Background: an optimization exercise with open tools, aiming at small area, a short achievable clock period and few clock cycles per item. Do not read the settings as production practice. Where RTL was checked, it was by simulation tests only, not by an equivalence proof against the original. Not every run is shown, and edits may drop behaviour that the tests do not exercise. For run 2, only the layout was checked, not whether the RTL still works.

## flow/config.mk

```make
export PLATFORM = sky130hd
export DESIGN_NAME = haze_removal
export DESIGN_NICKNAME = haze_removal
export VERILOG_FILES = /design/flow/design.v
export SDC_FILE = /design/flow/constraint.sdc
export NUM_CORES = 4
export LEC_CHECK = 0
export CAP_MARGIN = 20
export CORE_MARGIN = 2
export CORE_UTILIZATION = 40
export SLEW_MARGIN = 20
```

## flow/constraint.sdc

```tcl
create_clock -name core_clock -period 40.0 [get_ports {clock}]
set_input_delay 8.0000 -clock core_clock [delete_from_list [all_inputs] [get_ports {clock}]]
set_output_delay 8.0000 -clock core_clock [all_outputs]
set_load 0.01 [all_outputs]
```

## flow/run.sh

```bash
#!/bin/bash
# synth_recipe.tcl (not shown) runs the flow's synth.tcl, then flattens the netlist and writes it again
# the make line also repeats each setting of config.mk as NAME=value (left out here)
make -C /OpenROAD-flow-scripts/flow DESIGN_CONFIG=/design/flow/config.mk WORK_HOME=/design/flow/orfs CLKGATE_MAP_FILE= SYNTH_SCRIPT=/design/flow/synth_recipe.tcl finish
```

## flow/design.v

```verilog
`timescale 1ns / 1ps
module MIN9(clock,Enable, pixel_1, pixel_2, pixel_3, pixel_4,x, pixel_6, pixel_7, pixel_8, pixel_9, dataout) ;
input clock;
input Enable;
input [7:0] pixel_1, pixel_2, pixel_3, pixel_4, x, pixel_6, pixel_7, pixel_8, pixel_9;
output [7:0] dataout ;
reg [7:0] pixel_values[1:9];
integer i;
reg [3:0] ADDR, temp;  
always @(posedge clock) begin
if (Enable) begin
pixel_values[1] <= pixel_1;
pixel_values[2] <= pixel_2;
pixel_values[3] <= pixel_3;
pixel_values[4] <= pixel_4;
pixel_values[5] <= x;
pixel_values[6] <= pixel_6;
pixel_values[7] <= pixel_7;
pixel_values[8] <= pixel_8;
pixel_values[9] <= pixel_9;
end
end
always @(*) begin
temp = 1;
for (i = 1; i < 9; i=i+1) begin
if (pixel_values[i] > pixel_values[i+1] )
ADDR = i+1;   
else
ADDR = i;
if (pixel_values[temp] >  pixel_values[ADDR])
temp = ADDR;
end
end
assign dataout = pixel_values[temp];
endmodule 
`timescale 1ns / 1ps
module MIN3(clock,Enable, a, b, c, dataout) ;
input clock;
input Enable;
input [7:0] a, b, c;
output [7:0] dataout ;
reg [7:0] values[1:3];
integer i;
reg [3:0] ADDR, temp;  
always @(posedge clock) begin
if (Enable) begin
values[1] <= a;
values[2] <= b;
values[3] <= c;
end
end
always @(*) begin
temp = 1;
for (i = 1; i < 3; i=i+1) begin
if (values[i] > values[i+1] )
ADDR = i+1;  
else
ADDR = i;
if (values[temp] >  values[ADDR])
temp = ADDR;
end
end
assign dataout = values[temp];
endmodule 
`timescale 1ns / 1ps
module MAX3(clock,Enable, a, b, c, dataout) ;
input clock;
input Enable;
input [7:0] a, b, c;
output [7:0] dataout ;
reg [7:0] values[1:3];
integer i;
reg [3:0] ADDR, temp;  
always @(posedge clock) begin
if (Enable) begin
values[1] <= a;
values[2] <= b;
values[3] <= c;
end
end
always @(*) begin
temp = 1;
for (i = 1; i < 3; i=i+1) begin
if (values[i] < values[i+1] )
ADDR = i+1;  
else
ADDR = i;
if (values[temp] <  values[ADDR])
temp = ADDR;
end
end
assign dataout = values[temp];
endmodule 
`timescale 1ns / 1ps
module alight_est( clock, reset, Enable, valid, start, r1, r2, r3, r4, r5, r6, r7, r8, r9, A );
input clock;
input reset;    
input Enable;   
input valid;    
input start;    
input [7:0] r1, r2, r3, r4, r5, r6, r7, r8, r9;
output [7:0] A;
wire [7:0] min;
reg [7:0] temp, A;
MIN9 channel_min (clock, Enable, r1, r2, r3, r4, r5, r6, r7, r8, r9, min);
always @(posedge clock)
begin
    if (reset)
        A <= 8'd180;
    else if (valid)
    begin
        if (start)
            temp = 8'd180;
        else
            temp = A;
        if(min > temp)
            A <= min;
        else A <= temp;
    end
end
endmodule
`timescale 1ns / 1ps
module transmission_estimation(clock, Enable, r1, r2, r3, r4, r5, r6, r7, r8, r9,
g1, g2, g3, g4, g5, g6, g7, g8, g9, b1, b2, b3, b4, b5, b6, b7, b8, b9, t);
input clock;
input Enable;
input [7:0] r1, r2, r3, r4, r5, r6, r7, r8, r9;
input [7:0] g1, g2, g3, g4, g5, g6, g7, g8, g9; 
input [7:0] b1, b2, b3, b4, b5, b6, b7, b8, b9;
output [7:0] t ;
wire [7:0] r_min;
wire [7:0] g_min;
wire [7:0] b_min; 
wire [7:0] BC; 
wire [7:0] DC;
wire [7:0] DC_neg;
wire [7:0] three_BC;
reg [7:0] BC_d;  
MIN9 r_min9 (clock, Enable, r1, r2, r3, r4, r5, r6, r7, r8, r9, r_min);
MIN9 g_min9 (clock, Enable, g1, g2, g3, g4, g5, g6, g7, g8, g9, g_min);
MIN9 b_min9 (clock, Enable, b1, b2, b3, b4, b5, b6, b7, b8, b9, b_min);
MAX3 max3_x (clock, Enable, r5, g5, b5, BC);
MIN3 min3 (clock, Enable, r_min, g_min, b_min, DC);
always @(posedge clock)
begin
BC_d <= BC;
end
assign DC_neg = ~DC;
assign three_BC = BC_d + {BC_d[6:0],1'b0};
assign t = (DC_neg > three_BC) ? DC_neg : three_BC;
endmodule
`timescale 1ns / 1ps
module scene_recovery( Ar, R, t, Jr );
input [7:0] Ar, R, t;
output [7:0] Jr;
reg Jr_flag;
reg [15:0] Jr_temp;
reg [7:0] Jr;
always @(*)
begin
    if(R > Ar)
    Jr_flag = 1'b1;
    else Jr_flag = 1'b0;
end
always @(*)
begin
    if(R > Ar)
    Jr_temp = ((R-Ar)<<8)/t;
    else Jr_temp = ((Ar-R)<<8)/t;
end
always @(*)
begin
if(Jr_flag == 0)
    begin
    if(Jr_temp > Ar)
        Jr = 8'b0;
    else Jr = Ar - Jr_temp;
    end
else
    begin
    if(Jr_temp + Ar > 255)
        Jr = 8'd255;
    else Jr = Jr_temp + Ar;
    end
end
endmodule
`timescale 1ns / 1ps
module haze_removal( clock, reset, in_valid, frame_start, win_r, win_g, win_b,
                     out_valid, Jr, Jg, Jb );
input clock;
input reset;         
input in_valid;      
input frame_start;   
input [71:0] win_r, win_g, win_b;
output reg out_valid;
output reg [7:0] Jr, Jg, Jb;
wire [7:0] r1 = win_r[7:0],   r2 = win_r[15:8],  r3 = win_r[23:16],
           r4 = win_r[31:24], r5 = win_r[39:32], r6 = win_r[47:40],
           r7 = win_r[55:48], r8 = win_r[63:56], r9 = win_r[71:64];
wire [7:0] g1 = win_g[7:0],   g2 = win_g[15:8],  g3 = win_g[23:16],
           g4 = win_g[31:24], g5 = win_g[39:32], g6 = win_g[47:40],
           g7 = win_g[55:48], g8 = win_g[63:56], g9 = win_g[71:64];
wire [7:0] b1 = win_b[7:0],   b2 = win_b[15:8],  b3 = win_b[23:16],
           b4 = win_b[31:24], b5 = win_b[39:32], b6 = win_b[47:40],
           b7 = win_b[55:48], b8 = win_b[63:56], b9 = win_b[71:64];
reg valid_d1, valid_d2, start_d1;
always @(posedge clock)
begin
    if (reset)
    begin
        valid_d1 <= 1'b0;
        valid_d2 <= 1'b0;
        out_valid <= 1'b0;
    end
    else
    begin
        valid_d1 <= in_valid;
        valid_d2 <= valid_d1;
        out_valid <= valid_d2;
    end
    start_d1 <= frame_start;
end
reg [7:0] R_d1, G_d1, B_d1, R_d2, G_d2, B_d2;
always @(posedge clock)
begin
    R_d1 <= r5; G_d1 <= g5; B_d1 <= b5;
    R_d2 <= R_d1; G_d2 <= G_d1; B_d2 <= B_d1;
end
wire [7:0] t;
transmission_estimation trans_est (clock, 1'b1, r1, r2, r3, r4, r5, r6, r7, r8, r9,
    g1, g2, g3, g4, g5, g6, g7, g8, g9, b1, b2, b3, b4, b5, b6, b7, b8, b9, t);
wire [7:0] Ar, Ag, Ab;
alight_est alight_red   (clock, reset, in_valid, valid_d1, start_d1, r1, r2, r3, r4, r5, r6, r7, r8, r9, Ar);
alight_est alight_green (clock, reset, in_valid, valid_d1, start_d1, g1, g2, g3, g4, g5, g6, g7, g8, g9, Ag);
alight_est alight_blue  (clock, reset, in_valid, valid_d1, start_d1, b1, b2, b3, b4, b5, b6, b7, b8, b9, Ab);
wire [7:0] Jr_c, Jg_c, Jb_c;
scene_recovery recover_red   (Ar, R_d2, t, Jr_c);
scene_recovery recover_green (Ag, G_d2, t, Jg_c);
scene_recovery recover_blue  (Ab, B_d2, t, Jb_c);
always @(posedge clock)
begin
    Jr <= Jr_c;
    Jg <= Jg_c;
    Jb <= Jb_c;
end
endmodule
```

Run 1, top view of the die:
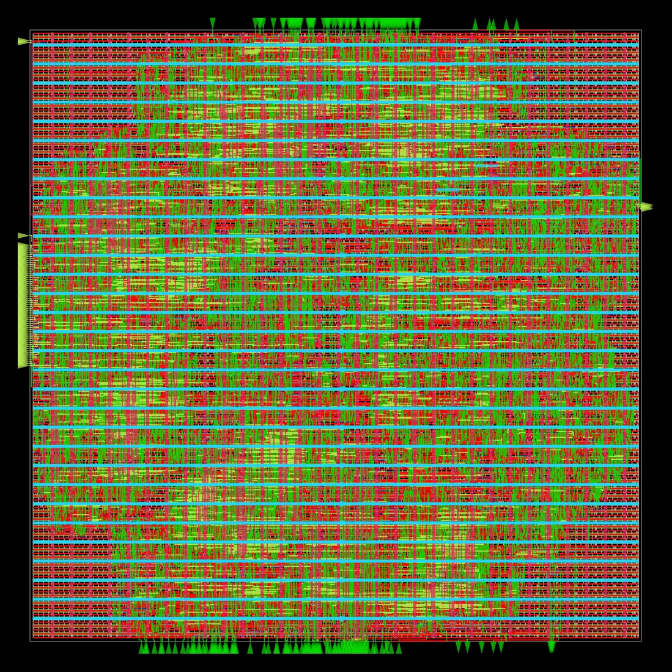
DRT Wirelength: 314,000 um
Die W: 435 um

Run 1, M2 wires:
Cells faint in the background.
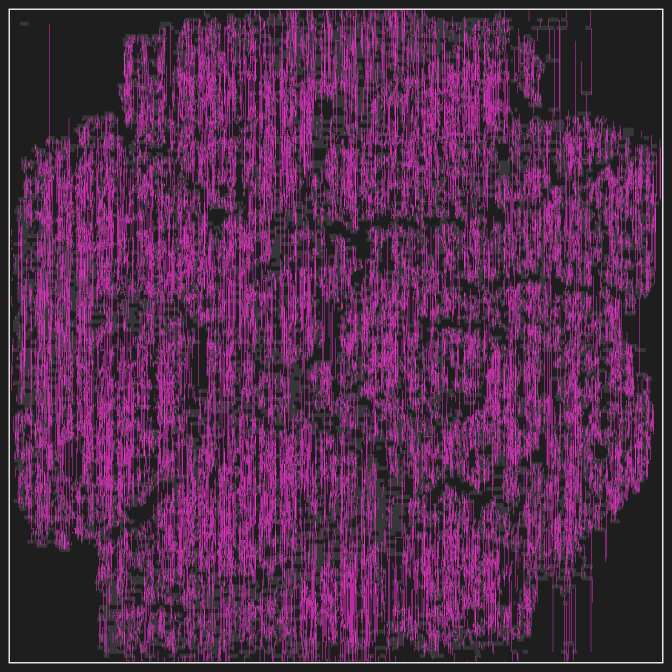
longest straight run = 157 um
nets with wire on the layer = 9,543
main direction = vertical
wire length on this layer = 136 mm
share of all routed wire = 43%
met2 Usage GRT: 48.8%
via count: 79,200

==> qor.yml, run 1 <==
synthesis:
  synth_flop_cell: "dfxtp_1"
  synthCells: 9966
  ys_ff_latch: 540
  ys_types: 119
  yosys_warnings: 74
  synth_top_area_share_pct: 21.2
  synth_area_um2: 74300
  mappedNetlistNets: 11500
  yosysSeqAreaShare_pct: 17.5
  synth_fa_ha_area_share_pct: 21.6
  synth.mux.area_fraction_pct: 3.88
  synthTopCellsByArea: "ha_1 21%, dfxtp_1 8.7%, edfxtp_1 8.7%"
  synth_compound_area_share_pct: 29.9
  synth-xor-area-share_pct: 2.23
clocking:
  root_buffer: "clkbuf_16"
  numCtsBuffers: 61
  postCtsSetupBuffers: 3
  cts-resized-gates: 11
  hold_buffers: 0
  numClockSinks: 540
  clkTransAtPathRegs_ns: 0.07
detailed_routing:
  final_antenna_net_count: 0
  vias_per_cell: 6.23
  drc: 0
  wl_met1_um: 137000
  dr.pass1.iters: 9
  met2WireLength_um: 136000
  route.met3.wl_um: 25800
  top_layer: "met5"
layout:
  nonClkBufAreaFrac_pct: 6.07
  layout.cells.non_filler: 12700
  nNetsFinal: 11700
  largestClassByArea: "multi-input gates"
  mostFrequentLayoutCells: "1,253 x ha_1, 1,179 x a21oi_1, 1,175 x nor2_1"
  clockBufferCount: 73
  post-route-util_pct: 45.3
  antenna_cells: 16
  seq-cell-share_pct: 15.5
  multi_input_gates: 8320
  nFlopsAndLatches: 540
  area_growth_pct: 12.8
  multi_input_area_share_pct: 69.2
  n_fill_cell: 18700
  finalInstanceArea_um2: 83800
  drive_gt1_share_pct: 8.18
  inverters: 663
  final_common_cell: "ha_1"
  buffers: 581
critical_path:
  cp-endpoint: "Jr[1]$_DFF_P_"
  cp.required_ns: 40.57
  cp.depth: 202
  r2r-end: "Jr[1]$_DFF_P_"
  crit_path_end_kind: "register"
  startpoint_type: "register"
  regToRegStartpoint: "trans_est.min3.values[2][1]$_DFF_P_"
  crit_type: "register to register"
  crit_path_top_delay_cell: "or4b_2"
  cp_max_fo: 16
  crit_top_cell: "ha_1"
  cp.buffers_inverters: 19
  crit_path_start: "trans_est.min3.values[2][1]$_DFF_P_"
die:
  core_area_um2: 185000
  start_util_pct: 40.1
  io_pins: 245
  dieArea_um2: 189000
  fp-row-count: 158
  taps: 2480
grt:
  use_met1_pct: 42.7
  grt_pass1_vias: 73900
  grt_pass1_wl_um: 462000
  gr-max-usage-layer: "met2"
  grt_util_all_layers_pct: 31.3
  grt_max_degree: 128
placed_design:
  place_congestion: 0.985
  hpwl_um: 238000
  placed_area_um2: 80300
  pre_cts_ws_ns: -0.679
  dp.cells: 12500
outcome:
  outcome: "no timing/DRC/antenna violations"
hold_path:
  worstHoldStart: "valid_d2$_SDFF_PP0_"
run:
  drv_cap: 0
sta:
  max_slew.worst_pin.slew_ns: 1.13
  hold_ws_ns: 0.436
  period_needed_ns: 37.89
Testbench counts for the RTL of run 1, summed over its fixed seeds: cycles 16,016, items 16,000.
Run 1, I/O pins on the die edge:
Pins as bars across the die edge, other pins in grey.
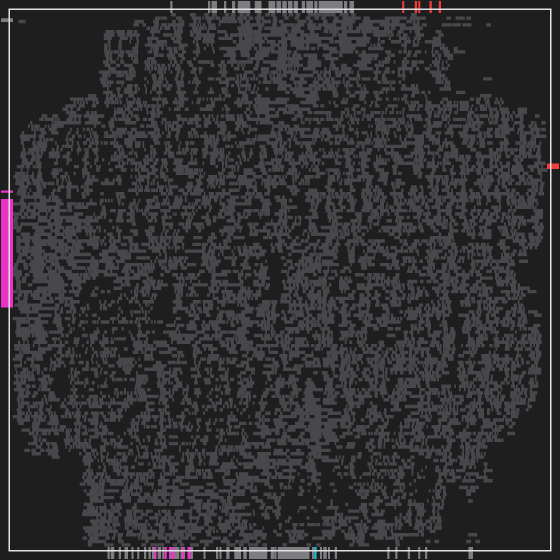
magenta -> `win_r`  # pins 72, direction input, edge 65 left, 7 bottom
cyan -> `reset`  # pins 1, direction input, edge bottom
red -> `Jb`  # pins 8, direction output, edge 5 top, 3 right
all pins by edge = 98 bottom, 77 top, 67 left, 3 right

Run 1, clock distribution:
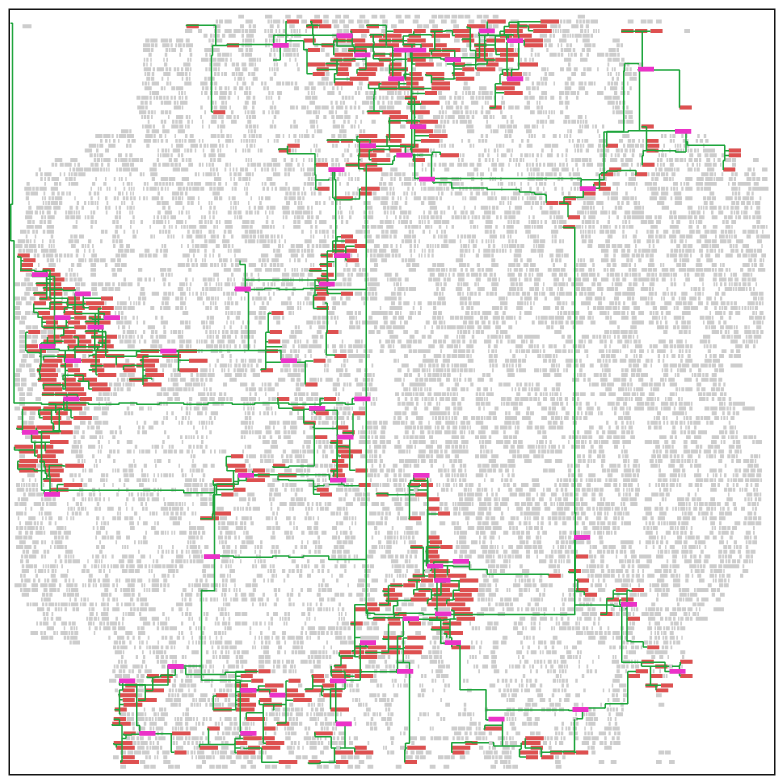

## Run 2: files that changed since run 1, shown whole
==> flow/design.v <==
`timescale 1ns / 1ps
module MIN9( w, m );
input  [71:0] w;
output [7:0]  m;
wire [7:0] a = (w[7:0]   < w[15:8])  ? w[7:0]   : w[15:8];
wire [7:0] b = (w[23:16] < w[31:24]) ? w[23:16] : w[31:24];
wire [7:0] c = (w[39:32] < w[47:40]) ? w[39:32] : w[47:40];
wire [7:0] d = (w[55:48] < w[63:56]) ? w[55:48] : w[63:56];
wire [7:0] e = (a < b) ? a : b;
wire [7:0] f = (c < d) ? c : d;
wire [7:0] g = (e < f) ? e : f;
assign m = (g < w[71:64]) ? g : w[71:64];
endmodule
`timescale 1ns / 1ps
module MIN3( a, b, c, m );
input  [7:0] a, b, c;
output [7:0] m;
wire [7:0] x = (a < b) ? a : b;
assign m = (x < c) ? x : c;
endmodule
`timescale 1ns / 1ps
module MAX3( a, b, c, m );
input  [7:0] a, b, c;
output [7:0] m;
wire [7:0] x = (a > b) ? a : b;
assign m = (x > c) ? x : c;
endmodule
`timescale 1ns / 1ps
module alight_est( clock, reset, valid, start, min, A );
input clock;
input reset;
input valid;
input start;
input  [7:0] min;
output [7:0] A;
reg [7:0] Areg;
wire [7:0] base = start ? 8'd180 : Areg;
assign A = (min > base) ? min : base;
always @(posedge clock)
begin
    if (reset)      Areg <= 8'd180;
    else if (valid) Areg <= A;
end
endmodule
`timescale 1ns / 1ps
`timescale 1ns / 1ps
module div_step #(parameter K = 7) ( x, t, y );
input  [24:0] x;
input  [7:0]  t;
output [24:0] y;
wire [7:0] r  = x[7:0];
wire [9:0] d  = {1'b0, r, 1'b0} - {2'b0, t};
wire       b  = ~d[9];                       
wire [7:0] rn = b ? d[7:0] : {r[6:0], 1'b0};
wire [7:0] q  = x[15:8] | ({7'd0, b} << K);
assign y = {x[24:16], q, (K == 0) ? 8'd0 : rn};
endmodule
module scene_recovery( A, q, s, J );
input  [7:0] A, q;
input        s;
output [7:0] J;
wire [8:0] sum  = {1'b0, A} + {1'b0, q};
wire [8:0] dif  = {1'b0, A} - {1'b0, q};
assign J = s ? (sum[8] ? 8'd255 : sum[7:0]) : (dif[8] ? 8'd0 : dif[7:0]);
endmodule
`timescale 1ns / 1ps
module haze_removal( clock, reset, in_valid, frame_start, win_r, win_g, win_b,
                     out_valid, Jr, Jg, Jb );
parameter [8:0] DCUT = 9'b000010000;  
parameter OCUT = 1;                   
input clock;
input reset;
input in_valid;
input frame_start;
input [71:0] win_r, win_g, win_b;
output out_valid;
output [7:0] Jr, Jg, Jb;
wire [7:0] mr_c, mg_c, mb_c;
MIN9 min_r (win_r, mr_c);
MIN9 min_g (win_g, mg_c);
MIN9 min_b (win_b, mb_c);
reg        v1, fs1;
reg [7:0]  mr, mg, mb, cr, cg, cb;
always @(posedge clock)
begin
    if (reset) v1 <= 1'b0;
    else       v1 <= in_valid;
    fs1 <= frame_start;
    mr <= mr_c; mg <= mg_c; mb <= mb_c;
    cr <= win_r[39:32]; cg <= win_g[39:32]; cb <= win_b[39:32];
end
wire [7:0] dc, bc;
MIN3 min_dc (mr, mg, mb, dc);
MAX3 max_bc (cr, cg, cb, bc);
wire [7:0] dc_n = ~dc;
wire [7:0] bc3  = bc + {bc[6:0], 1'b0};
wire [7:0] t0   = (dc_n > bc3) ? dc_n : bc3;
wire [7:0] Ar0, Ag0, Ab0;
alight_est al_r (clock, reset, v1, fs1, mr, Ar0);
alight_est al_g (clock, reset, v1, fs1, mg, Ag0);
alight_est al_b (clock, reset, v1, fs1, mb, Ab0);
wire [24:0] br [0:9];
wire [24:0] bg [0:9];
wire [24:0] bb [0:9];
wire [7:0]  tt [0:9];
wire        vv [0:9];
wire [7:0] dr0 = (cr > Ar0) ? cr - Ar0 : Ar0 - cr;
wire [7:0] dg0 = (cg > Ag0) ? cg - Ag0 : Ag0 - cg;
wire [7:0] db0 = (cb > Ab0) ? cb - Ab0 : Ab0 - cb;
assign br[0] = {cr > Ar0, Ar0, 8'd0, dr0};
assign bg[0] = {cg > Ag0, Ag0, 8'd0, dg0};
assign bb[0] = {cb > Ab0, Ab0, 8'd0, db0};
assign tt[0] = t0;
assign vv[0] = v1;
genvar k;
generate
for (k = 0; k < 9; k = k + 1) begin : step
    wire [24:0] xr, xg, xb;
    wire [7:0]  xt;
    wire        xv;
    if (DCUT[k]) begin : cut
        reg [24:0] pr, pg, pb;
        reg [7:0]  pt;
        reg        pv;
        always @(posedge clock)
        begin
            if (reset) pv <= 1'b0;
            else       pv <= vv[k];
            pr <= br[k]; pg <= bg[k]; pb <= bb[k]; pt <= tt[k];
        end
        assign xr = pr; assign xg = pg; assign xb = pb; assign xt = pt; assign xv = pv;
    end else begin : nocut
        assign xr = br[k]; assign xg = bg[k]; assign xb = bb[k]; assign xt = tt[k]; assign xv = vv[k];
    end
    if (k < 8) begin : dstep
        div_step #(.K(7-k)) sr (xr, xt, br[k+1]);
        div_step #(.K(7-k)) sg (xg, xt, bg[k+1]);
        div_step #(.K(7-k)) sb (xb, xt, bb[k+1]);
    end else begin : last
        assign br[9] = xr; assign bg[9] = xg; assign bb[9] = xb;
    end
    assign tt[k+1] = xt;
    assign vv[k+1] = xv;
end
endgenerate
wire [7:0] Jr_c, Jg_c, Jb_c;
scene_recovery rec_r (br[9][23:16], br[9][15:8], br[9][24], Jr_c);
scene_recovery rec_g (bg[9][23:16], bg[9][15:8], bg[9][24], Jg_c);
scene_recovery rec_b (bb[9][23:16], bb[9][15:8], bb[9][24], Jb_c);
generate
if (OCUT) begin : oreg
    reg       ov;
    reg [7:0] oJr, oJg, oJb;
    always @(posedge clock)
    begin
        if (reset) ov <= 1'b0;
        else       ov <= vv[9];
        oJr <= Jr_c; oJg <= Jg_c; oJb <= Jb_c;
    end
    assign out_valid = ov;
    assign Jr = oJr; assign Jg = oJg; assign Jb = oJb;
end else begin : ocomb
    assign out_valid = vv[9];
    assign Jr = Jr_c; assign Jg = Jg_c; assign Jb = Jb_c;
end
endgenerate
endmodule
Run 2, clock distribution:
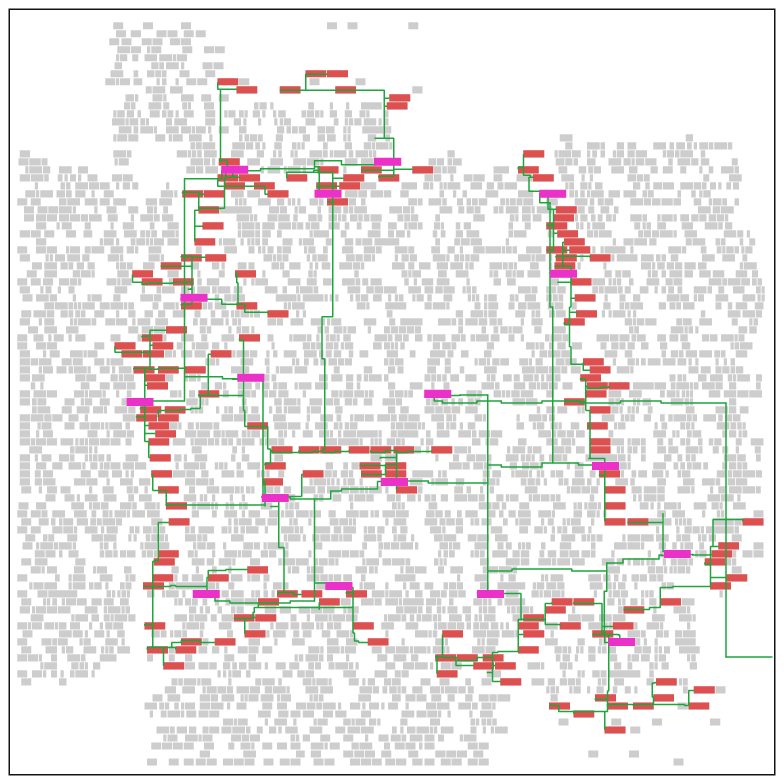
green -> clock wires  # length 2,660 um
magenta -> clock-net drivers  # count 17
red -> flip-flops  # count 171
routed clock nets = 18
Worst-Skew Late Latency: 0.50 ns

Run 2, I/O pins on the die edge:
Pins as bars across the die edge, other pins in grey.
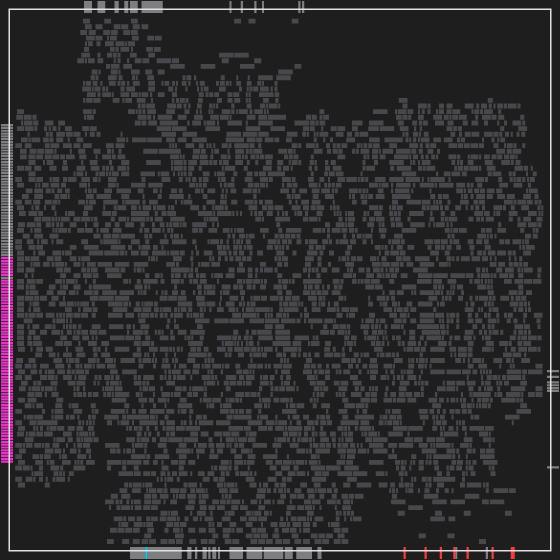
cyan -> `reset`  # pins 1, direction input, edge bottom
red -> `Jb`  # pins 8, direction output, edge bottom
magenta -> `win_r`  # pins 72, direction input, edge left
all pins by edge = 120 left, 85 bottom, 33 top, 7 right
port buffer count: 244
die height: 260 um
Die W: 260 um

==> run 2 against run 1 <==
Register-to-register slack gained 22 ns; die area shrank 64%; final cell count shrank 66%; utilization grew 1.5 points; sequential cell count shrank 369; setup slack gained 21 ns; critical path depth shrank 172; synthesized cell count shrank 67%; critical endpoint is now mb[0]$_DFF_P_; first-iteration DRC count shrank 87%; global-route usage shrank 11 points.
==> qor.yml, run 2 <==
outcome:
  outcome: "no timing/DRC/antenna violations"
die:
  io_pins: 245
  start_util_pct: 40.5
  fp-row-count: 93
  core_area_um2: 64600
  dieArea_um2: 67400
  taps: 855
grt:
  grt_pass1_wl_um: 112000
  grt_overflow: 0
  grt.met2_usage_pct: 33.8
  antenna_found_initial: 2
  use_met3_pct: 3.50
  gr-max-usage-layer: "met2"
  grt_pass1_vias: 22300
  use_met1_pct: 26.9
  grt_max_degree: 50
  grt_util_all_layers_pct: 20.3
critical_path:
  rrSetupSlack_ns: 23.93
  cp.required_ns: 40.38
  cp-endpoint: "mb[0]$_DFF_P_"
  cp.depth: 30
  crit_top_cell: "a21o_1"
  crit_path_end_kind: "register"
  r2r_cells: 63
  arrival_ns: 16.78
  crit_path_top_delay_cell: "a2111oi_0"
  startpoint_type: "input pin"
  regToRegStartpoint: "cg[3]$_DFF_P_"
  cp_top_family: "compound AO/OA/AOI/OAI gates"
  cp_max_fo: 8
  crit_path_start: "win_b[57]"
  r2r-end: "step[4].cut.pr[1]$_DFF_P_"
  cp.buffers_inverters: 3
  crit_type: "input pin to register"
layout:
  nonClkBufAreaFrac_pct: 8.66
  multi_input_area_share_pct: 69.3
  drive_gt1_share_pct: 6.86
  multiInputGateArea_um2: 20900
  seq-cell-share_pct: 11.3
  final_common_cell: "ha_1"
  clockBufferCount: 18
  layout.cells.non_filler: 4368
  seqCellArea_um2: 3420
  finalInstanceArea_um2: 30200
  inverters: 398
  clk_share_pct: 2.18
  antenna_cells: 0
  buffers: 267
  largestClassByArea: "multi-input gates"
  post-route-util_pct: 46.8
  multi_input_gates: 2645
  nNetsFinal: 4235
  mostFrequentLayoutCells: "497 x ha_1, 392 x inv_1, 249 x a21oi_1"
  nFlopsAndLatches: 171
  area_growth_pct: 15.5
  n_fill_cell: 6370
sta:
  skew_ns: 0.0163
  fmax_mhz: 61.0
  hold_ws_ns: 0.437
  hold_viol: 0
  finalMaxSlewViolations: 0
  rsz0062_at_grt: "no"
  slew_headroom_pct: 27.0
  period_needed_ns: 16.40
  setup_slack_ns: 23.60
  setup_viol_count_final: 0
  max_slew.worst_pin.slew_ns: 1.09
clocking:
  postCtsSetupBuffers: 0
  numClockSinks: 171
  clkTransAtPathRegs_ns: 0.07
  numCtsBuffers: 17
  root_buffer: "clkbuf_16"
  cts_tree: "built"
  hold_buffers: 0
  cts-resized-gates: 0
  htree_levels: 4
synthesis:
  yosys-top-cells-count: "497 x ha_1, 392 x inv_1, 249 x a21oi_1"
  yosys.area.top_type: "ha_1"
  synth_area_um2: 26100
  yosys_warnings: 2
  synth_compound_area_share_pct: 23.8
  ys_ff_latch: 171
  synth_top_area_share_pct: 23.8
  ys_types: 99
  avgSynthCellArea_um2: 7.96
  yosysSeqAreaShare_pct: 13.1
  synth-xor-area-share_pct: 4.48
  synth_flop_cell: "dfxtp_1"
  mappedNetlistNets: 4021
  async_reset_ff_share_pct: 0
  synth_fa_ha_area_share_pct: 25.2
  synthTopCellsByArea: "ha_1 24%, dfxtp_1 13%, mux2i_1 6.1%"
  yosysMostFrequentCell: "ha_1"
  synth.mux.area_fraction_pct: 11.9
  synthCells: 3286
detailed_routing:
  drc: 0
  final_antenna_net_count: 0
  route.met3.wl_um: 2820
  top_layer: "met5"
  drtIter0Drc: 1093
  met2WireLength_um: 31000
  vias: 23300
  wirelength_um: 68700
  dr.pass1.iters: 7
  vias_per_cell: 5.33
  wl_met1_um: 33600
placed_design:
  place_congestion: 0.912
  hpwl_um: 57000
  pre_cts_ws_ns: 23.18
  dp.cells: 4336
  placed_area_um2: 29500
hold_path:
  worstHoldStart: "step[4].cut.pv$_SDFF_PP0_"
  whs_path_depth: 1
  hp-class: "register to register"
run:
  drv_cap: 0
Run 2, top view of the die:
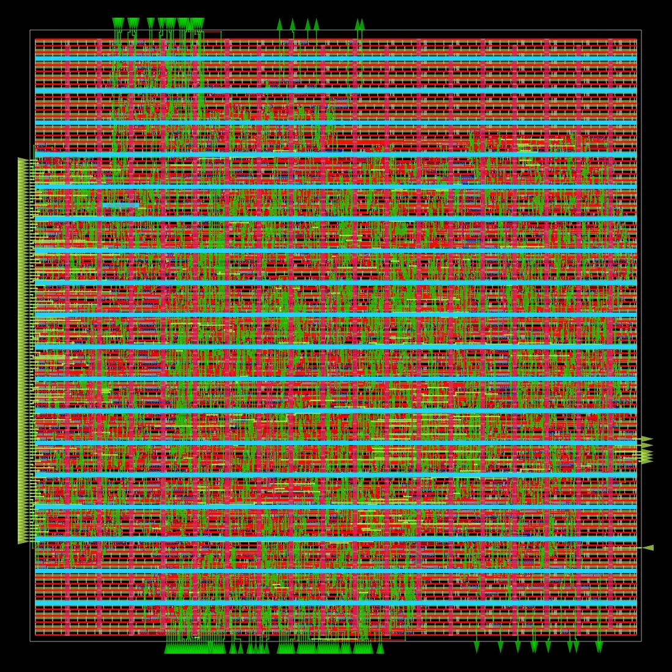

==> run 3: a larger rewrite; changed files in full <==
==> flow/design.v <==
`timescale 1ns / 1ps
module MINB #(parameter N = 9) ( w, m );
input  [8*N-1:0] w;
output [7:0]     m;
wire [N-1:0] dead [0:8];
assign dead[8] = {N{1'b0}};
genvar k, i;
generate for (k = 7; k >= 0; k = k - 1) begin : gk
    wire [N-1:0] e;
    for (i = 0; i < N; i = i + 1) begin : gi
        assign e[i] = dead[k+1][i] | w[8*i+k];
    end
    assign m[k] = &e;
    assign dead[k] = dead[k+1] | ({N{~m[k]}} & e);
end endgenerate
endmodule
module MIN9( w, m );
input  [71:0] w;
output [7:0]  m;
MINB #(9) mn (w, m);
endmodule
`timescale 1ns / 1ps
module LT8( a, b, lt );
input  [7:0] a, b;
output lt;
wire [8:0] c;
assign c[0] = 1'b0;
genvar i;
generate for (i = 0; i < 8; i = i + 1) begin : gb
    assign c[i+1] = (a[i] ^ b[i]) ? b[i] : c[i];
end endgenerate
assign lt = c[8];
endmodule
`timescale 1ns / 1ps
module MAX3( a, b, c, m );
input  [7:0] a, b, c;
output [7:0] m;
wire [7:0] mn;
MINB #(3) mx ({~c, ~b, ~a}, mn);
assign m = ~mn;
endmodule
`timescale 1ns / 1ps
module alight_est( clock, reset, valid, start, min, A, Aq );
input clock;
input reset;
input valid;
input start;
input  [7:0] min;
output [7:0] A;
output [6:0] Aq;
reg [6:0] Areg;
wire [6:0] base = start ? 7'd52 : Areg;         
wire lt;
LT8 cmp ({1'b1, base}, min, lt);
assign A  = lt ? min : {1'b1, base};
assign Aq = Areg;
always @(posedge clock)
begin
    if (reset)      Areg <= 7'd52;
    else if (valid) Areg <= A[6:0];
end
endmodule
`timescale 1ns / 1ps
module transmission_estimation( r5, g5, b5, bc3 );
input  [7:0] r5, g5, b5;
output [7:0] bc3;
wire [7:0] bc;
MAX3 mx (r5, g5, b5, bc);
wire [7:0] y = {bc[6:0], 1'b0};
wire [8:0] c;
assign c[0] = 1'b0;
genvar i;
generate for (i = 0; i < 8; i = i + 1) begin : gb
    assign bc3[i]  = bc[i] ^ y[i] ^ c[i];
    assign c[i+1] = (bc[i] ^ y[i]) ? c[i] : bc[i];
end endgenerate
endmodule
`timescale 1ns / 1ps
module scene_div( C, A, t, q, s );
input  [7:0] C, A, t;
output [7:0] q;
output       s;
wire [7:0] x, r0;
wire [8:0] bo, nz;
assign bo[0] = 1'b0;
assign nz[0] = 1'b0;
genvar k, i;
generate for (i = 0; i < 8; i = i + 1) begin : gd
    assign x[i]    = C[i] ^ A[i] ^ bo[i];
    assign bo[i+1] = (C[i] ^ A[i]) ? A[i] : bo[i];
    assign r0[i]   = x[i] ^ (bo[8] & nz[i]);
    assign nz[i+1] = nz[i] | x[i];
end endgenerate
assign s = ~bo[8] & nz[8];
wire [7:0] r [0:8];
assign r[0] = r0;
generate for (k = 0; k < 8; k = k + 1) begin : gk
    wire [8:0] a = {r[k], 1'b0};
    wire [8:0] d;
    wire [9:0] bw;
    assign bw[0] = 1'b0;
    for (i = 0; i < 9; i = i + 1) begin : gi
        wire ti = (i < 8) ? t[i] : 1'b0;
        assign d[i]    = a[i] ^ ti ^ bw[i];
        assign bw[i+1] = (a[i] ^ ti) ? ti : bw[i];
    end
    assign q[7-k] = ~bw[9];                     
    assign r[k+1] = bw[9] ? a[7:0] : d[7:0];
end endgenerate
endmodule
module scene_recovery( A, q, s, J );
input  [7:0] A, q;
input        s;
output [7:0] J;
wire [7:0] y = s ? q : ~q;
wire [7:0] u;
wire [8:0] c;
assign c[0] = ~s;
genvar i;
generate for (i = 0; i < 8; i = i + 1) begin : gb
    wire a = (i == 7) ? 1'b1 : A[i];
    assign u[i]   = a ^ y[i] ^ c[i];
    assign c[i+1] = (a ^ y[i]) ? c[i] : a;
end endgenerate
assign J = (c[8] == s) ? {8{s}} : u;
endmodule
`timescale 1ns / 1ps
module haze_removal( clock, reset, in_valid, frame_start, win_r, win_g, win_b,
                     out_valid, Jr, Jg, Jb );
input clock;
input reset;
input in_valid;
input frame_start;
input [71:0] win_r, win_g, win_b;
output out_valid;
output [7:0] Jr, Jg, Jb;
wire [7:0] mr_c, mg_c, mb_c, bc3_c;
MIN9 min_r (win_r, mr_c);
MIN9 min_g (win_g, mg_c);
MIN9 min_b (win_b, mb_c);
transmission_estimation bc_est (win_r[39:32], win_g[39:32], win_b[39:32], bc3_c);
reg        v1, fs1;
reg [7:0]  mr, mg, mb, cr, cg, cb, bc3;
always @(posedge clock)
begin
    if (reset) v1 <= 1'b0;
    else       v1 <= in_valid;
    fs1 <= frame_start;
    mr <= mr_c; mg <= mg_c; mb <= mb_c;
    cr <= win_r[39:32]; cg <= win_g[39:32]; cb <= win_b[39:32];
    bc3 <= bc3_c;
end
wire [7:0] t_n;
MINB #(4) t_max ({~bc3, mr, mg, mb}, t_n);
wire [7:0] t = ~t_n;
wire [7:0] Ar, Ag, Ab;        
wire [6:0] Ar_q, Ag_q, Ab_q;  
alight_est al_r (clock, reset, v1, fs1, mr, Ar, Ar_q);
alight_est al_g (clock, reset, v1, fs1, mg, Ag, Ag_q);
alight_est al_b (clock, reset, v1, fs1, mb, Ab, Ab_q);
wire [7:0] qr_c, qg_c, qb_c;
wire       sr_c, sg_c, sb_c;
scene_div dv_r (cr, Ar, t, qr_c, sr_c);
scene_div dv_g (cg, Ag, t, qg_c, sg_c);
scene_div dv_b (cb, Ab, t, qb_c, sb_c);
reg        v2;
reg [7:0]  qr, qg, qb;
reg        sr, sg, sb;
always @(posedge clock)
begin
    if (reset) v2 <= 1'b0;
    else       v2 <= v1;
    qr <= qr_c; qg <= qg_c; qb <= qb_c;
    sr <= sr_c; sg <= sg_c; sb <= sb_c;
end
assign out_valid = v2;
scene_recovery rc_r ({1'b1, Ar_q}, qr, sr, Jr);
scene_recovery rc_g ({1'b1, Ag_q}, qg, sg, Jg);
scene_recovery rc_b ({1'b1, Ab_q}, qb, sb, Jb);
endmodule
==> flow/config.mk <==
export PLATFORM = sky130hd
export DESIGN_NAME = haze_removal
export DESIGN_NICKNAME = haze_removal
export VERILOG_FILES = /design/flow/design.v
export SDC_FILE = /design/flow/constraint.sdc
export NUM_CORES = 4
export LEC_CHECK = 0
export ABC_AREA = 1
export CAP_MARGIN = 20
export CORE_MARGIN = 2
export CORE_UTILIZATION = 40
export SLEW_MARGIN = 20
Run 3, top view of the die:
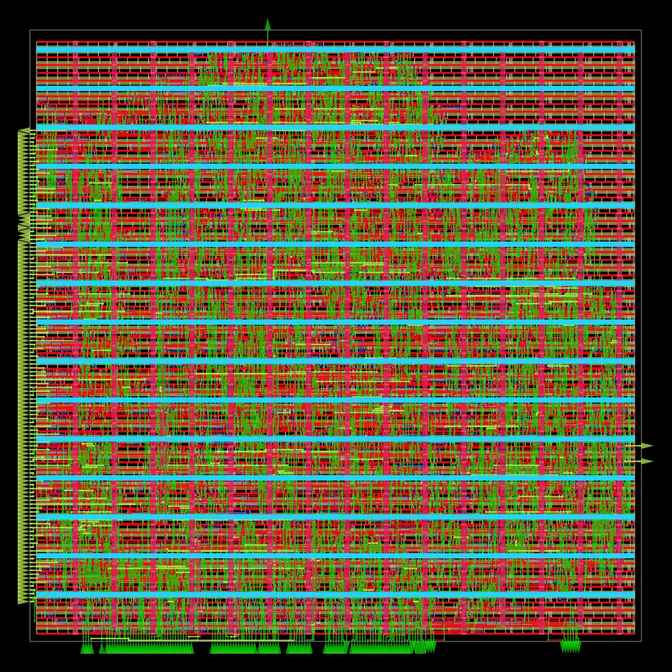
final core utilization: 47.2%
Post-Layout Cell Count: 3,849
die height: 214 um

==> run 3 against run 2 <==
First-iteration DRC count shrank 4.1%; final cell count down 12%; sequential cell count down 64; sequential share of layout area shrank 0.82 points; register-to-register slack improved by 1.9 ns; wire length is 18% lower; utilization is 0.41 points higher; worst hold slack better by 0.11 ns; area after synthesis decreased by 33%; critical path depth up 14; still clean on timing, DRC and antenna; global-route usage up 4.3 points.
==> qor.yml, run 3 <==
synthesis:
  synthTopCellsByArea: "nand2_1 20%, dfxtp_1 12%, inv_1 10%"
  mappedNetlistNets: 3287
  synth_area_um2: 17600
  synthCells: 3060
  async_reset_ff_share_pct: 0
  synth_top_area_share_pct: 19.7
  ys_ff_latch: 107
  synth.mux.area_fraction_pct: 0.0855
  synth_flop_cell: "dfxtp_1"
run:
  drv_cap: 0
grt:
  grt_pass1_wl_um: 90000
  gr-max-usage-layer: "met2"
  grt.met2_usage_pct: 45.4
  grt_pass1_vias: 18200
  grt_max_degree: 39
  grt_overflow: 0
  grt_util_all_layers_pct: 24.5
layout:
  inverters: 518
  multiInputGateArea_um2: 12700
  finalInstanceArea_um2: 20400
  seq-cell-share_pct: 10.5
  multi_input_gates: 2364
  clk_share_pct: 1.42
  final_common_cell: "nand2_1"
  n_fill_cell: 4687
  multi_input_area_share_pct: 62.4
  largestClassByArea: "multi-input gates"
  nonClkBufAreaFrac_pct: 12.5
detailed_routing:
  dr.pass1.iters: 5
  wirelength_um: 56100
  drtIter0Drc: 1048
  final_antenna_net_count: 0
  met2WireLength_um: 27600
  vias_per_cell: 5.03
die:
  core_area_um2: 43200
  start_util_pct: 40.7
critical_path:
  cp-endpoint: "mr[0]$_DFF_P_"
  crit_type: "input pin to register"
  cp.required_ns: 40.26
  crit_path_start: "win_r[39]"
  startpoint_type: "input pin"
placed_design:
  place_congestion: 0.910
clocking:
  numClockSinks: 107
  numCtsBuffers: 9
  root_buffer: "clkbuf_16"
sta:
  slew_headroom_pct: 34.1
  max_slew.worst_pin.slew_ns: 0.987
  period_needed_ns: 15.09
  skew_ns: 0.0113
hold_path:
  hp-class: "register to register"
  whs_path_depth: 2
outcome:
  outcome: "no timing/DRC/antenna violations"
Testbench counts for the RTL of run 3, summed over its fixed seeds: cycles 16,008, items 16,000.
Run 3, clock distribution:
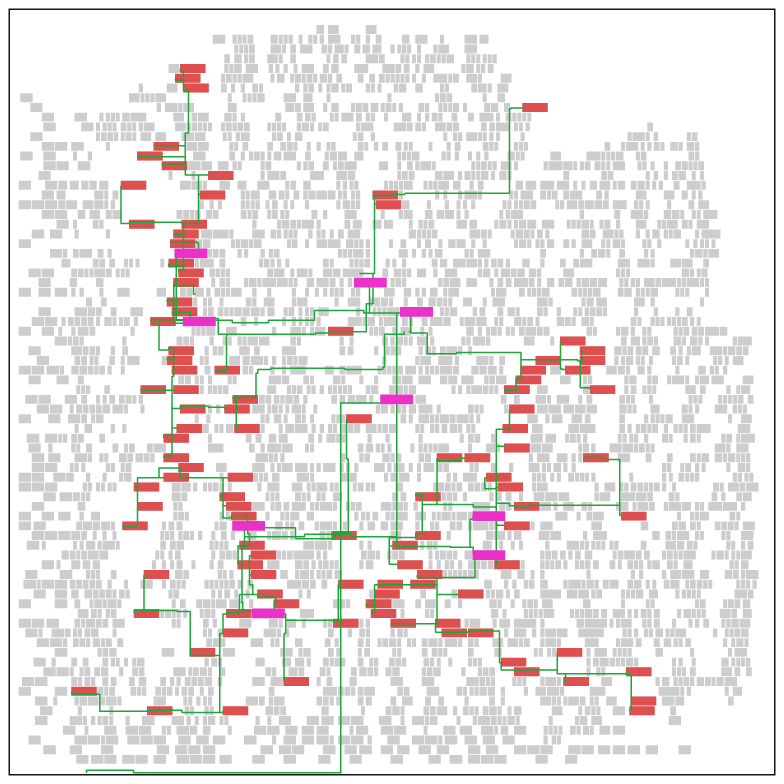
magenta -> clock-net drivers  # count 9
green -> clock wires  # length 1,840 um
red -> flip-flops  # count 107
routed clock nets = 10

Run 3, sizing map:
Scale bar: 50 um.
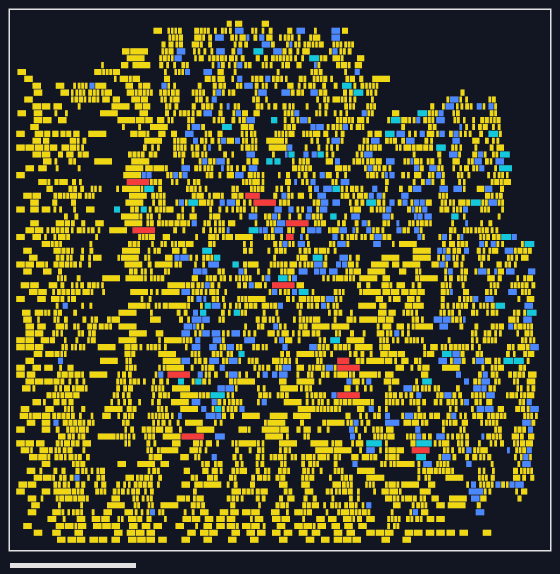

==> run 3 -> run 4 <==
==> flow/flow/run.sh (new file) <==
#!/bin/bash
# The standard layout (bash standard.sh: ORFS synthesis to finish, with
# the standard flow's config.mk and SDC unchanged), with two changes to how the layout is
# made:
#  * the port buffers are plain buffers (buf_2) instead of the delay buffers
#    that buffer_ports otherwise picks;
#  * repair_timing aims for a setup slack margin, so that the resizer works on
#    the critical paths although the 40 ns clock is met with room to spare.
# Each tool's full output goes to standard.log in this folder (ORFS also
# keeps its per-step logs under orfs/logs).
set -euo pipefail
export BUFFER_PORTS_ARGS="-buffer_cell sky130_fd_sc_hd__buf_2"
export SETUP_SLACK_MARGIN=${SETUP_SLACK_MARGIN_OVERRIDE:-27}
bash standard.sh > standard.log 2>&1
==> flow/standard.sh (new file) <==
#!/bin/bash
# synth_recipe.tcl (not shown) runs the flow's synth.tcl, then flattens the netlist and writes it again
# the make line also repeats each setting of config.mk as NAME=value (left out here)
make -C /OpenROAD-flow-scripts/flow DESIGN_CONFIG=/design/flow/config.mk WORK_HOME=/design/flow/orfs CLKGATE_MAP_FILE= SYNTH_SCRIPT=/design/flow/synth_recipe.tcl "${@:-finish}"
removed: flow/run.sh
Run 4, sizing map:
Scale bar: 50 um.
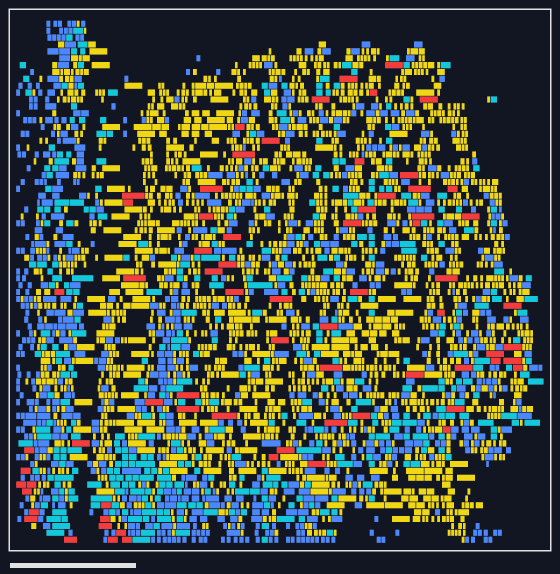
yellow -> x1 and smaller  # cells 2,235, share 64%, most used nand2_1
blue -> x2  # cells 796, share 23%, most used buf_2
cyan -> x3 and x4  # cells 395, share 11%, most used buf_4
red -> x6 and larger  # cells 70, share 2.0%, most used nand2_8

Run 4, I/O pins on the die edge:
Pins as bars across the die edge, other pins in grey.
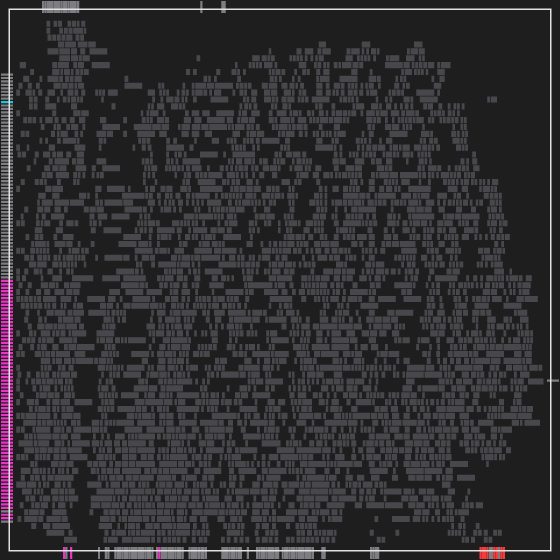
Die W: 214 um

==> run 4 against run 3 <==
Utilization grew 7.4 points; sequential share of layout area shrank 1.4 points; first-iteration DRC count shrank 0.86%; setup slack gained 1.5 ns; sequential cell count is the same; die area is the same; clock skew grew 0.0015 ns; final area grew 16%; count of clock-buffer cells in the layout shrank 1; critical endpoint is now mb[0]$_DFF_P_; still clean.
==> qor.yml, run 4 <==
critical_path:
  arrival_ns: 13.85
  crit_path_start: "win_b[55]"
  r2r_cells: 117
  cp_top_family: "simple AND/OR/NAND/NOR gates"
  cp.required_ns: 40.27
  cp_max_fo: 8
  startpoint_type: "input pin"
  cp-endpoint: "mb[0]$_DFF_P_"
  regToRegStartpoint: "mr[7]$_DFF_P_"
  cp.depth: 48
  rrSetupSlack_ns: 27.40
  cp.buffers_inverters: 12
  crit_type: "input pin to register"
  crit_path_top_delay_cell: "or2_4"
  crit_path_end_kind: "register"
  cp_slowest_stage_delay_ns: 0.27
  r2r-end: "qr[0]$_DFF_P_"
clocking:
  postCtsSetupBuffers: 74
  numCtsBuffers: 9
  clkTransAtPathRegs_ns: 0.09
  cts-resized-gates: 195
  numClockSinks: 107
  root_buffer: "clkbuf_16"
  cts_tree: "built"
  htree_levels: 3
  clock_latency_ns: 0.38
  hold_buffers: 0
placed_design:
  portBuffers: 244
  dp.cells: 3833
  hpwl_um: 44200
  place_congestion: 0.905
  placed_area_um2: 19000
  pre_cts_ws_ns: 25.74
synthesis:
  synth_compound_area_share_pct: 18.2
  synth_top_area_share_pct: 19.7
  synth_flop_cell: "dfxtp_1"
  synth_fa_ha_area_share_pct: 1.18
  mappedNetlistNets: 3287
  synth-xor-area-share_pct: 7.47
  synth.mux.area_fraction_pct: 0.0855
  yosys-top-cells-count: "920 x nand2_1, 481 x inv_1, 227 x nand3_1"
  yosys.area.top_type: "nand2_1"
  avgSynthCellArea_um2: 5.74
  synthTopCellsByArea: "nand2_1 20%, dfxtp_1 12%, inv_1 10%"
  ys_ff_latch: 107
  yosysMostFrequentCell: "nand2_1"
  yosysSeqAreaShare_pct: 12.2
  yosys_warnings: 6
  ys_types: 64
  synthCells: 3060
  synth_area_um2: 17600
  async_reset_ff_share_pct: 0
sta:
  hold_viol: 0
  skew_ns: 0.0127
  slew_headroom_pct: 30.5
  rsz0062_at_grt: "yes"
  setup_viol_count_final: 0
  setup_slack_ns: 26.43
  period_needed_ns: 13.57
  max_slew.worst_pin.slew_ns: 1.03
  fmax_mhz: 73.7
  hold_ws_ns: 0.557
  finalMaxSlewViolations: 0
layout:
  clk_share_pct: 1.25
  mostFrequentLayoutCells: "850 x nand2_1, 429 x inv_1, 228 x buf_4"
  finalInstanceArea_um2: 23600
  final_common_cell: "nand2_1"
  buffers: 483
  multi_input_gates: 2372
  inverters: 518
  multiInputGateArea_um2: 15000
  layout.cells.non_filler: 4083
  n_fill_cell: 4238
  nFlopsAndLatches: 107
  clockBufferCount: 9
  drive_gt1_share_pct: 36.1
  largestClassByArea: "multi-input gates"
  nNetsFinal: 3718
  seq-cell-share_pct: 9.13
  antenna_cells: 2
  multi_input_area_share_pct: 63.7
  post-route-util_pct: 54.6
  nonClkBufAreaFrac_pct: 14.0
  seqCellArea_um2: 2150
  area_growth_pct: 34.2
detailed_routing:
  route.met3.wl_um: 3240
  final_antenna_net_count: 0
  drtIter0Drc: 1039
  wl_per_cell_um: 15.3
  met2WireLength_um: 30800
  dr.pass1.iters: 5
  drc: 0
  top_layer: "met4"
  wirelength_um: 62400
  vias_per_cell: 5.13
  vias: 20900
  wl_met1_um: 26600
grt:
  grt_overflow: 0
  grt_pass1_wl_um: 93700
  use_met3_pct: 3.00
  gr-max-usage-layer: "met2"
  grt_util_all_layers_pct: 25.3
  grt_pass1_vias: 19400
  antenna_found_initial: 1
  grt_max_degree: 39
  use_met1_pct: 31.4
  grt.met2_usage_pct: 46.2
run:
  drv_cap: 0
die:
  fp-row-count: 76
  taps: 585
  dieArea_um2: 45600
  start_util_pct: 40.7
  core_area_um2: 43200
  io_pins: 245
hold_path:
  worstHoldStart: "al_g.Areg[2]$_SDFFE_PP1P_"
  whs_path_depth: 2
  hp-class: "register to register"
outcome:
  outcome: "no timing/DRC/antenna violations"
Run 4, M2 wires:
Cells faint in the background.
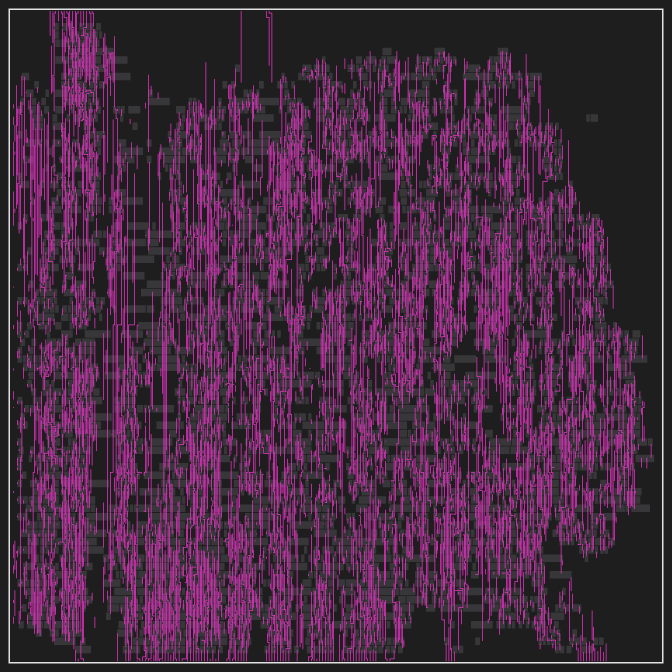

==> run 4 -> run 5 <==
--- a/flow/flow/run.sh
+++ b/flow/flow/run.sh
@@ -10,5 +10,5 @@
 # keeps its per-step logs under orfs/logs).
 set -euo pipefail
 export BUFFER_PORTS_ARGS="-buffer_cell sky130_fd_sc_hd__buf_2"
-export SETUP_SLACK_MARGIN=${SETUP_SLACK_MARGIN_OVERRIDE:-27}
+export SETUP_SLACK_MARGIN=${SETUP_SLACK_MARGIN_OVERRIDE:-0}
 bash standard.sh > standard.log 2>&1
Run 5, M2 wires:
Cells faint in the background.
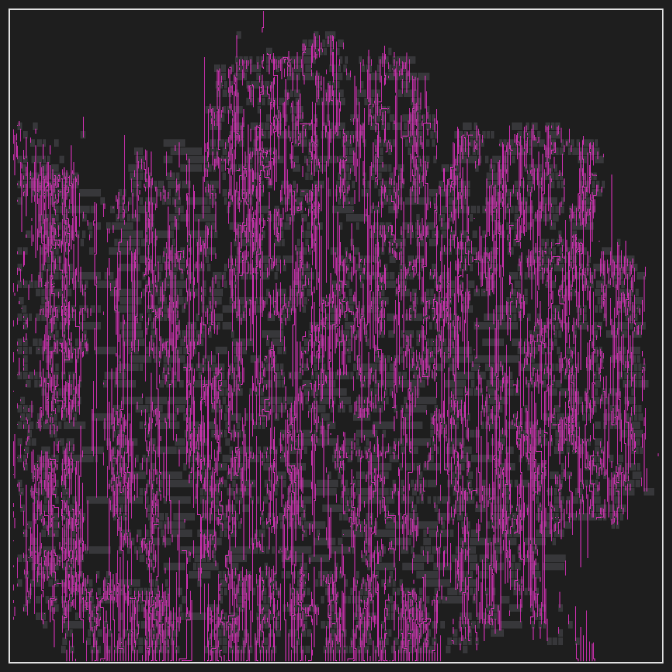
via count: 19,300
met2 Usage GRT: 43.2%

==> run 5 against run 4 <==
Still clean on timing, DRC and antenna; fmax is 6.3% lower; worst hold slack worse by 0.018 ns; final area is 19% lower; register-to-register slack worse by 1.7 ns; synthesized cell count stayed put; clock skew is 0.0018 ns lower; critical path depth is 4 lower; highest routed layer unchanged.
==> qor.yml, run 5 <==
grt:
  grt_overflow: 0
  use_met1_pct: 30.2
  use_met3_pct: 2.55
  gr-max-usage-layer: "met2"
  grt_pass1_vias: 18400
  grt_util_all_layers_pct: 24.0
  antenna_found_initial: 0
detailed_routing:
  drtIter0Drc: 1016
  wirelength_um: 54100
  final_antenna_net_count: 0
  wl_met1_um: 24800
  drc: 0
  wl_per_cell_um: 14.0
critical_path:
  cp_max_fo: 8
  regToRegStartpoint: "mg[7]$_DFF_P_"
  crit_path_top_delay_cell: "or2_2"
  cp.depth: 44
  rrSetupSlack_ns: 25.71
  arrival_ns: 14.76
  crit_path_end_kind: "register"
  r2r_cells: 131
  crit_path_start: "win_r[39]"
  cp.buffers_inverters: 8
  cp.required_ns: 40.27
  crit_top_cell: "nor2_1"
  cp_slowest_stage_delay_ns: 0.29
placed_design:
  place_congestion: 0.996
  pre_cts_ws_ns: 25.20
  portBuffers: 244
layout:
  seqCellArea_um2: 2140
  layout.cells.non_filler: 3848
  nFlopsAndLatches: 107
  buffers: 258
  antenna_cells: 0
  finalInstanceArea_um2: 19100
  seq-cell-share_pct: 11.2
  nNetsFinal: 3485
  post-route-util_pct: 44.3
  inverters: 518
  area_growth_pct: 9.00
  drive_gt1_share_pct: 19.2
  final_common_cell: "nand2_1"
  multi_input_gates: 2364
  mostFrequentLayoutCells: "920 x nand2_1, 480 x inv_1, 244 x buf_2"
  multiInputGateArea_um2: 12700
  clk_share_pct: 1.58
  largestClassByArea: "multi-input gates"
outcome:
  outcome: "no timing/DRC/antenna violations"
hold_path:
  whs_path_depth: 2
  worstHoldStart: "al_r.Areg[3]$_SDFFE_PP0P_"
sta:
  slew_headroom_pct: 32.1
  hold_viol: 0
  period_needed_ns: 14.49
  skew_ns: 0.0109
  finalMaxSlewViolations: 0
  setup_viol_count_final: 0
  max_slew.worst_pin.slew_ns: 1.02
clocking:
  cts-resized-gates: 0
  postCtsSetupBuffers: 0
  clock_latency_ns: 0.38
  htree_levels: 3
  numCtsBuffers: 9
  numClockSinks: 107
  root_buffer: "clkbuf_16"
  clkTransAtPathRegs_ns: 0.08
  hold_buffers: 0
synthesis:
  yosysSeqAreaShare_pct: 12.2
  synth.mux.area_fraction_pct: 0.0855
  yosysMostFrequentCell: "nand2_1"
  yosys_warnings: 6
  synthTopCellsByArea: "nand2_1 20%, dfxtp_1 12%, inv_1 10%"
  async_reset_ff_share_pct: 0
  synth_top_area_share_pct: 19.7
  synth_area_um2: 17600
  synthCells: 3060
  synth_compound_area_share_pct: 18.2
  yosys.area.top_type: "nand2_1"
  synth_fa_ha_area_share_pct: 1.18
  ys_types: 64
die:
  die-height_um: 214
  core_area_um2: 43200
  dieArea_um2: 45600
run:
  drv_cap: 0
Run 5, I/O pins on the die edge:
Pins as bars across the die edge, other pins in grey.
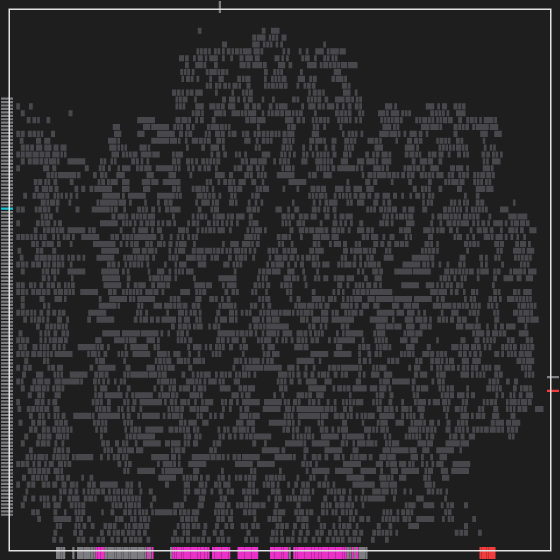
red -> `Jb`  # pins 8, direction output, edge 7 bottom, 1 right
cyan -> `reset`  # pins 1, direction input, edge left
magenta -> `win_r`  # pins 72, direction input, edge bottom
all pins by edge = 122 left, 120 bottom, 2 right, 1 top

Run 5, sizing map:
Scale bar: 50 um.
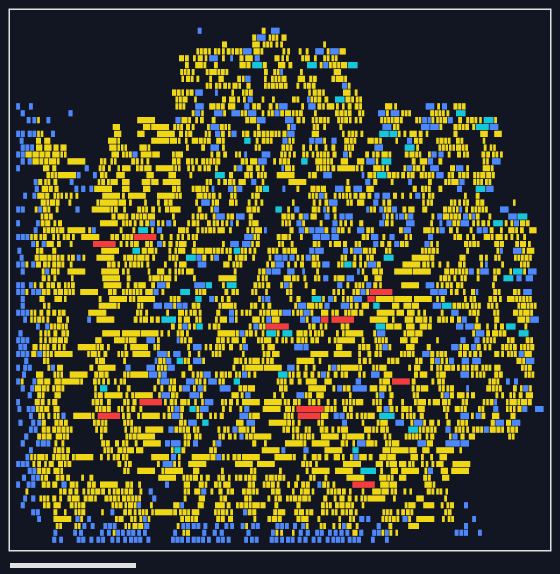

==> run 5 -> run 6 <==
--- a/flow/flow/run.sh
+++ b/flow/flow/run.sh
@@ -10,5 +10,5 @@
 # keeps its per-step logs under orfs/logs).
 set -euo pipefail
 export BUFFER_PORTS_ARGS="-buffer_cell sky130_fd_sc_hd__buf_2"
-export SETUP_SLACK_MARGIN=${SETUP_SLACK_MARGIN_OVERRIDE:-0}
+export SETUP_SLACK_MARGIN=${SETUP_SLACK_MARGIN_OVERRIDE:-25}
 bash standard.sh > standard.log 2>&1
Run 6, sizing map:
Scale bar: 50 um.
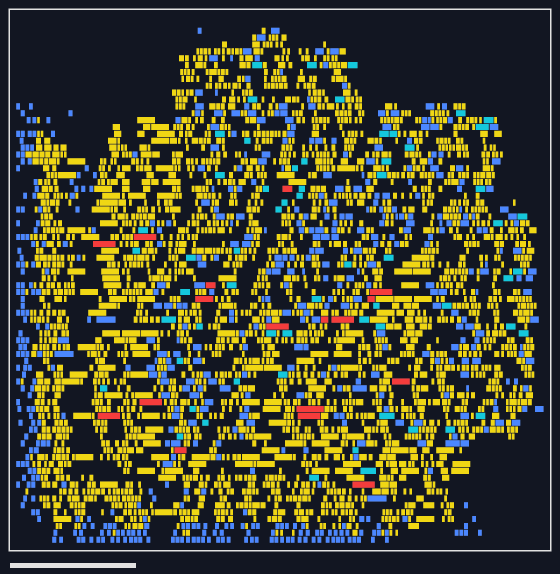
Final Cell Area: 19,300 um2
setup ws final: 25.74 ns
P&R area growth vs syn: 9.69%

==> run 6 against run 5 <==
Still clean on timing, DRC and antenna; sequential cell count did not move; area after synthesis did not move; fmax rose by 1.6%; non-clock buffer count rose by 3; sequential share of layout area fell by 0.052 points; largest cell class unchanged; die area did not move; count of clock-buffer cells in the layout did not move; first-iteration DRC count fell by 3.1%; final area rose by 0.64%.
==> qor.yml, run 6 <==
critical_path:
  crit_path_start: "win_g[39]"
  cp-endpoint: "mg[0]$_DFF_P_"
  cp_slowest_stage_delay_ns: 0.54
  startpoint_type: "input pin"
  r2r-end: "qb[0]$_DFF_P_"
  cp.buffers_inverters: 10
  crit_top_cell: "inv_1"
  cp.required_ns: 40.25
  arrival_ns: 14.51
  cp.depth: 47
  regToRegStartpoint: "mg[7]$_DFF_P_"
  crit_path_end_kind: "register"
  cp_top_family: "simple AND/OR/NAND/NOR gates"
clocking:
  htree_levels: 3
  root_buffer: "clkbuf_16"
  cts_tree: "built"
  numClockSinks: 107
  clock_latency_ns: 0.37
grt:
  grt_util_all_layers_pct: 24.0
  gr-max-usage-layer: "met2"
  grt_pass1_vias: 18400
  antenna_found_initial: 0
  use_met1_pct: 30.2
sta:
  setup_viol_count_final: 0
  rsz0062_at_grt: "yes"
  finalMaxSlewViolations: 0
  slew_headroom_pct: 31.4
  max_slew.worst_pin.slew_ns: 1.03
  skew_ns: 0.0104
  period_needed_ns: 14.26
  hold_ws_ns: 0.541
detailed_routing:
  met2WireLength_um: 25900
  wl_met1_um: 24800
  drc: 0
  dr.pass1.iters: 7
  wirelength_um: 54200
  drtIter0Drc: 985
  final_antenna_net_count: 0
hold_path:
  hp-class: "register to register"
  whs_path_depth: 2
synthesis:
  yosys.area.top_type: "nand2_1"
  synthCells: 3060
  ys_types: 64
  synth_top_area_share_pct: 19.7
  ys_ff_latch: 107
  synthTopCellsByArea: "nand2_1 20%, dfxtp_1 12%, inv_1 10%"
  yosys_warnings: 6
  synth_area_um2: 17600
layout:
  clockBufferCount: 10
  multiInputGateArea_um2: 12800
  mostFrequentLayoutCells: "920 x nand2_1, 478 x inv_1, 244 x buf_2"
  inverters: 518
  multi_input_area_share_pct: 66.2
  final_common_cell: "nand2_1"
  nNetsFinal: 3488
  clk_share_pct: 1.57
  drive_gt1_share_pct: 19.7
  seq-cell-share_pct: 11.1
  buffers: 261
  nonClkBufAreaFrac_pct: 7.12
  antenna_cells: 0
die:
  core_area_um2: 43200
  die-height_um: 214
  taps: 585
  start_util_pct: 40.7
  die_w_um: 214
outcome:
  outcome: "no timing/DRC/antenna violations"
placed_design:
  hpwl_um: 43000
  placed_area_um2: 18800
  place_congestion: 0.996
  portBuffers: 244
  dp.cells: 3832
run:
  drv_cap: 0
Run 6, top view of the die:
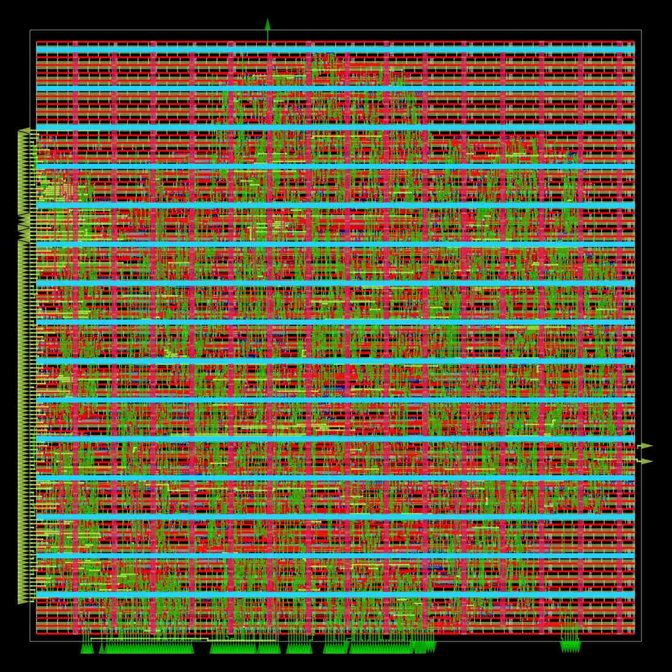
Post-Layout Cell Count: 3,851
total die area: 45,600 um2
Cell Rows: 76
I/O pin count: 245

Run 6, M2 wires:
Cells faint in the background.
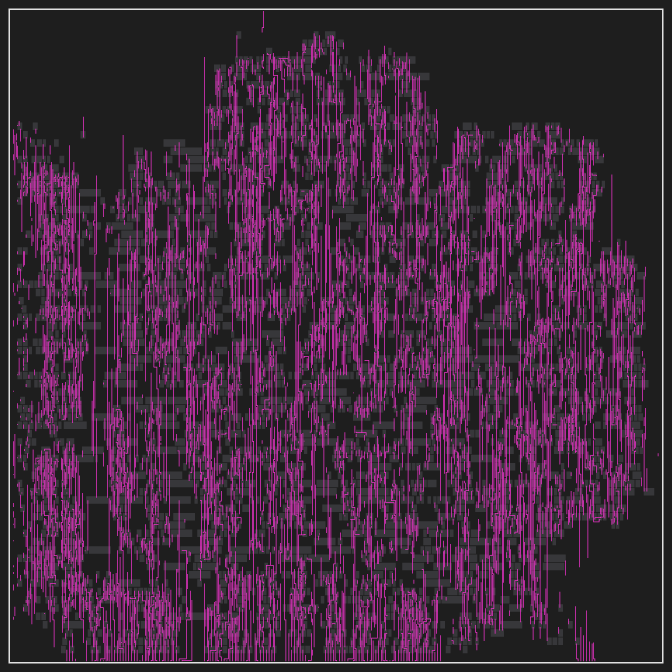

## Run 7: files that changed since run 6, shown whole
==> flow/design.v <==
`timescale 1ns / 1ps
module MINB #(parameter N = 9) ( w, m );
input  [8*N-1:0] w;
output [7:0]     m;
wire [N-1:0] dead [0:8];
assign dead[8] = {N{1'b0}};
genvar k, i;
generate for (k = 7; k >= 0; k = k - 1) begin : gk
    wire [N-1:0] e;
    for (i = 0; i < N; i = i + 1) begin : gi
        assign e[i] = dead[k+1][i] | w[8*i+k];
    end
    assign m[k] = &e;
    assign dead[k] = dead[k+1] | ({N{~m[k]}} & e);
end endgenerate
endmodule
module MIN9( w, m );
input  [71:0] w;
output [7:0]  m;
MINB #(9) mn (w, m);
endmodule
`timescale 1ns / 1ps
module LT8( a, b, lt );
input  [7:0] a, b;
output lt;
wire [8:0] c;
assign c[0] = 1'b0;
genvar i;
generate for (i = 0; i < 8; i = i + 1) begin : gb
    assign c[i+1] = (a[i] ^ b[i]) ? b[i] : c[i];
end endgenerate
assign lt = c[8];
endmodule
`timescale 1ns / 1ps
module MAX3( a, b, c, m );
input  [7:0] a, b, c;
output [7:0] m;
wire [7:0] mn;
MINB #(3) mx ({~c, ~b, ~a}, mn);
assign m = ~mn;
endmodule
`timescale 1ns / 1ps
module alight_est( clock, reset, valid, start, min, A, Aq );
input clock;
input reset;
input valid;
input start;
input  [7:0] min;
output [7:0] A;
output [6:0] Aq;
reg [6:0] Areg;
wire [6:0] base = start ? 7'd52 : Areg;         
wire lt;
LT8 cmp ({1'b1, base}, min, lt);
assign A  = lt ? min : {1'b1, base};
assign Aq = Areg;
always @(posedge clock)
begin
    if (reset)      Areg <= 7'd52;
    else if (valid) Areg <= A[6:0];
end
endmodule
`timescale 1ns / 1ps
module transmission_estimation( r5, g5, b5, bc3 );
input  [7:0] r5, g5, b5;
output [7:0] bc3;
wire [7:0] bc;
MAX3 mx (r5, g5, b5, bc);
wire [7:0] y = {bc[6:0], 1'b0};
wire [8:0] c;
assign c[0] = 1'b0;
genvar i;
generate for (i = 0; i < 8; i = i + 1) begin : gb
    assign bc3[i]  = bc[i] ^ y[i] ^ c[i];
    assign c[i+1] = (bc[i] ^ y[i]) ? c[i] : bc[i];
end endgenerate
endmodule
`timescale 1ns / 1ps
module ABSDIFF( C, A, d, s );
input  [7:0] C, A;
output [7:0] d;
output       s;
wire [7:0] x;
wire [8:0] bo, nz;
assign bo[0] = 1'b0;
assign nz[0] = 1'b0;
genvar i;
generate for (i = 0; i < 8; i = i + 1) begin : gd
    assign x[i]    = C[i] ^ A[i] ^ bo[i];
    assign bo[i+1] = (C[i] ^ A[i]) ? A[i] : bo[i];
    assign d[i]    = x[i] ^ (bo[8] & nz[i]);
    assign nz[i+1] = nz[i] | x[i];
end endgenerate
assign s = ~bo[8] & nz[8];
endmodule
module div_step #(parameter K = 7) ( x, t, y );
input  [23:0] x;
input  [7:0]  t;
output [23:0] y;
wire [8:0] a = {x[7:0], 1'b0};
wire [8:0] d;
wire [9:0] bw;
assign bw[0] = 1'b0;
genvar i;
generate for (i = 0; i < 9; i = i + 1) begin : gi
    wire ti = (i < 8) ? t[i] : 1'b0;
    assign d[i]    = a[i] ^ ti ^ bw[i];
    assign bw[i+1] = (a[i] ^ ti) ? ti : bw[i];
end endgenerate
wire       b  = ~bw[9];                      
wire [7:0] rn = b ? d[7:0] : a[7:0];
wire [7:0] q  = x[15:8] | ({7'd0, b} << K);
assign y = {x[23:16], q, (K == 0) ? 8'd0 : rn};
endmodule
module scene_recovery( A, q, s, J );
input  [7:0] A, q;
input        s;
output [7:0] J;
wire [7:0] y = s ? q : ~q;
wire [7:0] u;
wire [8:0] c;
assign c[0] = ~s;
genvar i;
generate for (i = 0; i < 8; i = i + 1) begin : gb
    wire a = (i == 7) ? 1'b1 : A[i];
    assign u[i]   = a ^ y[i] ^ c[i];
    assign c[i+1] = (a ^ y[i]) ? c[i] : a;
end endgenerate
assign J = (c[8] == s) ? {8{s}} : u;
endmodule
`timescale 1ns / 1ps
module haze_removal( clock, reset, in_valid, frame_start, win_r, win_g, win_b,
                     out_valid, Jr, Jg, Jb );
parameter ICUT = 0;                   
parameter GCUT = 1;                   
parameter MCUT = 0;                   
parameter [7:0] DCUT = 8'b00001000;   
parameter SCUT = 0;                   
parameter OCUT = 1;                   
input clock;
input reset;
input in_valid;
input frame_start;
input [71:0] win_r, win_g, win_b;
output out_valid;
output [7:0] Jr, Jg, Jb;
wire [71:0] wr, wg, wb;
wire        v0, fs0;
PIPE  #(217, ICUT) p_i  (clock, {frame_start, win_r, win_g, win_b}, {fs0, wr, wg, wb});
VPIPE #(ICUT)      p_iv (clock, reset, in_valid, v0);
wire [23:0] gr_c, gg_c, gb_c;
MINB #(3) g_r0 (wr[23:0],  gr_c[7:0]);
MINB #(3) g_r1 (wr[47:24], gr_c[15:8]);
MINB #(3) g_r2 (wr[71:48], gr_c[23:16]);
MINB #(3) g_g0 (wg[23:0],  gg_c[7:0]);
MINB #(3) g_g1 (wg[47:24], gg_c[15:8]);
MINB #(3) g_g2 (wg[71:48], gg_c[23:16]);
MINB #(3) g_b0 (wb[23:0],  gb_c[7:0]);
MINB #(3) g_b1 (wb[47:24], gb_c[15:8]);
MINB #(3) g_b2 (wb[71:48], gb_c[23:16]);
wire [23:0] gr, gg, gb;
wire [7:0]  cr1, cg1, cb1;
wire        v1, fs1;
PIPE  #(97, GCUT) p_g  (clock, {fs0, gr_c, gg_c, gb_c, wr[39:32], wg[39:32], wb[39:32]},
                               {fs1, gr, gg, gb, cr1, cg1, cb1});
VPIPE #(GCUT)      p_gv (clock, reset, v0, v1);
wire [7:0] mr_c, mg_c, mb_c, bc3;
transmission_estimation bc_est (cr1, cg1, cb1, bc3);
MINB #(3) m_r (gr, mr_c);
MINB #(3) m_g (gg, mg_c);
MINB #(3) m_b (gb, mb_c);
wire [7:0] mr, mg, mb, bc3m, cr, cg, cb;
wire       v2, fs2;
PIPE  #(57, MCUT) p_m  (clock, {fs1, mr_c, mg_c, mb_c, bc3, cr1, cg1, cb1},
                               {fs2, mr, mg, mb, bc3m, cr, cg, cb});
VPIPE #(MCUT)     p_mv (clock, reset, v1, v2);
wire [7:0] t_n;
MINB #(4) t_max ({~bc3m, mr, mg, mb}, t_n);
wire [7:0] t = ~t_n;
wire [7:0] Ar, Ag, Ab;        
wire [6:0] Ar_q, Ag_q, Ab_q;  
alight_est al_r (clock, reset, v2, fs2, mr, Ar, Ar_q);
alight_est al_g (clock, reset, v2, fs2, mg, Ag, Ag_q);
alight_est al_b (clock, reset, v2, fs2, mb, Ab, Ab_q);
wire [7:0] dr, dg, db;
wire       sr, sg, sb;
ABSDIFF ad_r (cr, Ar, dr, sr);
ABSDIFF ad_g (cg, Ag, dg, sg);
ABSDIFF ad_b (cb, Ab, db, sb);
wire [23:0] br [0:8];
wire [23:0] bg [0:8];
wire [23:0] bb [0:8];
wire [7:0]  tt [0:8];
wire        vv [0:8];
assign br[0] = {sr, Ar[6:0], 8'd0, dr};
assign bg[0] = {sg, Ag[6:0], 8'd0, dg};
assign bb[0] = {sb, Ab[6:0], 8'd0, db};
assign tt[0] = t;
assign vv[0] = v2;
genvar k;
generate
for (k = 0; k < 8; k = k + 1) begin : step
    wire [23:0] xr, xg, xb;
    wire [7:0]  xt;
    wire        xv;
    DPIPE #(DCUT[k], (DCUT & ((8'd1 << k) - 8'd1)) != 8'd0) p_d (clock, reset, br[k], bg[k], bb[k], tt[k], vv[k],
                                 Ar_q, Ag_q, Ab_q, xr, xg, xb, xt, xv);
    div_step #(.K(7-k)) sr (xr, xt, br[k+1]);
    div_step #(.K(7-k)) sg (xg, xt, bg[k+1]);
    div_step #(.K(7-k)) sb (xb, xt, bb[k+1]);
    assign tt[k+1] = xt;
    assign vv[k+1] = xv;
end
endgenerate
wire [23:0] yr, yg, yb;
wire [7:0]  yt;
wire        yv;
DPIPE #(SCUT, DCUT != 8'd0) p_s (clock, reset, br[8], bg[8], bb[8], tt[8], vv[8],
                          Ar_q, Ag_q, Ab_q, yr, yg, yb, yt, yv);
wire [7:0] Jr_c, Jg_c, Jb_c;
scene_recovery rc_r ({1'b1, yr[22:16]}, yr[15:8], yr[23], Jr_c);
scene_recovery rc_g ({1'b1, yg[22:16]}, yg[15:8], yg[23], Jg_c);
scene_recovery rc_b ({1'b1, yb[22:16]}, yb[15:8], yb[23], Jb_c);
PIPE  #(24, OCUT) p_o  (clock, {Jr_c, Jg_c, Jb_c}, {Jr, Jg, Jb});
VPIPE #(OCUT)     p_ov (clock, reset, yv, out_valid);
endmodule
module PIPE #(parameter W = 1, parameter EN = 1) ( clock, d, q );
input          clock;
input  [W-1:0] d;
output [W-1:0] q;
generate if (EN) begin : r
    reg [W-1:0] x;
    always @(posedge clock) x <= d;
    assign q = x;
end else begin : w
    assign q = d;
end endgenerate
endmodule
module VPIPE #(parameter EN = 1) ( clock, reset, d, q );
input  clock, reset, d;
output q;
generate if (EN) begin : r
    reg x;
    always @(posedge clock)
        if (reset) x <= 1'b0;
        else       x <= d;
    assign q = x;
end else begin : w
    assign q = d;
end endgenerate
endmodule
module DPIPE #(parameter EN = 1, parameter AFTER = 0) ( clock, reset, dr, dg, db, dt, dv,
                                                        Ar, Ag, Ab, qr, qg, qb, qt, qv );
input         clock, reset;
input  [23:0] dr, dg, db;
input  [7:0]  dt;
input         dv;
input  [6:0]  Ar, Ag, Ab;
output [23:0] qr, qg, qb;
output [7:0]  qt;
output        qv;
generate if (EN) begin : r
    reg [23:0] xr, xg, xb;
    reg [7:0]  xt;
    always @(posedge clock)
    begin
        xr <= dr; xg <= dg; xb <= db; xt <= dt;
    end
    if (AFTER) begin : a
        assign qr = xr; assign qg = xg; assign qb = xb;
    end else begin : n
        assign qr = {xr[23], Ar, xr[15:0]};
        assign qg = {xg[23], Ag, xg[15:0]};
        assign qb = {xb[23], Ab, xb[15:0]};
    end
    assign qt = xt;
    VPIPE #(1) v (clock, reset, dv, qv);
end else begin : w
    assign qr = dr; assign qg = dg; assign qb = db; assign qt = dt; assign qv = dv;
end endgenerate
endmodule
==> flow/flow/run.sh <==
#!/bin/bash
# The standard layout (bash standard.sh: ORFS synthesis to finish, with
# the standard flow's config.mk and SDC unchanged), with two changes to how the layout is
# made:
#  * the port buffers are plain buffers (buf_2) instead of the delay buffers
#    that buffer_ports otherwise picks;
#  * repair_timing aims for a setup slack margin, so that the resizer works on
#    the critical paths although the 40 ns clock is met with room to spare.
# Each tool's full output goes to standard.log in this folder (ORFS also
# keeps its per-step logs under orfs/logs).
set -euo pipefail
export BUFFER_PORTS_ARGS="-buffer_cell sky130_fd_sc_hd__buf_2"
export SETUP_SLACK_MARGIN=${SETUP_SLACK_MARGIN_OVERRIDE:-0}
bash standard.sh > standard.log 2>&1
Run 7, M2 wires:
Cells faint in the background.
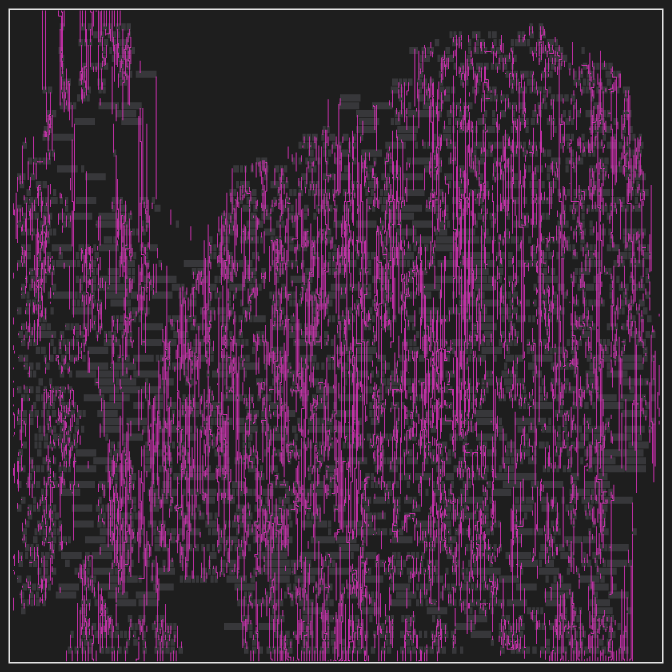
main direction = vertical
share of all routed wire = 44%
longest straight run = 86.3 um

==> run 7 against run 6 <==
Still clean on timing, DRC and antenna; final area up 13%; via count up 5.2%; die area up 11%; area after synthesis up 11%; utilization up 0.93 points; synthesized cell count up 9.7%; worst hold slack worse by 0.098 ns; critical endpoint is now step[3].p_d.r.xr[2]$_DFF_P_; largest cell class unchanged.
==> qor.yml, run 7 <==
critical_path:
  cp_slowest_stage_delay_ns: 0.58
  crit_path_end_kind: "register"
  crit_type: "register to register"
  cp_top_family: "simple AND/OR/NAND/NOR gates"
  cp_max_fo: 16
  cp.depth: 98
  crit_path_top_delay_cell: "dfxtp_1"
  cp-endpoint: "step[3].p_d.r.xr[2]$_DFF_P_"
  rrSetupSlack_ns: 28.63
  crit_path_start: "p_g.r.x[23]$_DFF_P_"
  cp.required_ns: 40.35
  r2r_cells: 98
  startpoint_type: "register"
  crit_top_cell: "nand2_1"
  r2r-end: "step[3].p_d.r.xr[2]$_DFF_P_"
  regToRegStartpoint: "p_g.r.x[23]$_DFF_P_"
  arrival_ns: 11.72
  cp.buffers_inverters: 6
synthesis:
  async_reset_ff_share_pct: 0
  avgSynthCellArea_um2: 5.81
  synth_flop_cell: "dfxtp_1"
  synth_top_family_by_area: "simple AND/OR/NAND/NOR gates"
  synth_fa_ha_area_share_pct: 0.610
  synthTopCellsByArea: "dfxtp_1 19%, nand2_1 18%, inv_1 10%"
  yosys-top-cells-count: "958 x nand2_1, 534 x inv_1, 254 x nand3_1"
  synth_top_area_share_pct: 19.4
  mappedNetlistNets: 3584
  synth-xor-area-share_pct: 6.70
  yosys_warnings: 8
  synth_area_um2: 19500
  synth_compound_area_share_pct: 18.7
  yosys.area.top_type: "dfxtp_1"
  yosysSeqAreaShare_pct: 19.4
  yosys.area_share.simple_pct: 41.4
  synth.mux.area_fraction_pct: 0.103
  ys_types: 62
  synthCells: 3357
  ys_ff_latch: 189
  yosysMostFrequentCell: "nand2_1"
detailed_routing:
  wl_per_cell_um: 13.3
  met2WireLength_um: 24400
  wl_met1_um: 27700
  top_layer: "met4"
  final_antenna_net_count: 0
  dr.pass1.iters: 5
  drc: 0
  vias_per_cell: 4.87
  wirelength_um: 55700
  vias: 20400
  drtIter0Drc: 1225
  route.met3.wl_um: 2680
grt:
  grt.met2_usage_pct: 36.9
  gr-max-usage-layer: "met2"
  grt_pass1_vias: 18500
  antenna_found_initial: 0
  use_met3_pct: 3.02
  grt_pass1_wl_um: 90500
  grt_overflow: 0
  grt_max_degree: 33
  grt_util_all_layers_pct: 22.3
  use_met1_pct: 30.3
sta:
  skew_ns: 0.0182
  max_slew.worst_pin.slew_ns: 0.995
  slew_headroom_pct: 33.6
  setup_viol_count_final: 0
  hold_ws_ns: 0.443
  fmax_mhz: 87.9
  hold_viol: 0
  rsz0062_at_grt: "no"
  period_needed_ns: 11.37
  finalCritPeriodShare_pct: 28.4
  finalMaxSlewViolations: 0
  setup_slack_ns: 28.63
placed_design:
  hpwl_um: 45800
  placed_area_um2: 21200
  dp.cells: 4166
  place_congestion: 0.893
  portBuffers: 244
  pre_cts_ws_ns: 28.38
layout:
  multiInputGateArea_um2: 13200
  seqCellArea_um2: 3780
  nFlopsAndLatches: 189
  mostFrequentLayoutCells: "958 x nand2_1, 534 x inv_1, 254 x nand3_1"
  seq-cell-share_pct: 17.3
  reg.largest.list: "p_g.r.x: 97 flops, p_o.r.x: 24 flops"
  final_common_cell: "nand2_1"
  finalInstanceArea_um2: 21800
  clockBufferCount: 17
  drive_gt1_share_pct: 16.9
  area_growth_pct: 12.0
  multi_input_gates: 2520
  inverters: 587
  largestClassByArea: "multi-input gates"
  largest_reg_flops: 97
  nonClkBufAreaFrac_pct: 5.97
  n_fill_cell: 5246
  antenna_cells: 0
  layout.cells.non_filler: 4198
  multi_input_area_share_pct: 60.3
  nNetsFinal: 3797
  post-route-util_pct: 45.6
  largest-register: "p_g.r.x"
  buffers: 255
  clk_share_pct: 2.81
clocking:
  numClockSinks: 189
  clock_latency_ns: 0.47
  numCtsBuffers: 17
  cts-resized-gates: 0
  root_buffer: "clkbuf_16"
  htree_levels: 4
  postCtsSetupBuffers: 0
  clkTransAtPathRegs_ns: 0.09
  hold_buffers: 0
  cts_tree: "built"
die:
  io_pins: 245
  die-height_um: 225
  fp-row-count: 80
  core_area_um2: 47900
  dieArea_um2: 50500
  start_util_pct: 40.7
  die_w_um: 225
  taps: 615
hold_path:
  whs_path_depth: 2
  hold_path_end: "p_ov.r.x$_SDFF_PP0_"
  hp-class: "register to register"
  worstHoldStart: "step[3].p_d.r.v.r.x$_SDFF_PP0_"
run:
  drv_cap: 0
outcome:
  outcome: "no timing/DRC/antenna violations"
Testbench counts for the RTL of run 7, summed over its fixed seeds: cycles 16,016, items 16,000.
Run 7, I/O pins on the die edge:
Pins as bars across the die edge, other pins in grey.
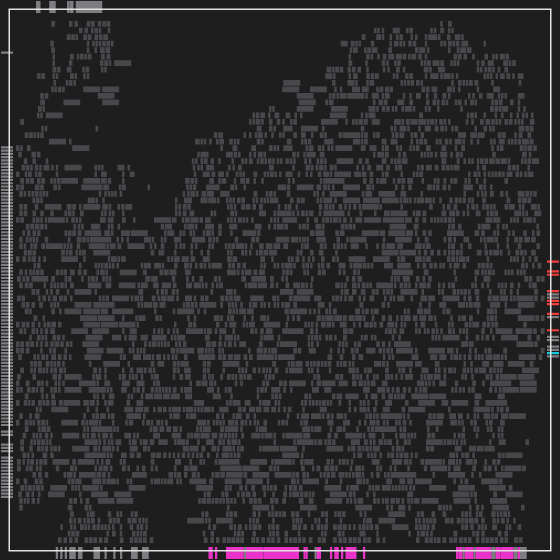
red -> `Jb`  # pins 8, direction output, edge right
magenta -> `win_r`  # pins 72, direction input, edge bottom
cyan -> `reset`  # pins 1, direction input, edge right
all pins by edge = 105 left, 103 bottom, 20 top, 17 right

Run 7, top view of the die:
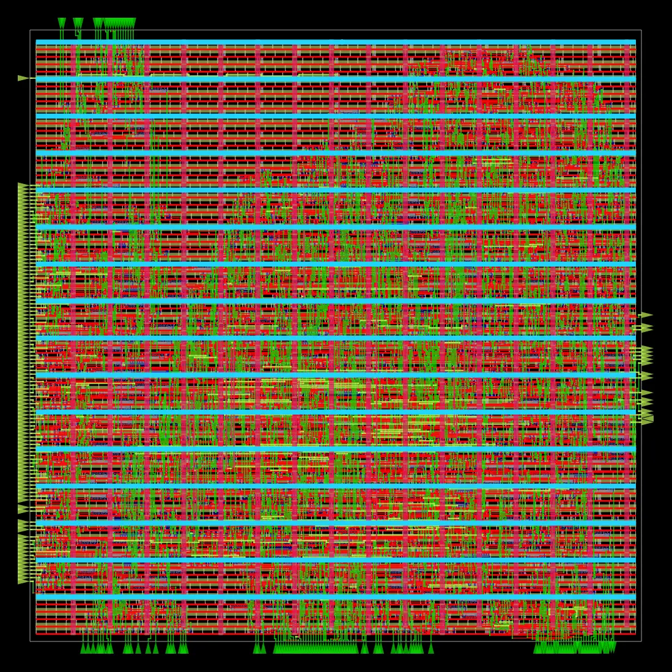

==> run 7 -> run 8 <==
--- a/flow/config.mk
+++ b/flow/config.mk
@@ -8,5 +8,5 @@
 export ABC_AREA = 1
 export CAP_MARGIN = 20
 export CORE_MARGIN = 2
-export CORE_UTILIZATION = 40
+export CORE_UTILIZATION = 60
 export SLEW_MARGIN = 20
Run 8, top view of the die:
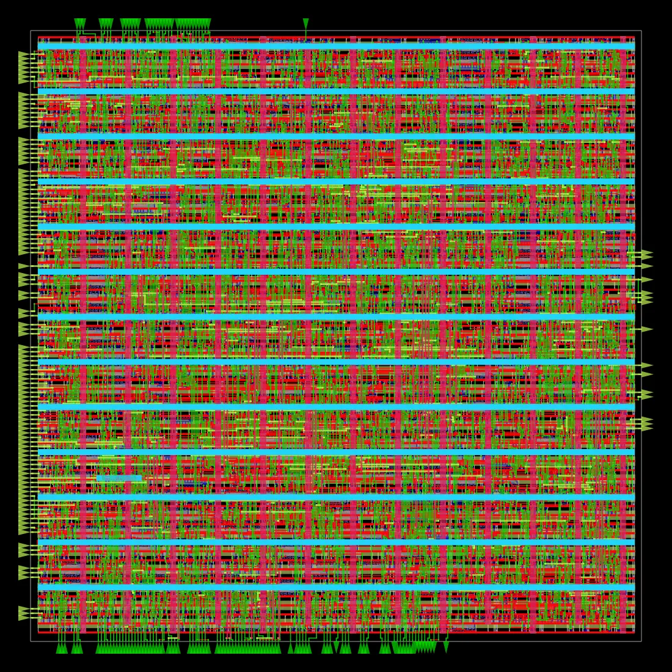
Post-Layout Cell Count: 4,029
Cell Rows: 66
total die area: 34,000 um2
Final Cell Area: 21,700 um2

==> run 8 against run 7 <==
Non-clock buffer count up 3; critical path type unchanged; wire length down 2.3%.
==> qor.yml, run 8 <==
synthesis:
  synth_flop_cell: "dfxtp_1"
  synth-xor-area-share_pct: 6.70
  synth_area_um2: 19500
  yosys-top-cells-count: "958 x nand2_1, 534 x inv_1, 254 x nand3_1"
  yosys.area.top_type: "dfxtp_1"
  synth_top_family_by_area: "simple AND/OR/NAND/NOR gates"
  yosysSeqAreaShare_pct: 19.4
  synthTopCellsByArea: "dfxtp_1 19%, nand2_1 18%, inv_1 10%"
  synthCells: 3357
  synth.mux.area_fraction_pct: 0.103
  synth_top_area_share_pct: 19.4
  ys_ff_latch: 189
detailed_routing:
  wirelength_um: 54400
  dr.pass1.iters: 5
  drc: 0
  final_antenna_net_count: 0
  wl_met1_um: 22600
  wl_per_cell_um: 13.5
layout:
  n_fill_cell: 3068
  drive_gt1_share_pct: 17.0
  clk_share_pct: 2.87
  largestClassByArea: "multi-input gates"
  nFlopsAndLatches: 189
  final_common_cell: "nand2_1"
  inverters: 587
  multi_input_gates: 2520
  reg.largest.list: "p_g.r.x: 97 flops, p_o.r.x: 24 flops"
  nNetsFinal: 3800
  post-route-util_pct: 67.1
  mostFrequentLayoutCells: "958 x nand2_1, 534 x inv_1, 254 x nand3_1"
  seqCellArea_um2: 3780
  area_growth_pct: 11.1
  largest-register: "p_g.r.x"
  multi_input_area_share_pct: 60.8
  antenna_cells: 1
clocking:
  clkTransAtPathRegs_ns: 0.08
  cts-resized-gates: 0
  cts_tree: "built"
  numClockSinks: 189
  htree_levels: 4
  numCtsBuffers: 17
  clock_latency_ns: 0.47
  postCtsSetupBuffers: 0
sta:
  rsz0062_at_grt: "no"
  hold_viol: 0
  period_needed_ns: 11.77
  finalCritPeriodShare_pct: 29.4
  hold_ws_ns: 0.413
  max_slew.worst_pin.slew_ns: 0.944
  setup_viol_count_final: 0
  finalMaxSlewViolations: 0
  skew_ns: 0.0170
  slew_headroom_pct: 37.0
hold_path:
  hp-class: "register to register"
  whs_path_depth: 2
  hold_path_end: "p_ov.r.x$_SDFF_PP0_"
critical_path:
  crit_top_cell: "nand2_2"
  cp.required_ns: 40.31
  startpoint_type: "register"
  cp_slowest_stage_delay_ns: 0.60
  cp-endpoint: "step[3].p_d.r.xg[4]$_DFF_P_"
  cp.depth: 98
  crit_path_start: "p_g.r.x[23]$_DFF_P_"
  crit_path_top_delay_cell: "dfxtp_1"
  cp_top_family: "simple AND/OR/NAND/NOR gates"
  crit_path_end_kind: "register"
  r2r_cells: 98
die:
  start_util_pct: 60.4
  core_area_um2: 32300
  io_pins: 245
outcome:
  outcome: "no timing/DRC/antenna violations"
grt:
  grt_max_degree: 33
  use_met3_pct: 4.52
  gr-max-usage-layer: "met2"
  grt_pass1_vias: 19700
  grt.met2_usage_pct: 59.3
  grt_pass1_wl_um: 89000
  grt_overflow: 0
placed_design:
  portBuffers: 244
  dp.cells: 3996
  placed_area_um2: 21000
  hpwl_um: 44600
  place_congestion: 0.965
run:
  drv_cap: 0
Run 8, I/O pins on the die edge:
Pins as bars across the die edge, other pins in grey.
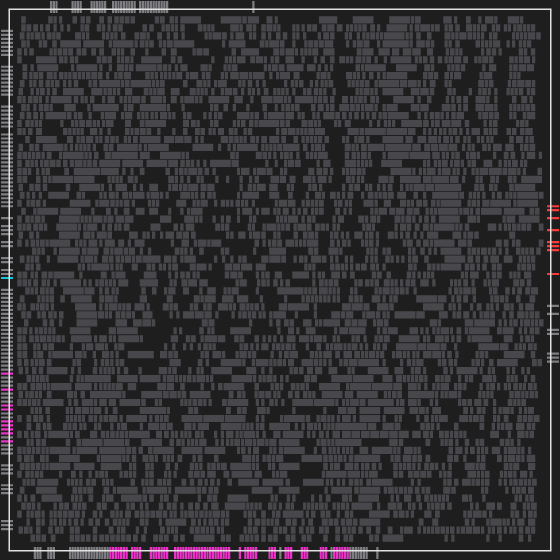
cyan -> `reset`  # pins 1, direction input, edge left
red -> `Jb`  # pins 8, direction output, edge right
magenta -> `win_r`  # pins 72, direction input, edge 63 bottom, 9 left
all pins by edge = 102 left, 94 bottom, 34 top, 15 right
die height: 184 um
Die W: 184 um

Run 8, clock distribution:
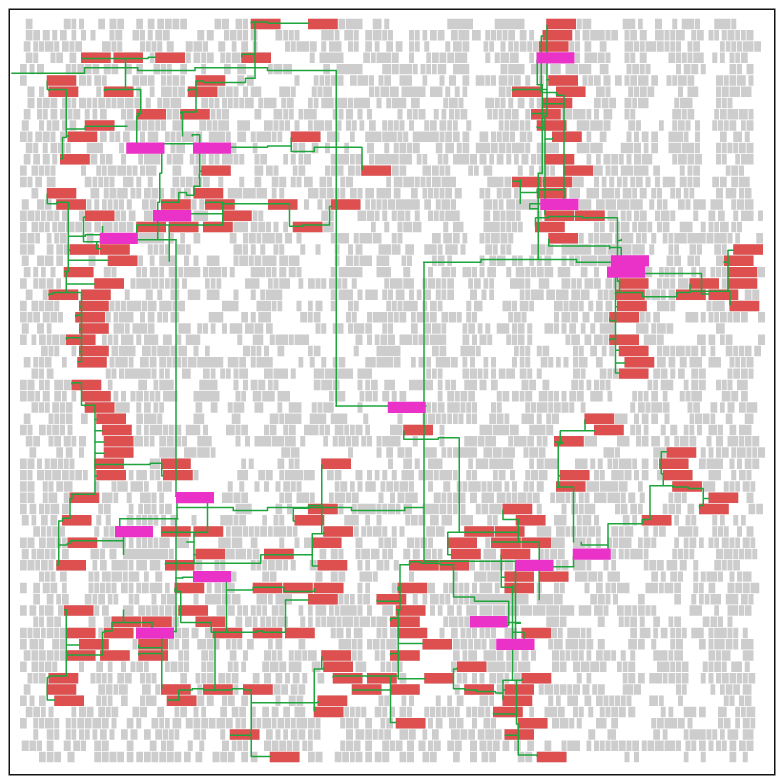

==> run 8 -> run 9 <==
==> flow/flow/run.sh (replaced) <==
#!/bin/bash
# The standard layout (bash standard.sh: ORFS synthesis to finish, with
# the standard flow's config.mk and SDC unchanged), with two changes to how the layout is
# made:
#  * the port buffers are plain buffers (buf_1) instead of the delay buffers
#    that buffer_ports otherwise picks;
#  * repair_timing aims for a setup slack margin, so that the resizer works on
#    the critical paths although the 40 ns clock is met with room to spare.
# Each tool's full output goes to standard.log in this folder (ORFS also
# keeps its per-step logs under orfs/logs).
set -euo pipefail
export BUFFER_PORTS_ARGS="-buffer_cell sky130_fd_sc_hd__buf_1"
export SETUP_SLACK_MARGIN=${SETUP_SLACK_MARGIN_OVERRIDE:-28.5}
bash standard.sh > standard.log 2>&1
--- a/flow/config.mk
+++ b/flow/config.mk
@@ -8,5 +8,5 @@
 export ABC_AREA = 1
 export CAP_MARGIN = 20
 export CORE_MARGIN = 2
-export CORE_UTILIZATION = 60
+export CORE_UTILIZATION = 40
 export SLEW_MARGIN = 20
Run 9, clock distribution:
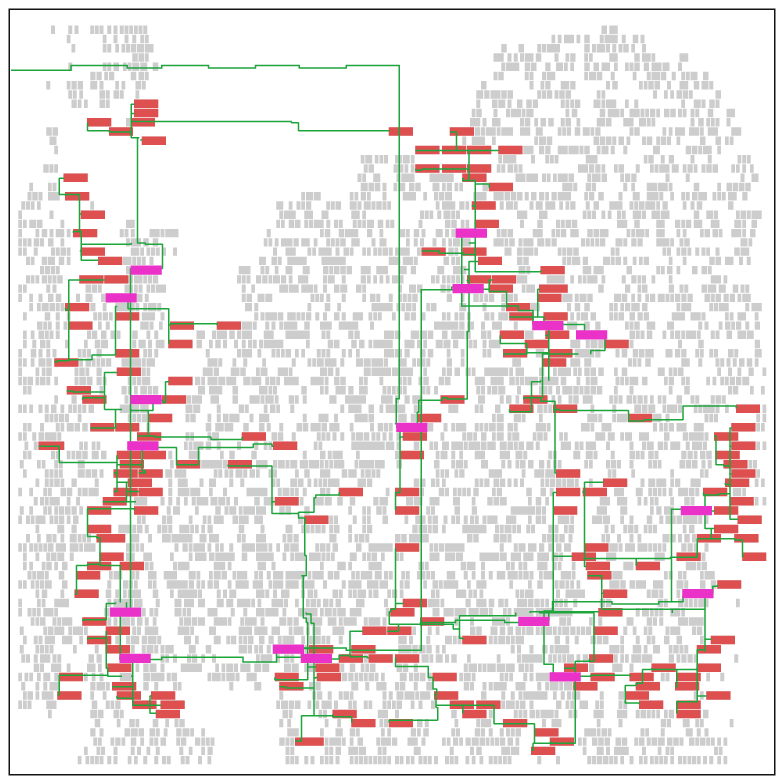
magenta -> clock-net drivers  # count 17
red -> flip-flops  # count 189
green -> clock wires  # length 2,860 um
routed clock nets = 18
flops lie = widely spread
Worst Skew: 0.0165 ns
Worst-Skew Late Latency: 0.48 ns

Run 9, I/O pins on the die edge:
Pins as bars across the die edge, other pins in grey.
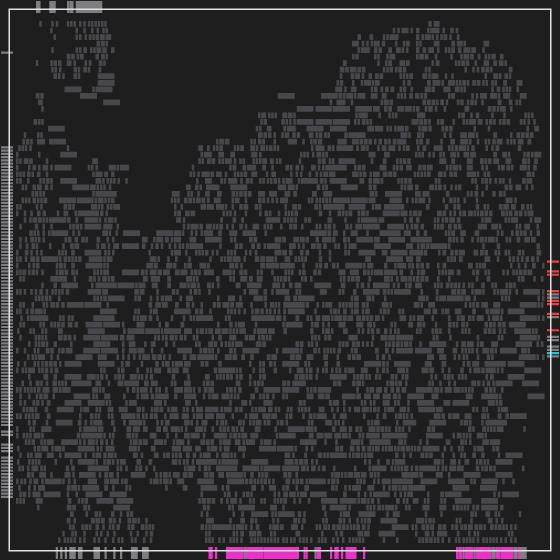
red -> `Jb`  # pins 8, direction output, edge right
cyan -> `reset`  # pins 1, direction input, edge right
magenta -> `win_r`  # pins 72, direction input, edge bottom

==> run 9 against run 8 <==
Sequential share of layout area shrank 0.45 points; synthesized cell count stayed put; area after synthesis unchanged; critical path type is now input pin to register; largest cell class unchanged; highest routed layer is now met4.
==> qor.yml, run 9 <==
grt:
  grt_pass1_wl_um: 90900
  gr-max-usage-layer: "met2"
  grt_overflow: 0
  grt_util_all_layers_pct: 22.4
  antenna_found_initial: 2
  use_met1_pct: 30.7
  grt_pass1_vias: 18500
  use_met3_pct: 2.74
  grt_max_degree: 27
  grt.met2_usage_pct: 37.4
layout:
  inverters: 587
  n_fill_cell: 5180
  nFlopsAndLatches: 189
  nNetsFinal: 3833
  seq-cell-share_pct: 17.0
  largest-register: "p_g.r.x"
  clockBufferCount: 17
  finalInstanceArea_um2: 22300
  drive_gt1_share_pct: 13.1
  nonClkBufAreaFrac_pct: 5.73
  multi_input_gates: 2521
  area_growth_pct: 14.4
  antenna_cells: 1
  clk_share_pct: 2.89
  post-route-util_pct: 46.5
  layout.cells.non_filler: 4235
  seqCellArea_um2: 3800
  multiInputGateArea_um2: 13600
  final_common_cell: "nand2_1"
  reg.largest.list: "p_g.r.x: 97 flops, p_o.r.x: 24 flops"
  largest_reg_flops: 97
  largestClassByArea: "multi-input gates"
  buffers: 290
  mostFrequentLayoutCells: "952 x nand2_1, 529 x inv_1, 251 x nand3_1"
  multi_input_area_share_pct: 60.9
critical_path:
  rrSetupSlack_ns: 29.55
  regToRegStartpoint: "p_g.r.x[15]$_DFF_P_"
  crit_type: "input pin to register"
  startpoint_type: "input pin"
  cp.required_ns: 40.37
  cp.depth: 30
  cp_max_fo: 3
  crit_path_end_kind: "register"
  cp_slowest_stage_delay_ns: 0.28
  cp.buffers_inverters: 5
  cp_top_family: "compound AO/OA/AOI/OAI gates"
  crit_path_top_delay_cell: "a21oi_1"
  crit_path_start: "win_b[63]"
  r2r_cells: 98
  crit_top_cell: "nand2_1"
  cp-endpoint: "p_g.r.x[40]$_DFF_P_"
  r2r-end: "step[3].p_d.r.xb[3]$_DFF_P_"
  arrival_ns: 11.47
synthesis:
  synth.mux.area_fraction_pct: 0.103
  mappedNetlistNets: 3584
  synth_fa_ha_area_share_pct: 0.610
  synthTopCellsByArea: "dfxtp_1 19%, nand2_1 18%, inv_1 10%"
  ys_types: 62
  yosys.area_share.simple_pct: 41.4
  synth_edf_count: 0
  synth-xor-area-share_pct: 6.70
  synth_compound_area_share_pct: 18.7
  yosysMostFrequentCell: "nand2_1"
  yosys-top-cells-count: "958 x nand2_1, 534 x inv_1, 254 x nand3_1"
  yosysSeqAreaShare_pct: 19.4
  synth_top_area_share_pct: 19.4
  async_reset_ff_share_pct: 0
  avgSynthCellArea_um2: 5.81
  synthCells: 3357
  synth_top_family_by_area: "simple AND/OR/NAND/NOR gates"
  yosys_warnings: 8
  synth_area_um2: 19500
  ys_ff_latch: 189
  yosys.area.top_type: "dfxtp_1"
  synth_flop_cell: "dfxtp_1"
detailed_routing:
  final_antenna_net_count: 0
  wirelength_um: 56500
  dr.pass1.iters: 5
  drc: 0
  vias_per_cell: 4.89
  drtIter0Drc: 1170
  vias: 20700
  top_layer: "met4"
  wl_per_cell_um: 13.3
  met2WireLength_um: 25500
  wl_met1_um: 27800
  route.met3.wl_um: 2460
clocking:
  numCtsBuffers: 17
  root_buffer: "clkbuf_16"
  hold_buffers: 0
  postCtsSetupBuffers: 0
  cts-resized-gates: 0
  numClockSinks: 189
  htree_levels: 4
  clkTransAtPathRegs_ns: 0.09
  cts_tree: "built"
  clock_path_buffers: 2
sta:
  period_needed_ns: 11.11
  hold_ws_ns: 0.429
  max_slew.worst_pin.slew_ns: 0.863
  hold_viol: 0
  finalMaxSlewViolations: 0
  rsz0062_at_grt: "yes"
  fmax_mhz: 90.0
  setup_viol_count_final: 0
  setup_tns_ns: 0
  slew_headroom_pct: 42.4
  setup_slack_ns: 28.89
  finalCritPeriodShare_pct: 27.8
run:
  drv_cap: 0
hold_path:
  worstHoldStart: "step[3].p_d.r.v.r.x$_SDFF_PP0_"
  hold_path_end: "p_ov.r.x$_SDFF_PP0_"
  hp-class: "register to register"
  whs_path_depth: 2
outcome:
  outcome: "no timing/DRC/antenna violations"
die:
  io_pins: 245
  start_util_pct: 40.7
  fp-row-count: 80
  taps: 615
  die_w_um: 225
  core_area_um2: 47900
  die-height_um: 225
  dieArea_um2: 50500
placed_design:
  place_congestion: 0.900
  portBuffers: 244
  pre_cts_ws_ns: 28.28
  placed_area_um2: 21000
  hpwl_um: 45600
  dp.cells: 4170
==> run 9 -> run 10 <==
--- a/flow/config.mk
+++ b/flow/config.mk
@@ -9,4 +9,5 @@
 export CAP_MARGIN = 20
 export CORE_MARGIN = 2
 export CORE_UTILIZATION = 40
+export GPL_TIMING_DRIVEN = 1
 export SLEW_MARGIN = 20
Run 10, top view of the die:
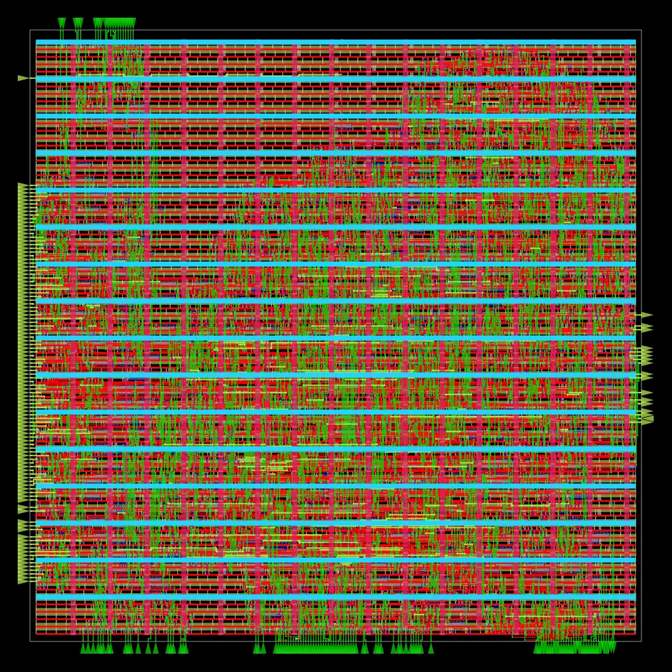
Post-Layout Cell Count: 4,235
final core utilization: 46.5%

Run 10, M2 wires:
Cells faint in the background.
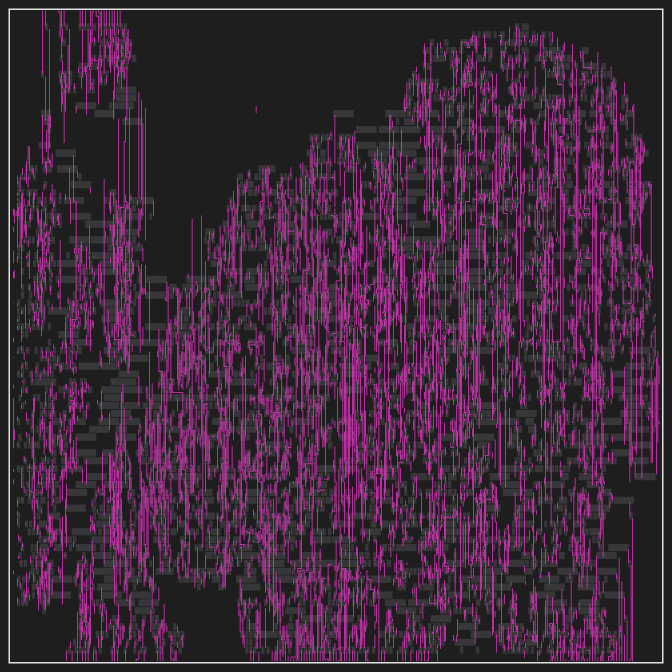
via count: 20,700
DRT Wirelength: 56,500 um

==> run 10 against run 9 <==
Still clean; synthesized cell count unchanged; first-iteration DRC count unchanged; final area is the same; critical endpoint unchanged.
==> qor.yml, run 10 <==
synthesis:
  yosysSeqAreaShare_pct: 19.4
  synthTopCellsByArea: "dfxtp_1 19%, nand2_1 18%, inv_1 10%"
  yosysMostFrequentCell: "nand2_1"
  synth_flop_cell: "dfxtp_1"
  synth_fa_ha_area_share_pct: 0.610
  synthCells: 3357
  synth_edf_count: 0
  synth_compound_area_share_pct: 18.7
  ys_ff_latch: 189
  synth_area_um2: 19500
  yosys-top-cells-count: "958 x nand2_1, 534 x inv_1, 254 x nand3_1"
  yosys.area.top_type: "dfxtp_1"
  synth.mux.area_fraction_pct: 0.103
  synth_top_area_share_pct: 19.4
  avgSynthCellArea_um2: 5.81
  synth_top_family_by_area: "simple AND/OR/NAND/NOR gates"
  yosys_warnings: 8
  ys_types: 62
  async_reset_ff_share_pct: 0
  synth-xor-area-share_pct: 6.70
  yosys.area_share.simple_pct: 41.4
clocking:
  htree_levels: 4
  cts_tree: "built"
  cts-resized-gates: 0
  numClockSinks: 189
  clock_latency_ns: 0.48
  clkTransAtPathRegs_ns: 0.09
  clock_path_buffers: 2
  hold_buffers: 0
  numCtsBuffers: 17
  postCtsSetupBuffers: 0
layout:
  multi_input_gates: 2521
  mostFrequentLayoutCells: "952 x nand2_1, 529 x inv_1, 251 x nand3_1"
  inverters: 587
  reg.largest.list: "p_g.r.x: 97 flops, p_o.r.x: 24 flops"
  clockBufferCount: 17
  n_fill_cell: 5180
  largestClassByArea: "multi-input gates"
  seqCellArea_um2: 3800
  nNetsFinal: 3833
  multiInputGateArea_um2: 13600
  antenna_cells: 1
  clk_share_pct: 2.89
  drive_gt1_share_pct: 13.1
  largest-register: "p_g.r.x"
  multi_input_area_share_pct: 60.9
  finalInstanceArea_um2: 22300
  area_growth_pct: 14.4
  final_common_cell: "nand2_1"
  nFlopsAndLatches: 189
  buffers: 290
  largest_reg_flops: 97
critical_path:
  crit_top_cell: "nand2_1"
  arrival_ns: 11.47
  cp.depth: 30
  crit_path_top_delay_cell: "a21oi_1"
  cp.buffers_inverters: 5
  cp-endpoint: "p_g.r.x[40]$_DFF_P_"
  regToRegStartpoint: "p_g.r.x[15]$_DFF_P_"
  rrSetupSlack_ns: 29.55
  r2r-end: "step[3].p_d.r.xb[3]$_DFF_P_"
  cp_max_fo: 3
  crit_path_end_kind: "register"
  crit_path_start: "win_b[63]"
  r2r_cells: 98
  cp.required_ns: 40.37
  crit_type: "input pin to register"
  startpoint_type: "input pin"
  cp_top_family: "compound AO/OA/AOI/OAI gates"
sta:
  period_needed_ns: 11.11
  setup_viol_count_final: 0
  finalMaxSlewViolations: 0
  hold_ws_ns: 0.429
  finalCritPeriodShare_pct: 27.8
  hold_viol: 0
  max_slew.worst_pin.slew_ns: 0.863
  fmax_mhz: 90.0
  slew_headroom_pct: 42.4
  skew_ns: 0.0165
  setup_tns_ns: 0
  rsz0062_at_grt: "yes"
die:
  fp-row-count: 80
  die-height_um: 225
  dieArea_um2: 50500
  taps: 615
  core_area_um2: 47900
  start_util_pct: 40.7
  die_w_um: 225
detailed_routing:
  met2WireLength_um: 25500
  wl_met1_um: 27800
  drtIter0Drc: 1170
  top_layer: "met4"
  drc: 0
  vias_per_cell: 4.89
  final_antenna_net_count: 0
  route.met3.wl_um: 2460
  dr.pass1.iters: 5
  wl_per_cell_um: 13.3
hold_path:
  whs_path_depth: 2
  hp-class: "register to register"
  hold_path_end: "p_ov.r.x$_SDFF_PP0_"
  worstHoldStart: "step[3].p_d.r.v.r.x$_SDFF_PP0_"
grt:
  grt.met2_usage_pct: 37.4
  grt_max_degree: 27
  gr-max-usage-layer: "met2"
  use_met3_pct: 2.74
  use_met1_pct: 30.7
  antenna_found_initial: 2
  grt_overflow: 0
  grt_pass1_vias: 18500
  grt_util_all_layers_pct: 22.4
placed_design:
  placed_area_um2: 21000
  place_congestion: 0.900
  dp.cells: 4170
  portBuffers: 244
run:
  drv_cap: 0
outcome:
  outcome: "no timing/DRC/antenna violations"
Run 10, sizing map:
Scale bar: 50 um.
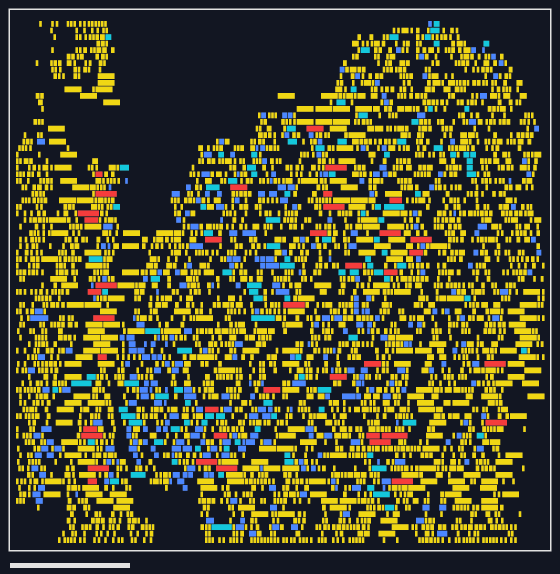

==> run 10 -> run 11 <==
--- a/flow/flow/run.sh
+++ b/flow/flow/run.sh
@@ -10,5 +10,5 @@
 # keeps its per-step logs under orfs/logs).
 set -euo pipefail
 export BUFFER_PORTS_ARGS="-buffer_cell sky130_fd_sc_hd__buf_1"
-export SETUP_SLACK_MARGIN=${SETUP_SLACK_MARGIN_OVERRIDE:-28.5}
+export SETUP_SLACK_MARGIN=${SETUP_SLACK_MARGIN_OVERRIDE:-29.5}
 bash standard.sh > standard.log 2>&1
--- a/flow/config.mk
+++ b/flow/config.mk
@@ -9,5 +9,4 @@
 export CAP_MARGIN = 20
 export CORE_MARGIN = 2
 export CORE_UTILIZATION = 40
-export GPL_TIMING_DRIVEN = 1
 export SLEW_MARGIN = 20
Run 11, sizing map:
Scale bar: 50 um.
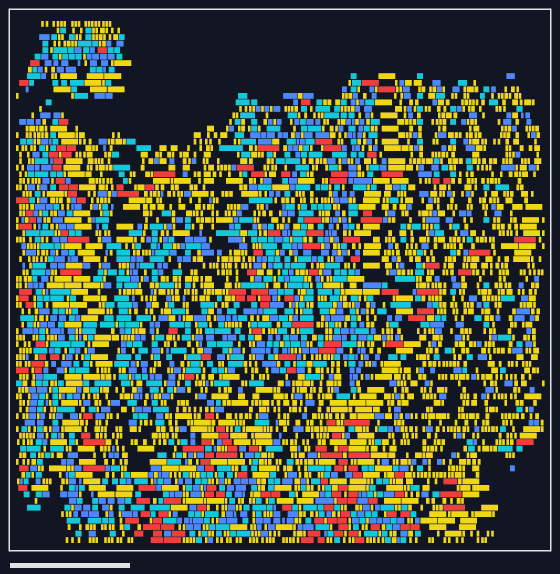
P&R area growth vs syn: 47.8%
Plain + repair buffers: 686
setup ws final: 28.93 ns

==> run 11 against run 10 <==
Count of clock-buffer cells in the layout increased by 1; final cell count rose by 9.5%; wire length grew 20%; utilization rose by 14 points; critical path depth increased by 1; sequential share of layout area decreased by 3.8 points; critical path type unchanged; largest cell class unchanged.
==> qor.yml, run 11 <==
sta:
  slew_headroom_pct: 21.4
  hold_ws_ns: 0.439
  fmax_mhz: 90.3
  setup_tns_ns: 0
  skew_ns: 0.0189
  finalMaxSlewViolations: 0
  period_needed_ns: 11.07
  hold_viol: 0
  rsz0062_at_grt: "yes"
  setup_viol_count_final: 0
synthesis:
  synth.mux.area_fraction_pct: 0.103
  async_reset_ff_share_pct: 0
  yosys_warnings: 8
  avgSynthCellArea_um2: 5.81
  synthTopCellsByArea: "dfxtp_1 19%, nand2_1 18%, inv_1 10%"
  synth_fa_ha_area_share_pct: 0.610
  ys_ff_latch: 189
  synth_compound_area_share_pct: 18.7
  mappedNetlistNets: 3584
  synth_area_um2: 19500
  synth_flop_cell: "dfxtp_1"
  yosysSeqAreaShare_pct: 19.4
  synth_top_family_by_area: "simple AND/OR/NAND/NOR gates"
  synthCells: 3357
  ys_types: 62
  yosysMostFrequentCell: "nand2_1"
  synth_edf_count: 0
  yosys.area.top_type: "dfxtp_1"
die:
  taps: 615
  start_util_pct: 40.7
  io_pins: 245
  die-height_um: 225
layout:
  largestClassByArea: "multi-input gates"
  multiInputGateArea_um2: 16400
  nonClkBufAreaFrac_pct: 16.8
  largest-register: "p_g.r.x"
  drive_gt1_share_pct: 35.2
  mostFrequentLayoutCells: "801 x nand2_1, 466 x inv_1, 357 x buf_4"
  antenna_cells: 0
  nNetsFinal: 4236
  n_fill_cell: 4332
  multi_input_area_share_pct: 56.9
  largest_reg_flops: 97
  multi_input_gates: 2528
  nFlopsAndLatches: 189
  seqCellArea_um2: 3810
  finalInstanceArea_um2: 28800
  seq-cell-share_pct: 13.2
  post-route-util_pct: 60.1
detailed_routing:
  wl_per_cell_um: 14.6
  top_layer: "met4"
  dr.pass1.iters: 5
  route.met3.wl_um: 3450
  wl_met1_um: 28700
  drtIter0Drc: 1183
  final_antenna_net_count: 0
  drc: 0
  met2WireLength_um: 33600
grt:
  gr-max-usage-layer: "met2"
  grt.met2_usage_pct: 41.3
  grt_max_degree: 33
  grt_overflow: 0
  use_met1_pct: 29.7
  grt_util_all_layers_pct: 23.2
  use_met3_pct: 2.76
clocking:
  numClockSinks: 189
  clock_path_buffers: 2
  postCtsSetupBuffers: 174
  hold_buffers: 0
  numCtsBuffers: 17
  clkTransAtPathRegs_ns: 0.08
  cts-resized-gates: 185
  root_buffer: "clkbuf_16"
  htree_levels: 4
critical_path:
  r2r_cells: 97
  crit_path_start: "win_r[23]"
  crit_top_cell: "a21oi_2"
  r2r-end: "step[3].p_d.r.xr[6]$_DFF_P_"
  startpoint_type: "input pin"
  cp_max_fo: 3
  cp.buffers_inverters: 7
  crit_path_end_kind: "register"
  cp.required_ns: 40.40
  cp.depth: 31
  arrival_ns: 11.47
  cp-endpoint: "p_g.r.x[72]$_DFF_P_"
  cp_slowest_stage_delay_ns: 0.20
  regToRegStartpoint: "p_g.r.x[23]$_DFF_P_"
  rrSetupSlack_ns: 29.59
  cp_top_family: "compound AO/OA/AOI/OAI gates"
run:
  drv_cap: 0
placed_design:
  placed_area_um2: 21100
  hpwl_um: 44600
  place_congestion: 0.877
  portBuffers: 244
hold_path:
  hold_path_end: "p_ov.r.x$_SDFF_PP0_"
  worstHoldStart: "step[3].p_d.r.v.r.x$_SDFF_PP0_"
  hp-class: "register to register"
outcome:
  outcome: "no timing/DRC/antenna violations"
Run 11, top view of the die:
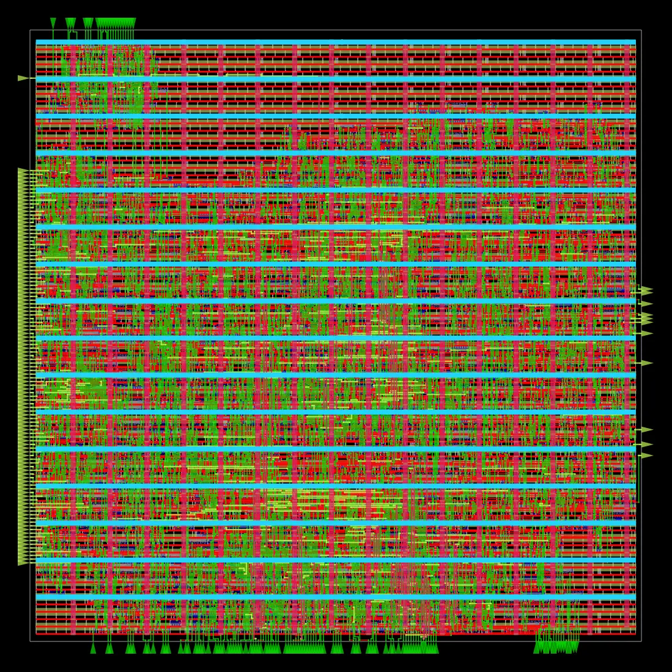
Post-Layout Cell Count: 4,637
total die area: 50,500 um2
DRT Wirelength: 67,800 um
Cell Rows: 80


==> gallery <==
I/O pins on the die edge.
Pins as bars across the die edge, other pins in grey.
Plate I
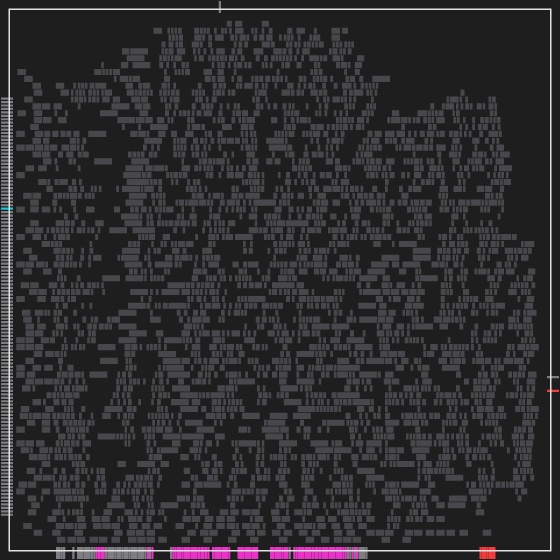
Plate II
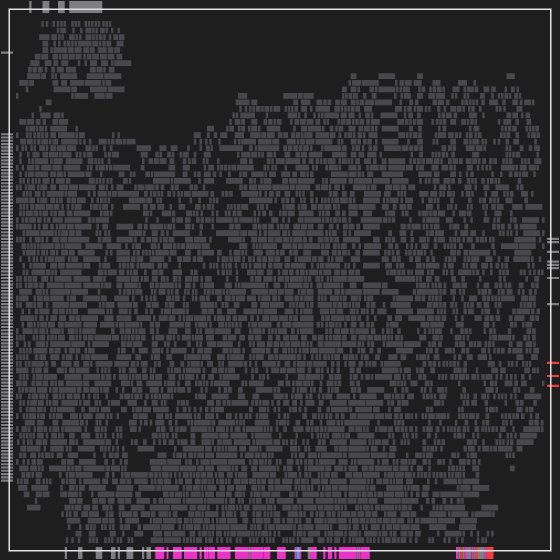
Run 11 is Plate II.
Run 3 is Plate I.

[afterwards: timing with drivers on the ports]
In the flow no input, the clock included, has a driving cell. The finished layouts below were timed again as built, in two steps. Step 1 (the two cells are an assumption about what drives the block):
set clk [get_ports {clock}]
set_driving_cell -lib_cell sky130_fd_sc_hd__clkbuf_16 $clk
set_driving_cell -lib_cell sky130_fd_sc_hd__buf_2 [delete_from_list [all_inputs] $clk]
Step 2, shift: input delay + t, output delay - t, t = (earliest + latest rising clock arrival at the registers) / 2. This alone moves slack from input paths to output paths. Three values: no drivers, after step 1, after step 2; two values: the first two.
run | shift t [ns] | setup slack, ns | cell pins on the clock port's net
run 1 | 0.778 | 2.114 / 2.114 / 2.114 | 1
run 2 | 0.546 | 23.604 / 23.637 / 23.090 | 1
run 3 | 0.419 | 24.910 / 24.936 / 24.517 | 1
run 4 | 0.426 | 26.428 / 26.435 / 26.009 | 1
run 5 | 0.421 | 25.512 / 25.543 / 25.122 | 1
run 6 | 0.418 | 25.738 / 25.761 / 25.343 | 1
run 7 | 0.524 | 28.630 / 28.630 / 28.364 | 1
run 8 | 0.512 | 28.233 / 28.233 / 28.201 | 1
run 9 | 0.532 | 28.893 / 28.929 / 28.396 | 1
run 10 | 0.532 | 28.893 / 28.929 / 28.396 | 1
run 11 | 0.534 | 28.929 / 28.955 / 28.421 | 1
After both steps every run listed still meets setup and hold. The setup slack of run 2, which loses most, moves by +0.033 ns with the drivers and by -0.514 ns with both steps.
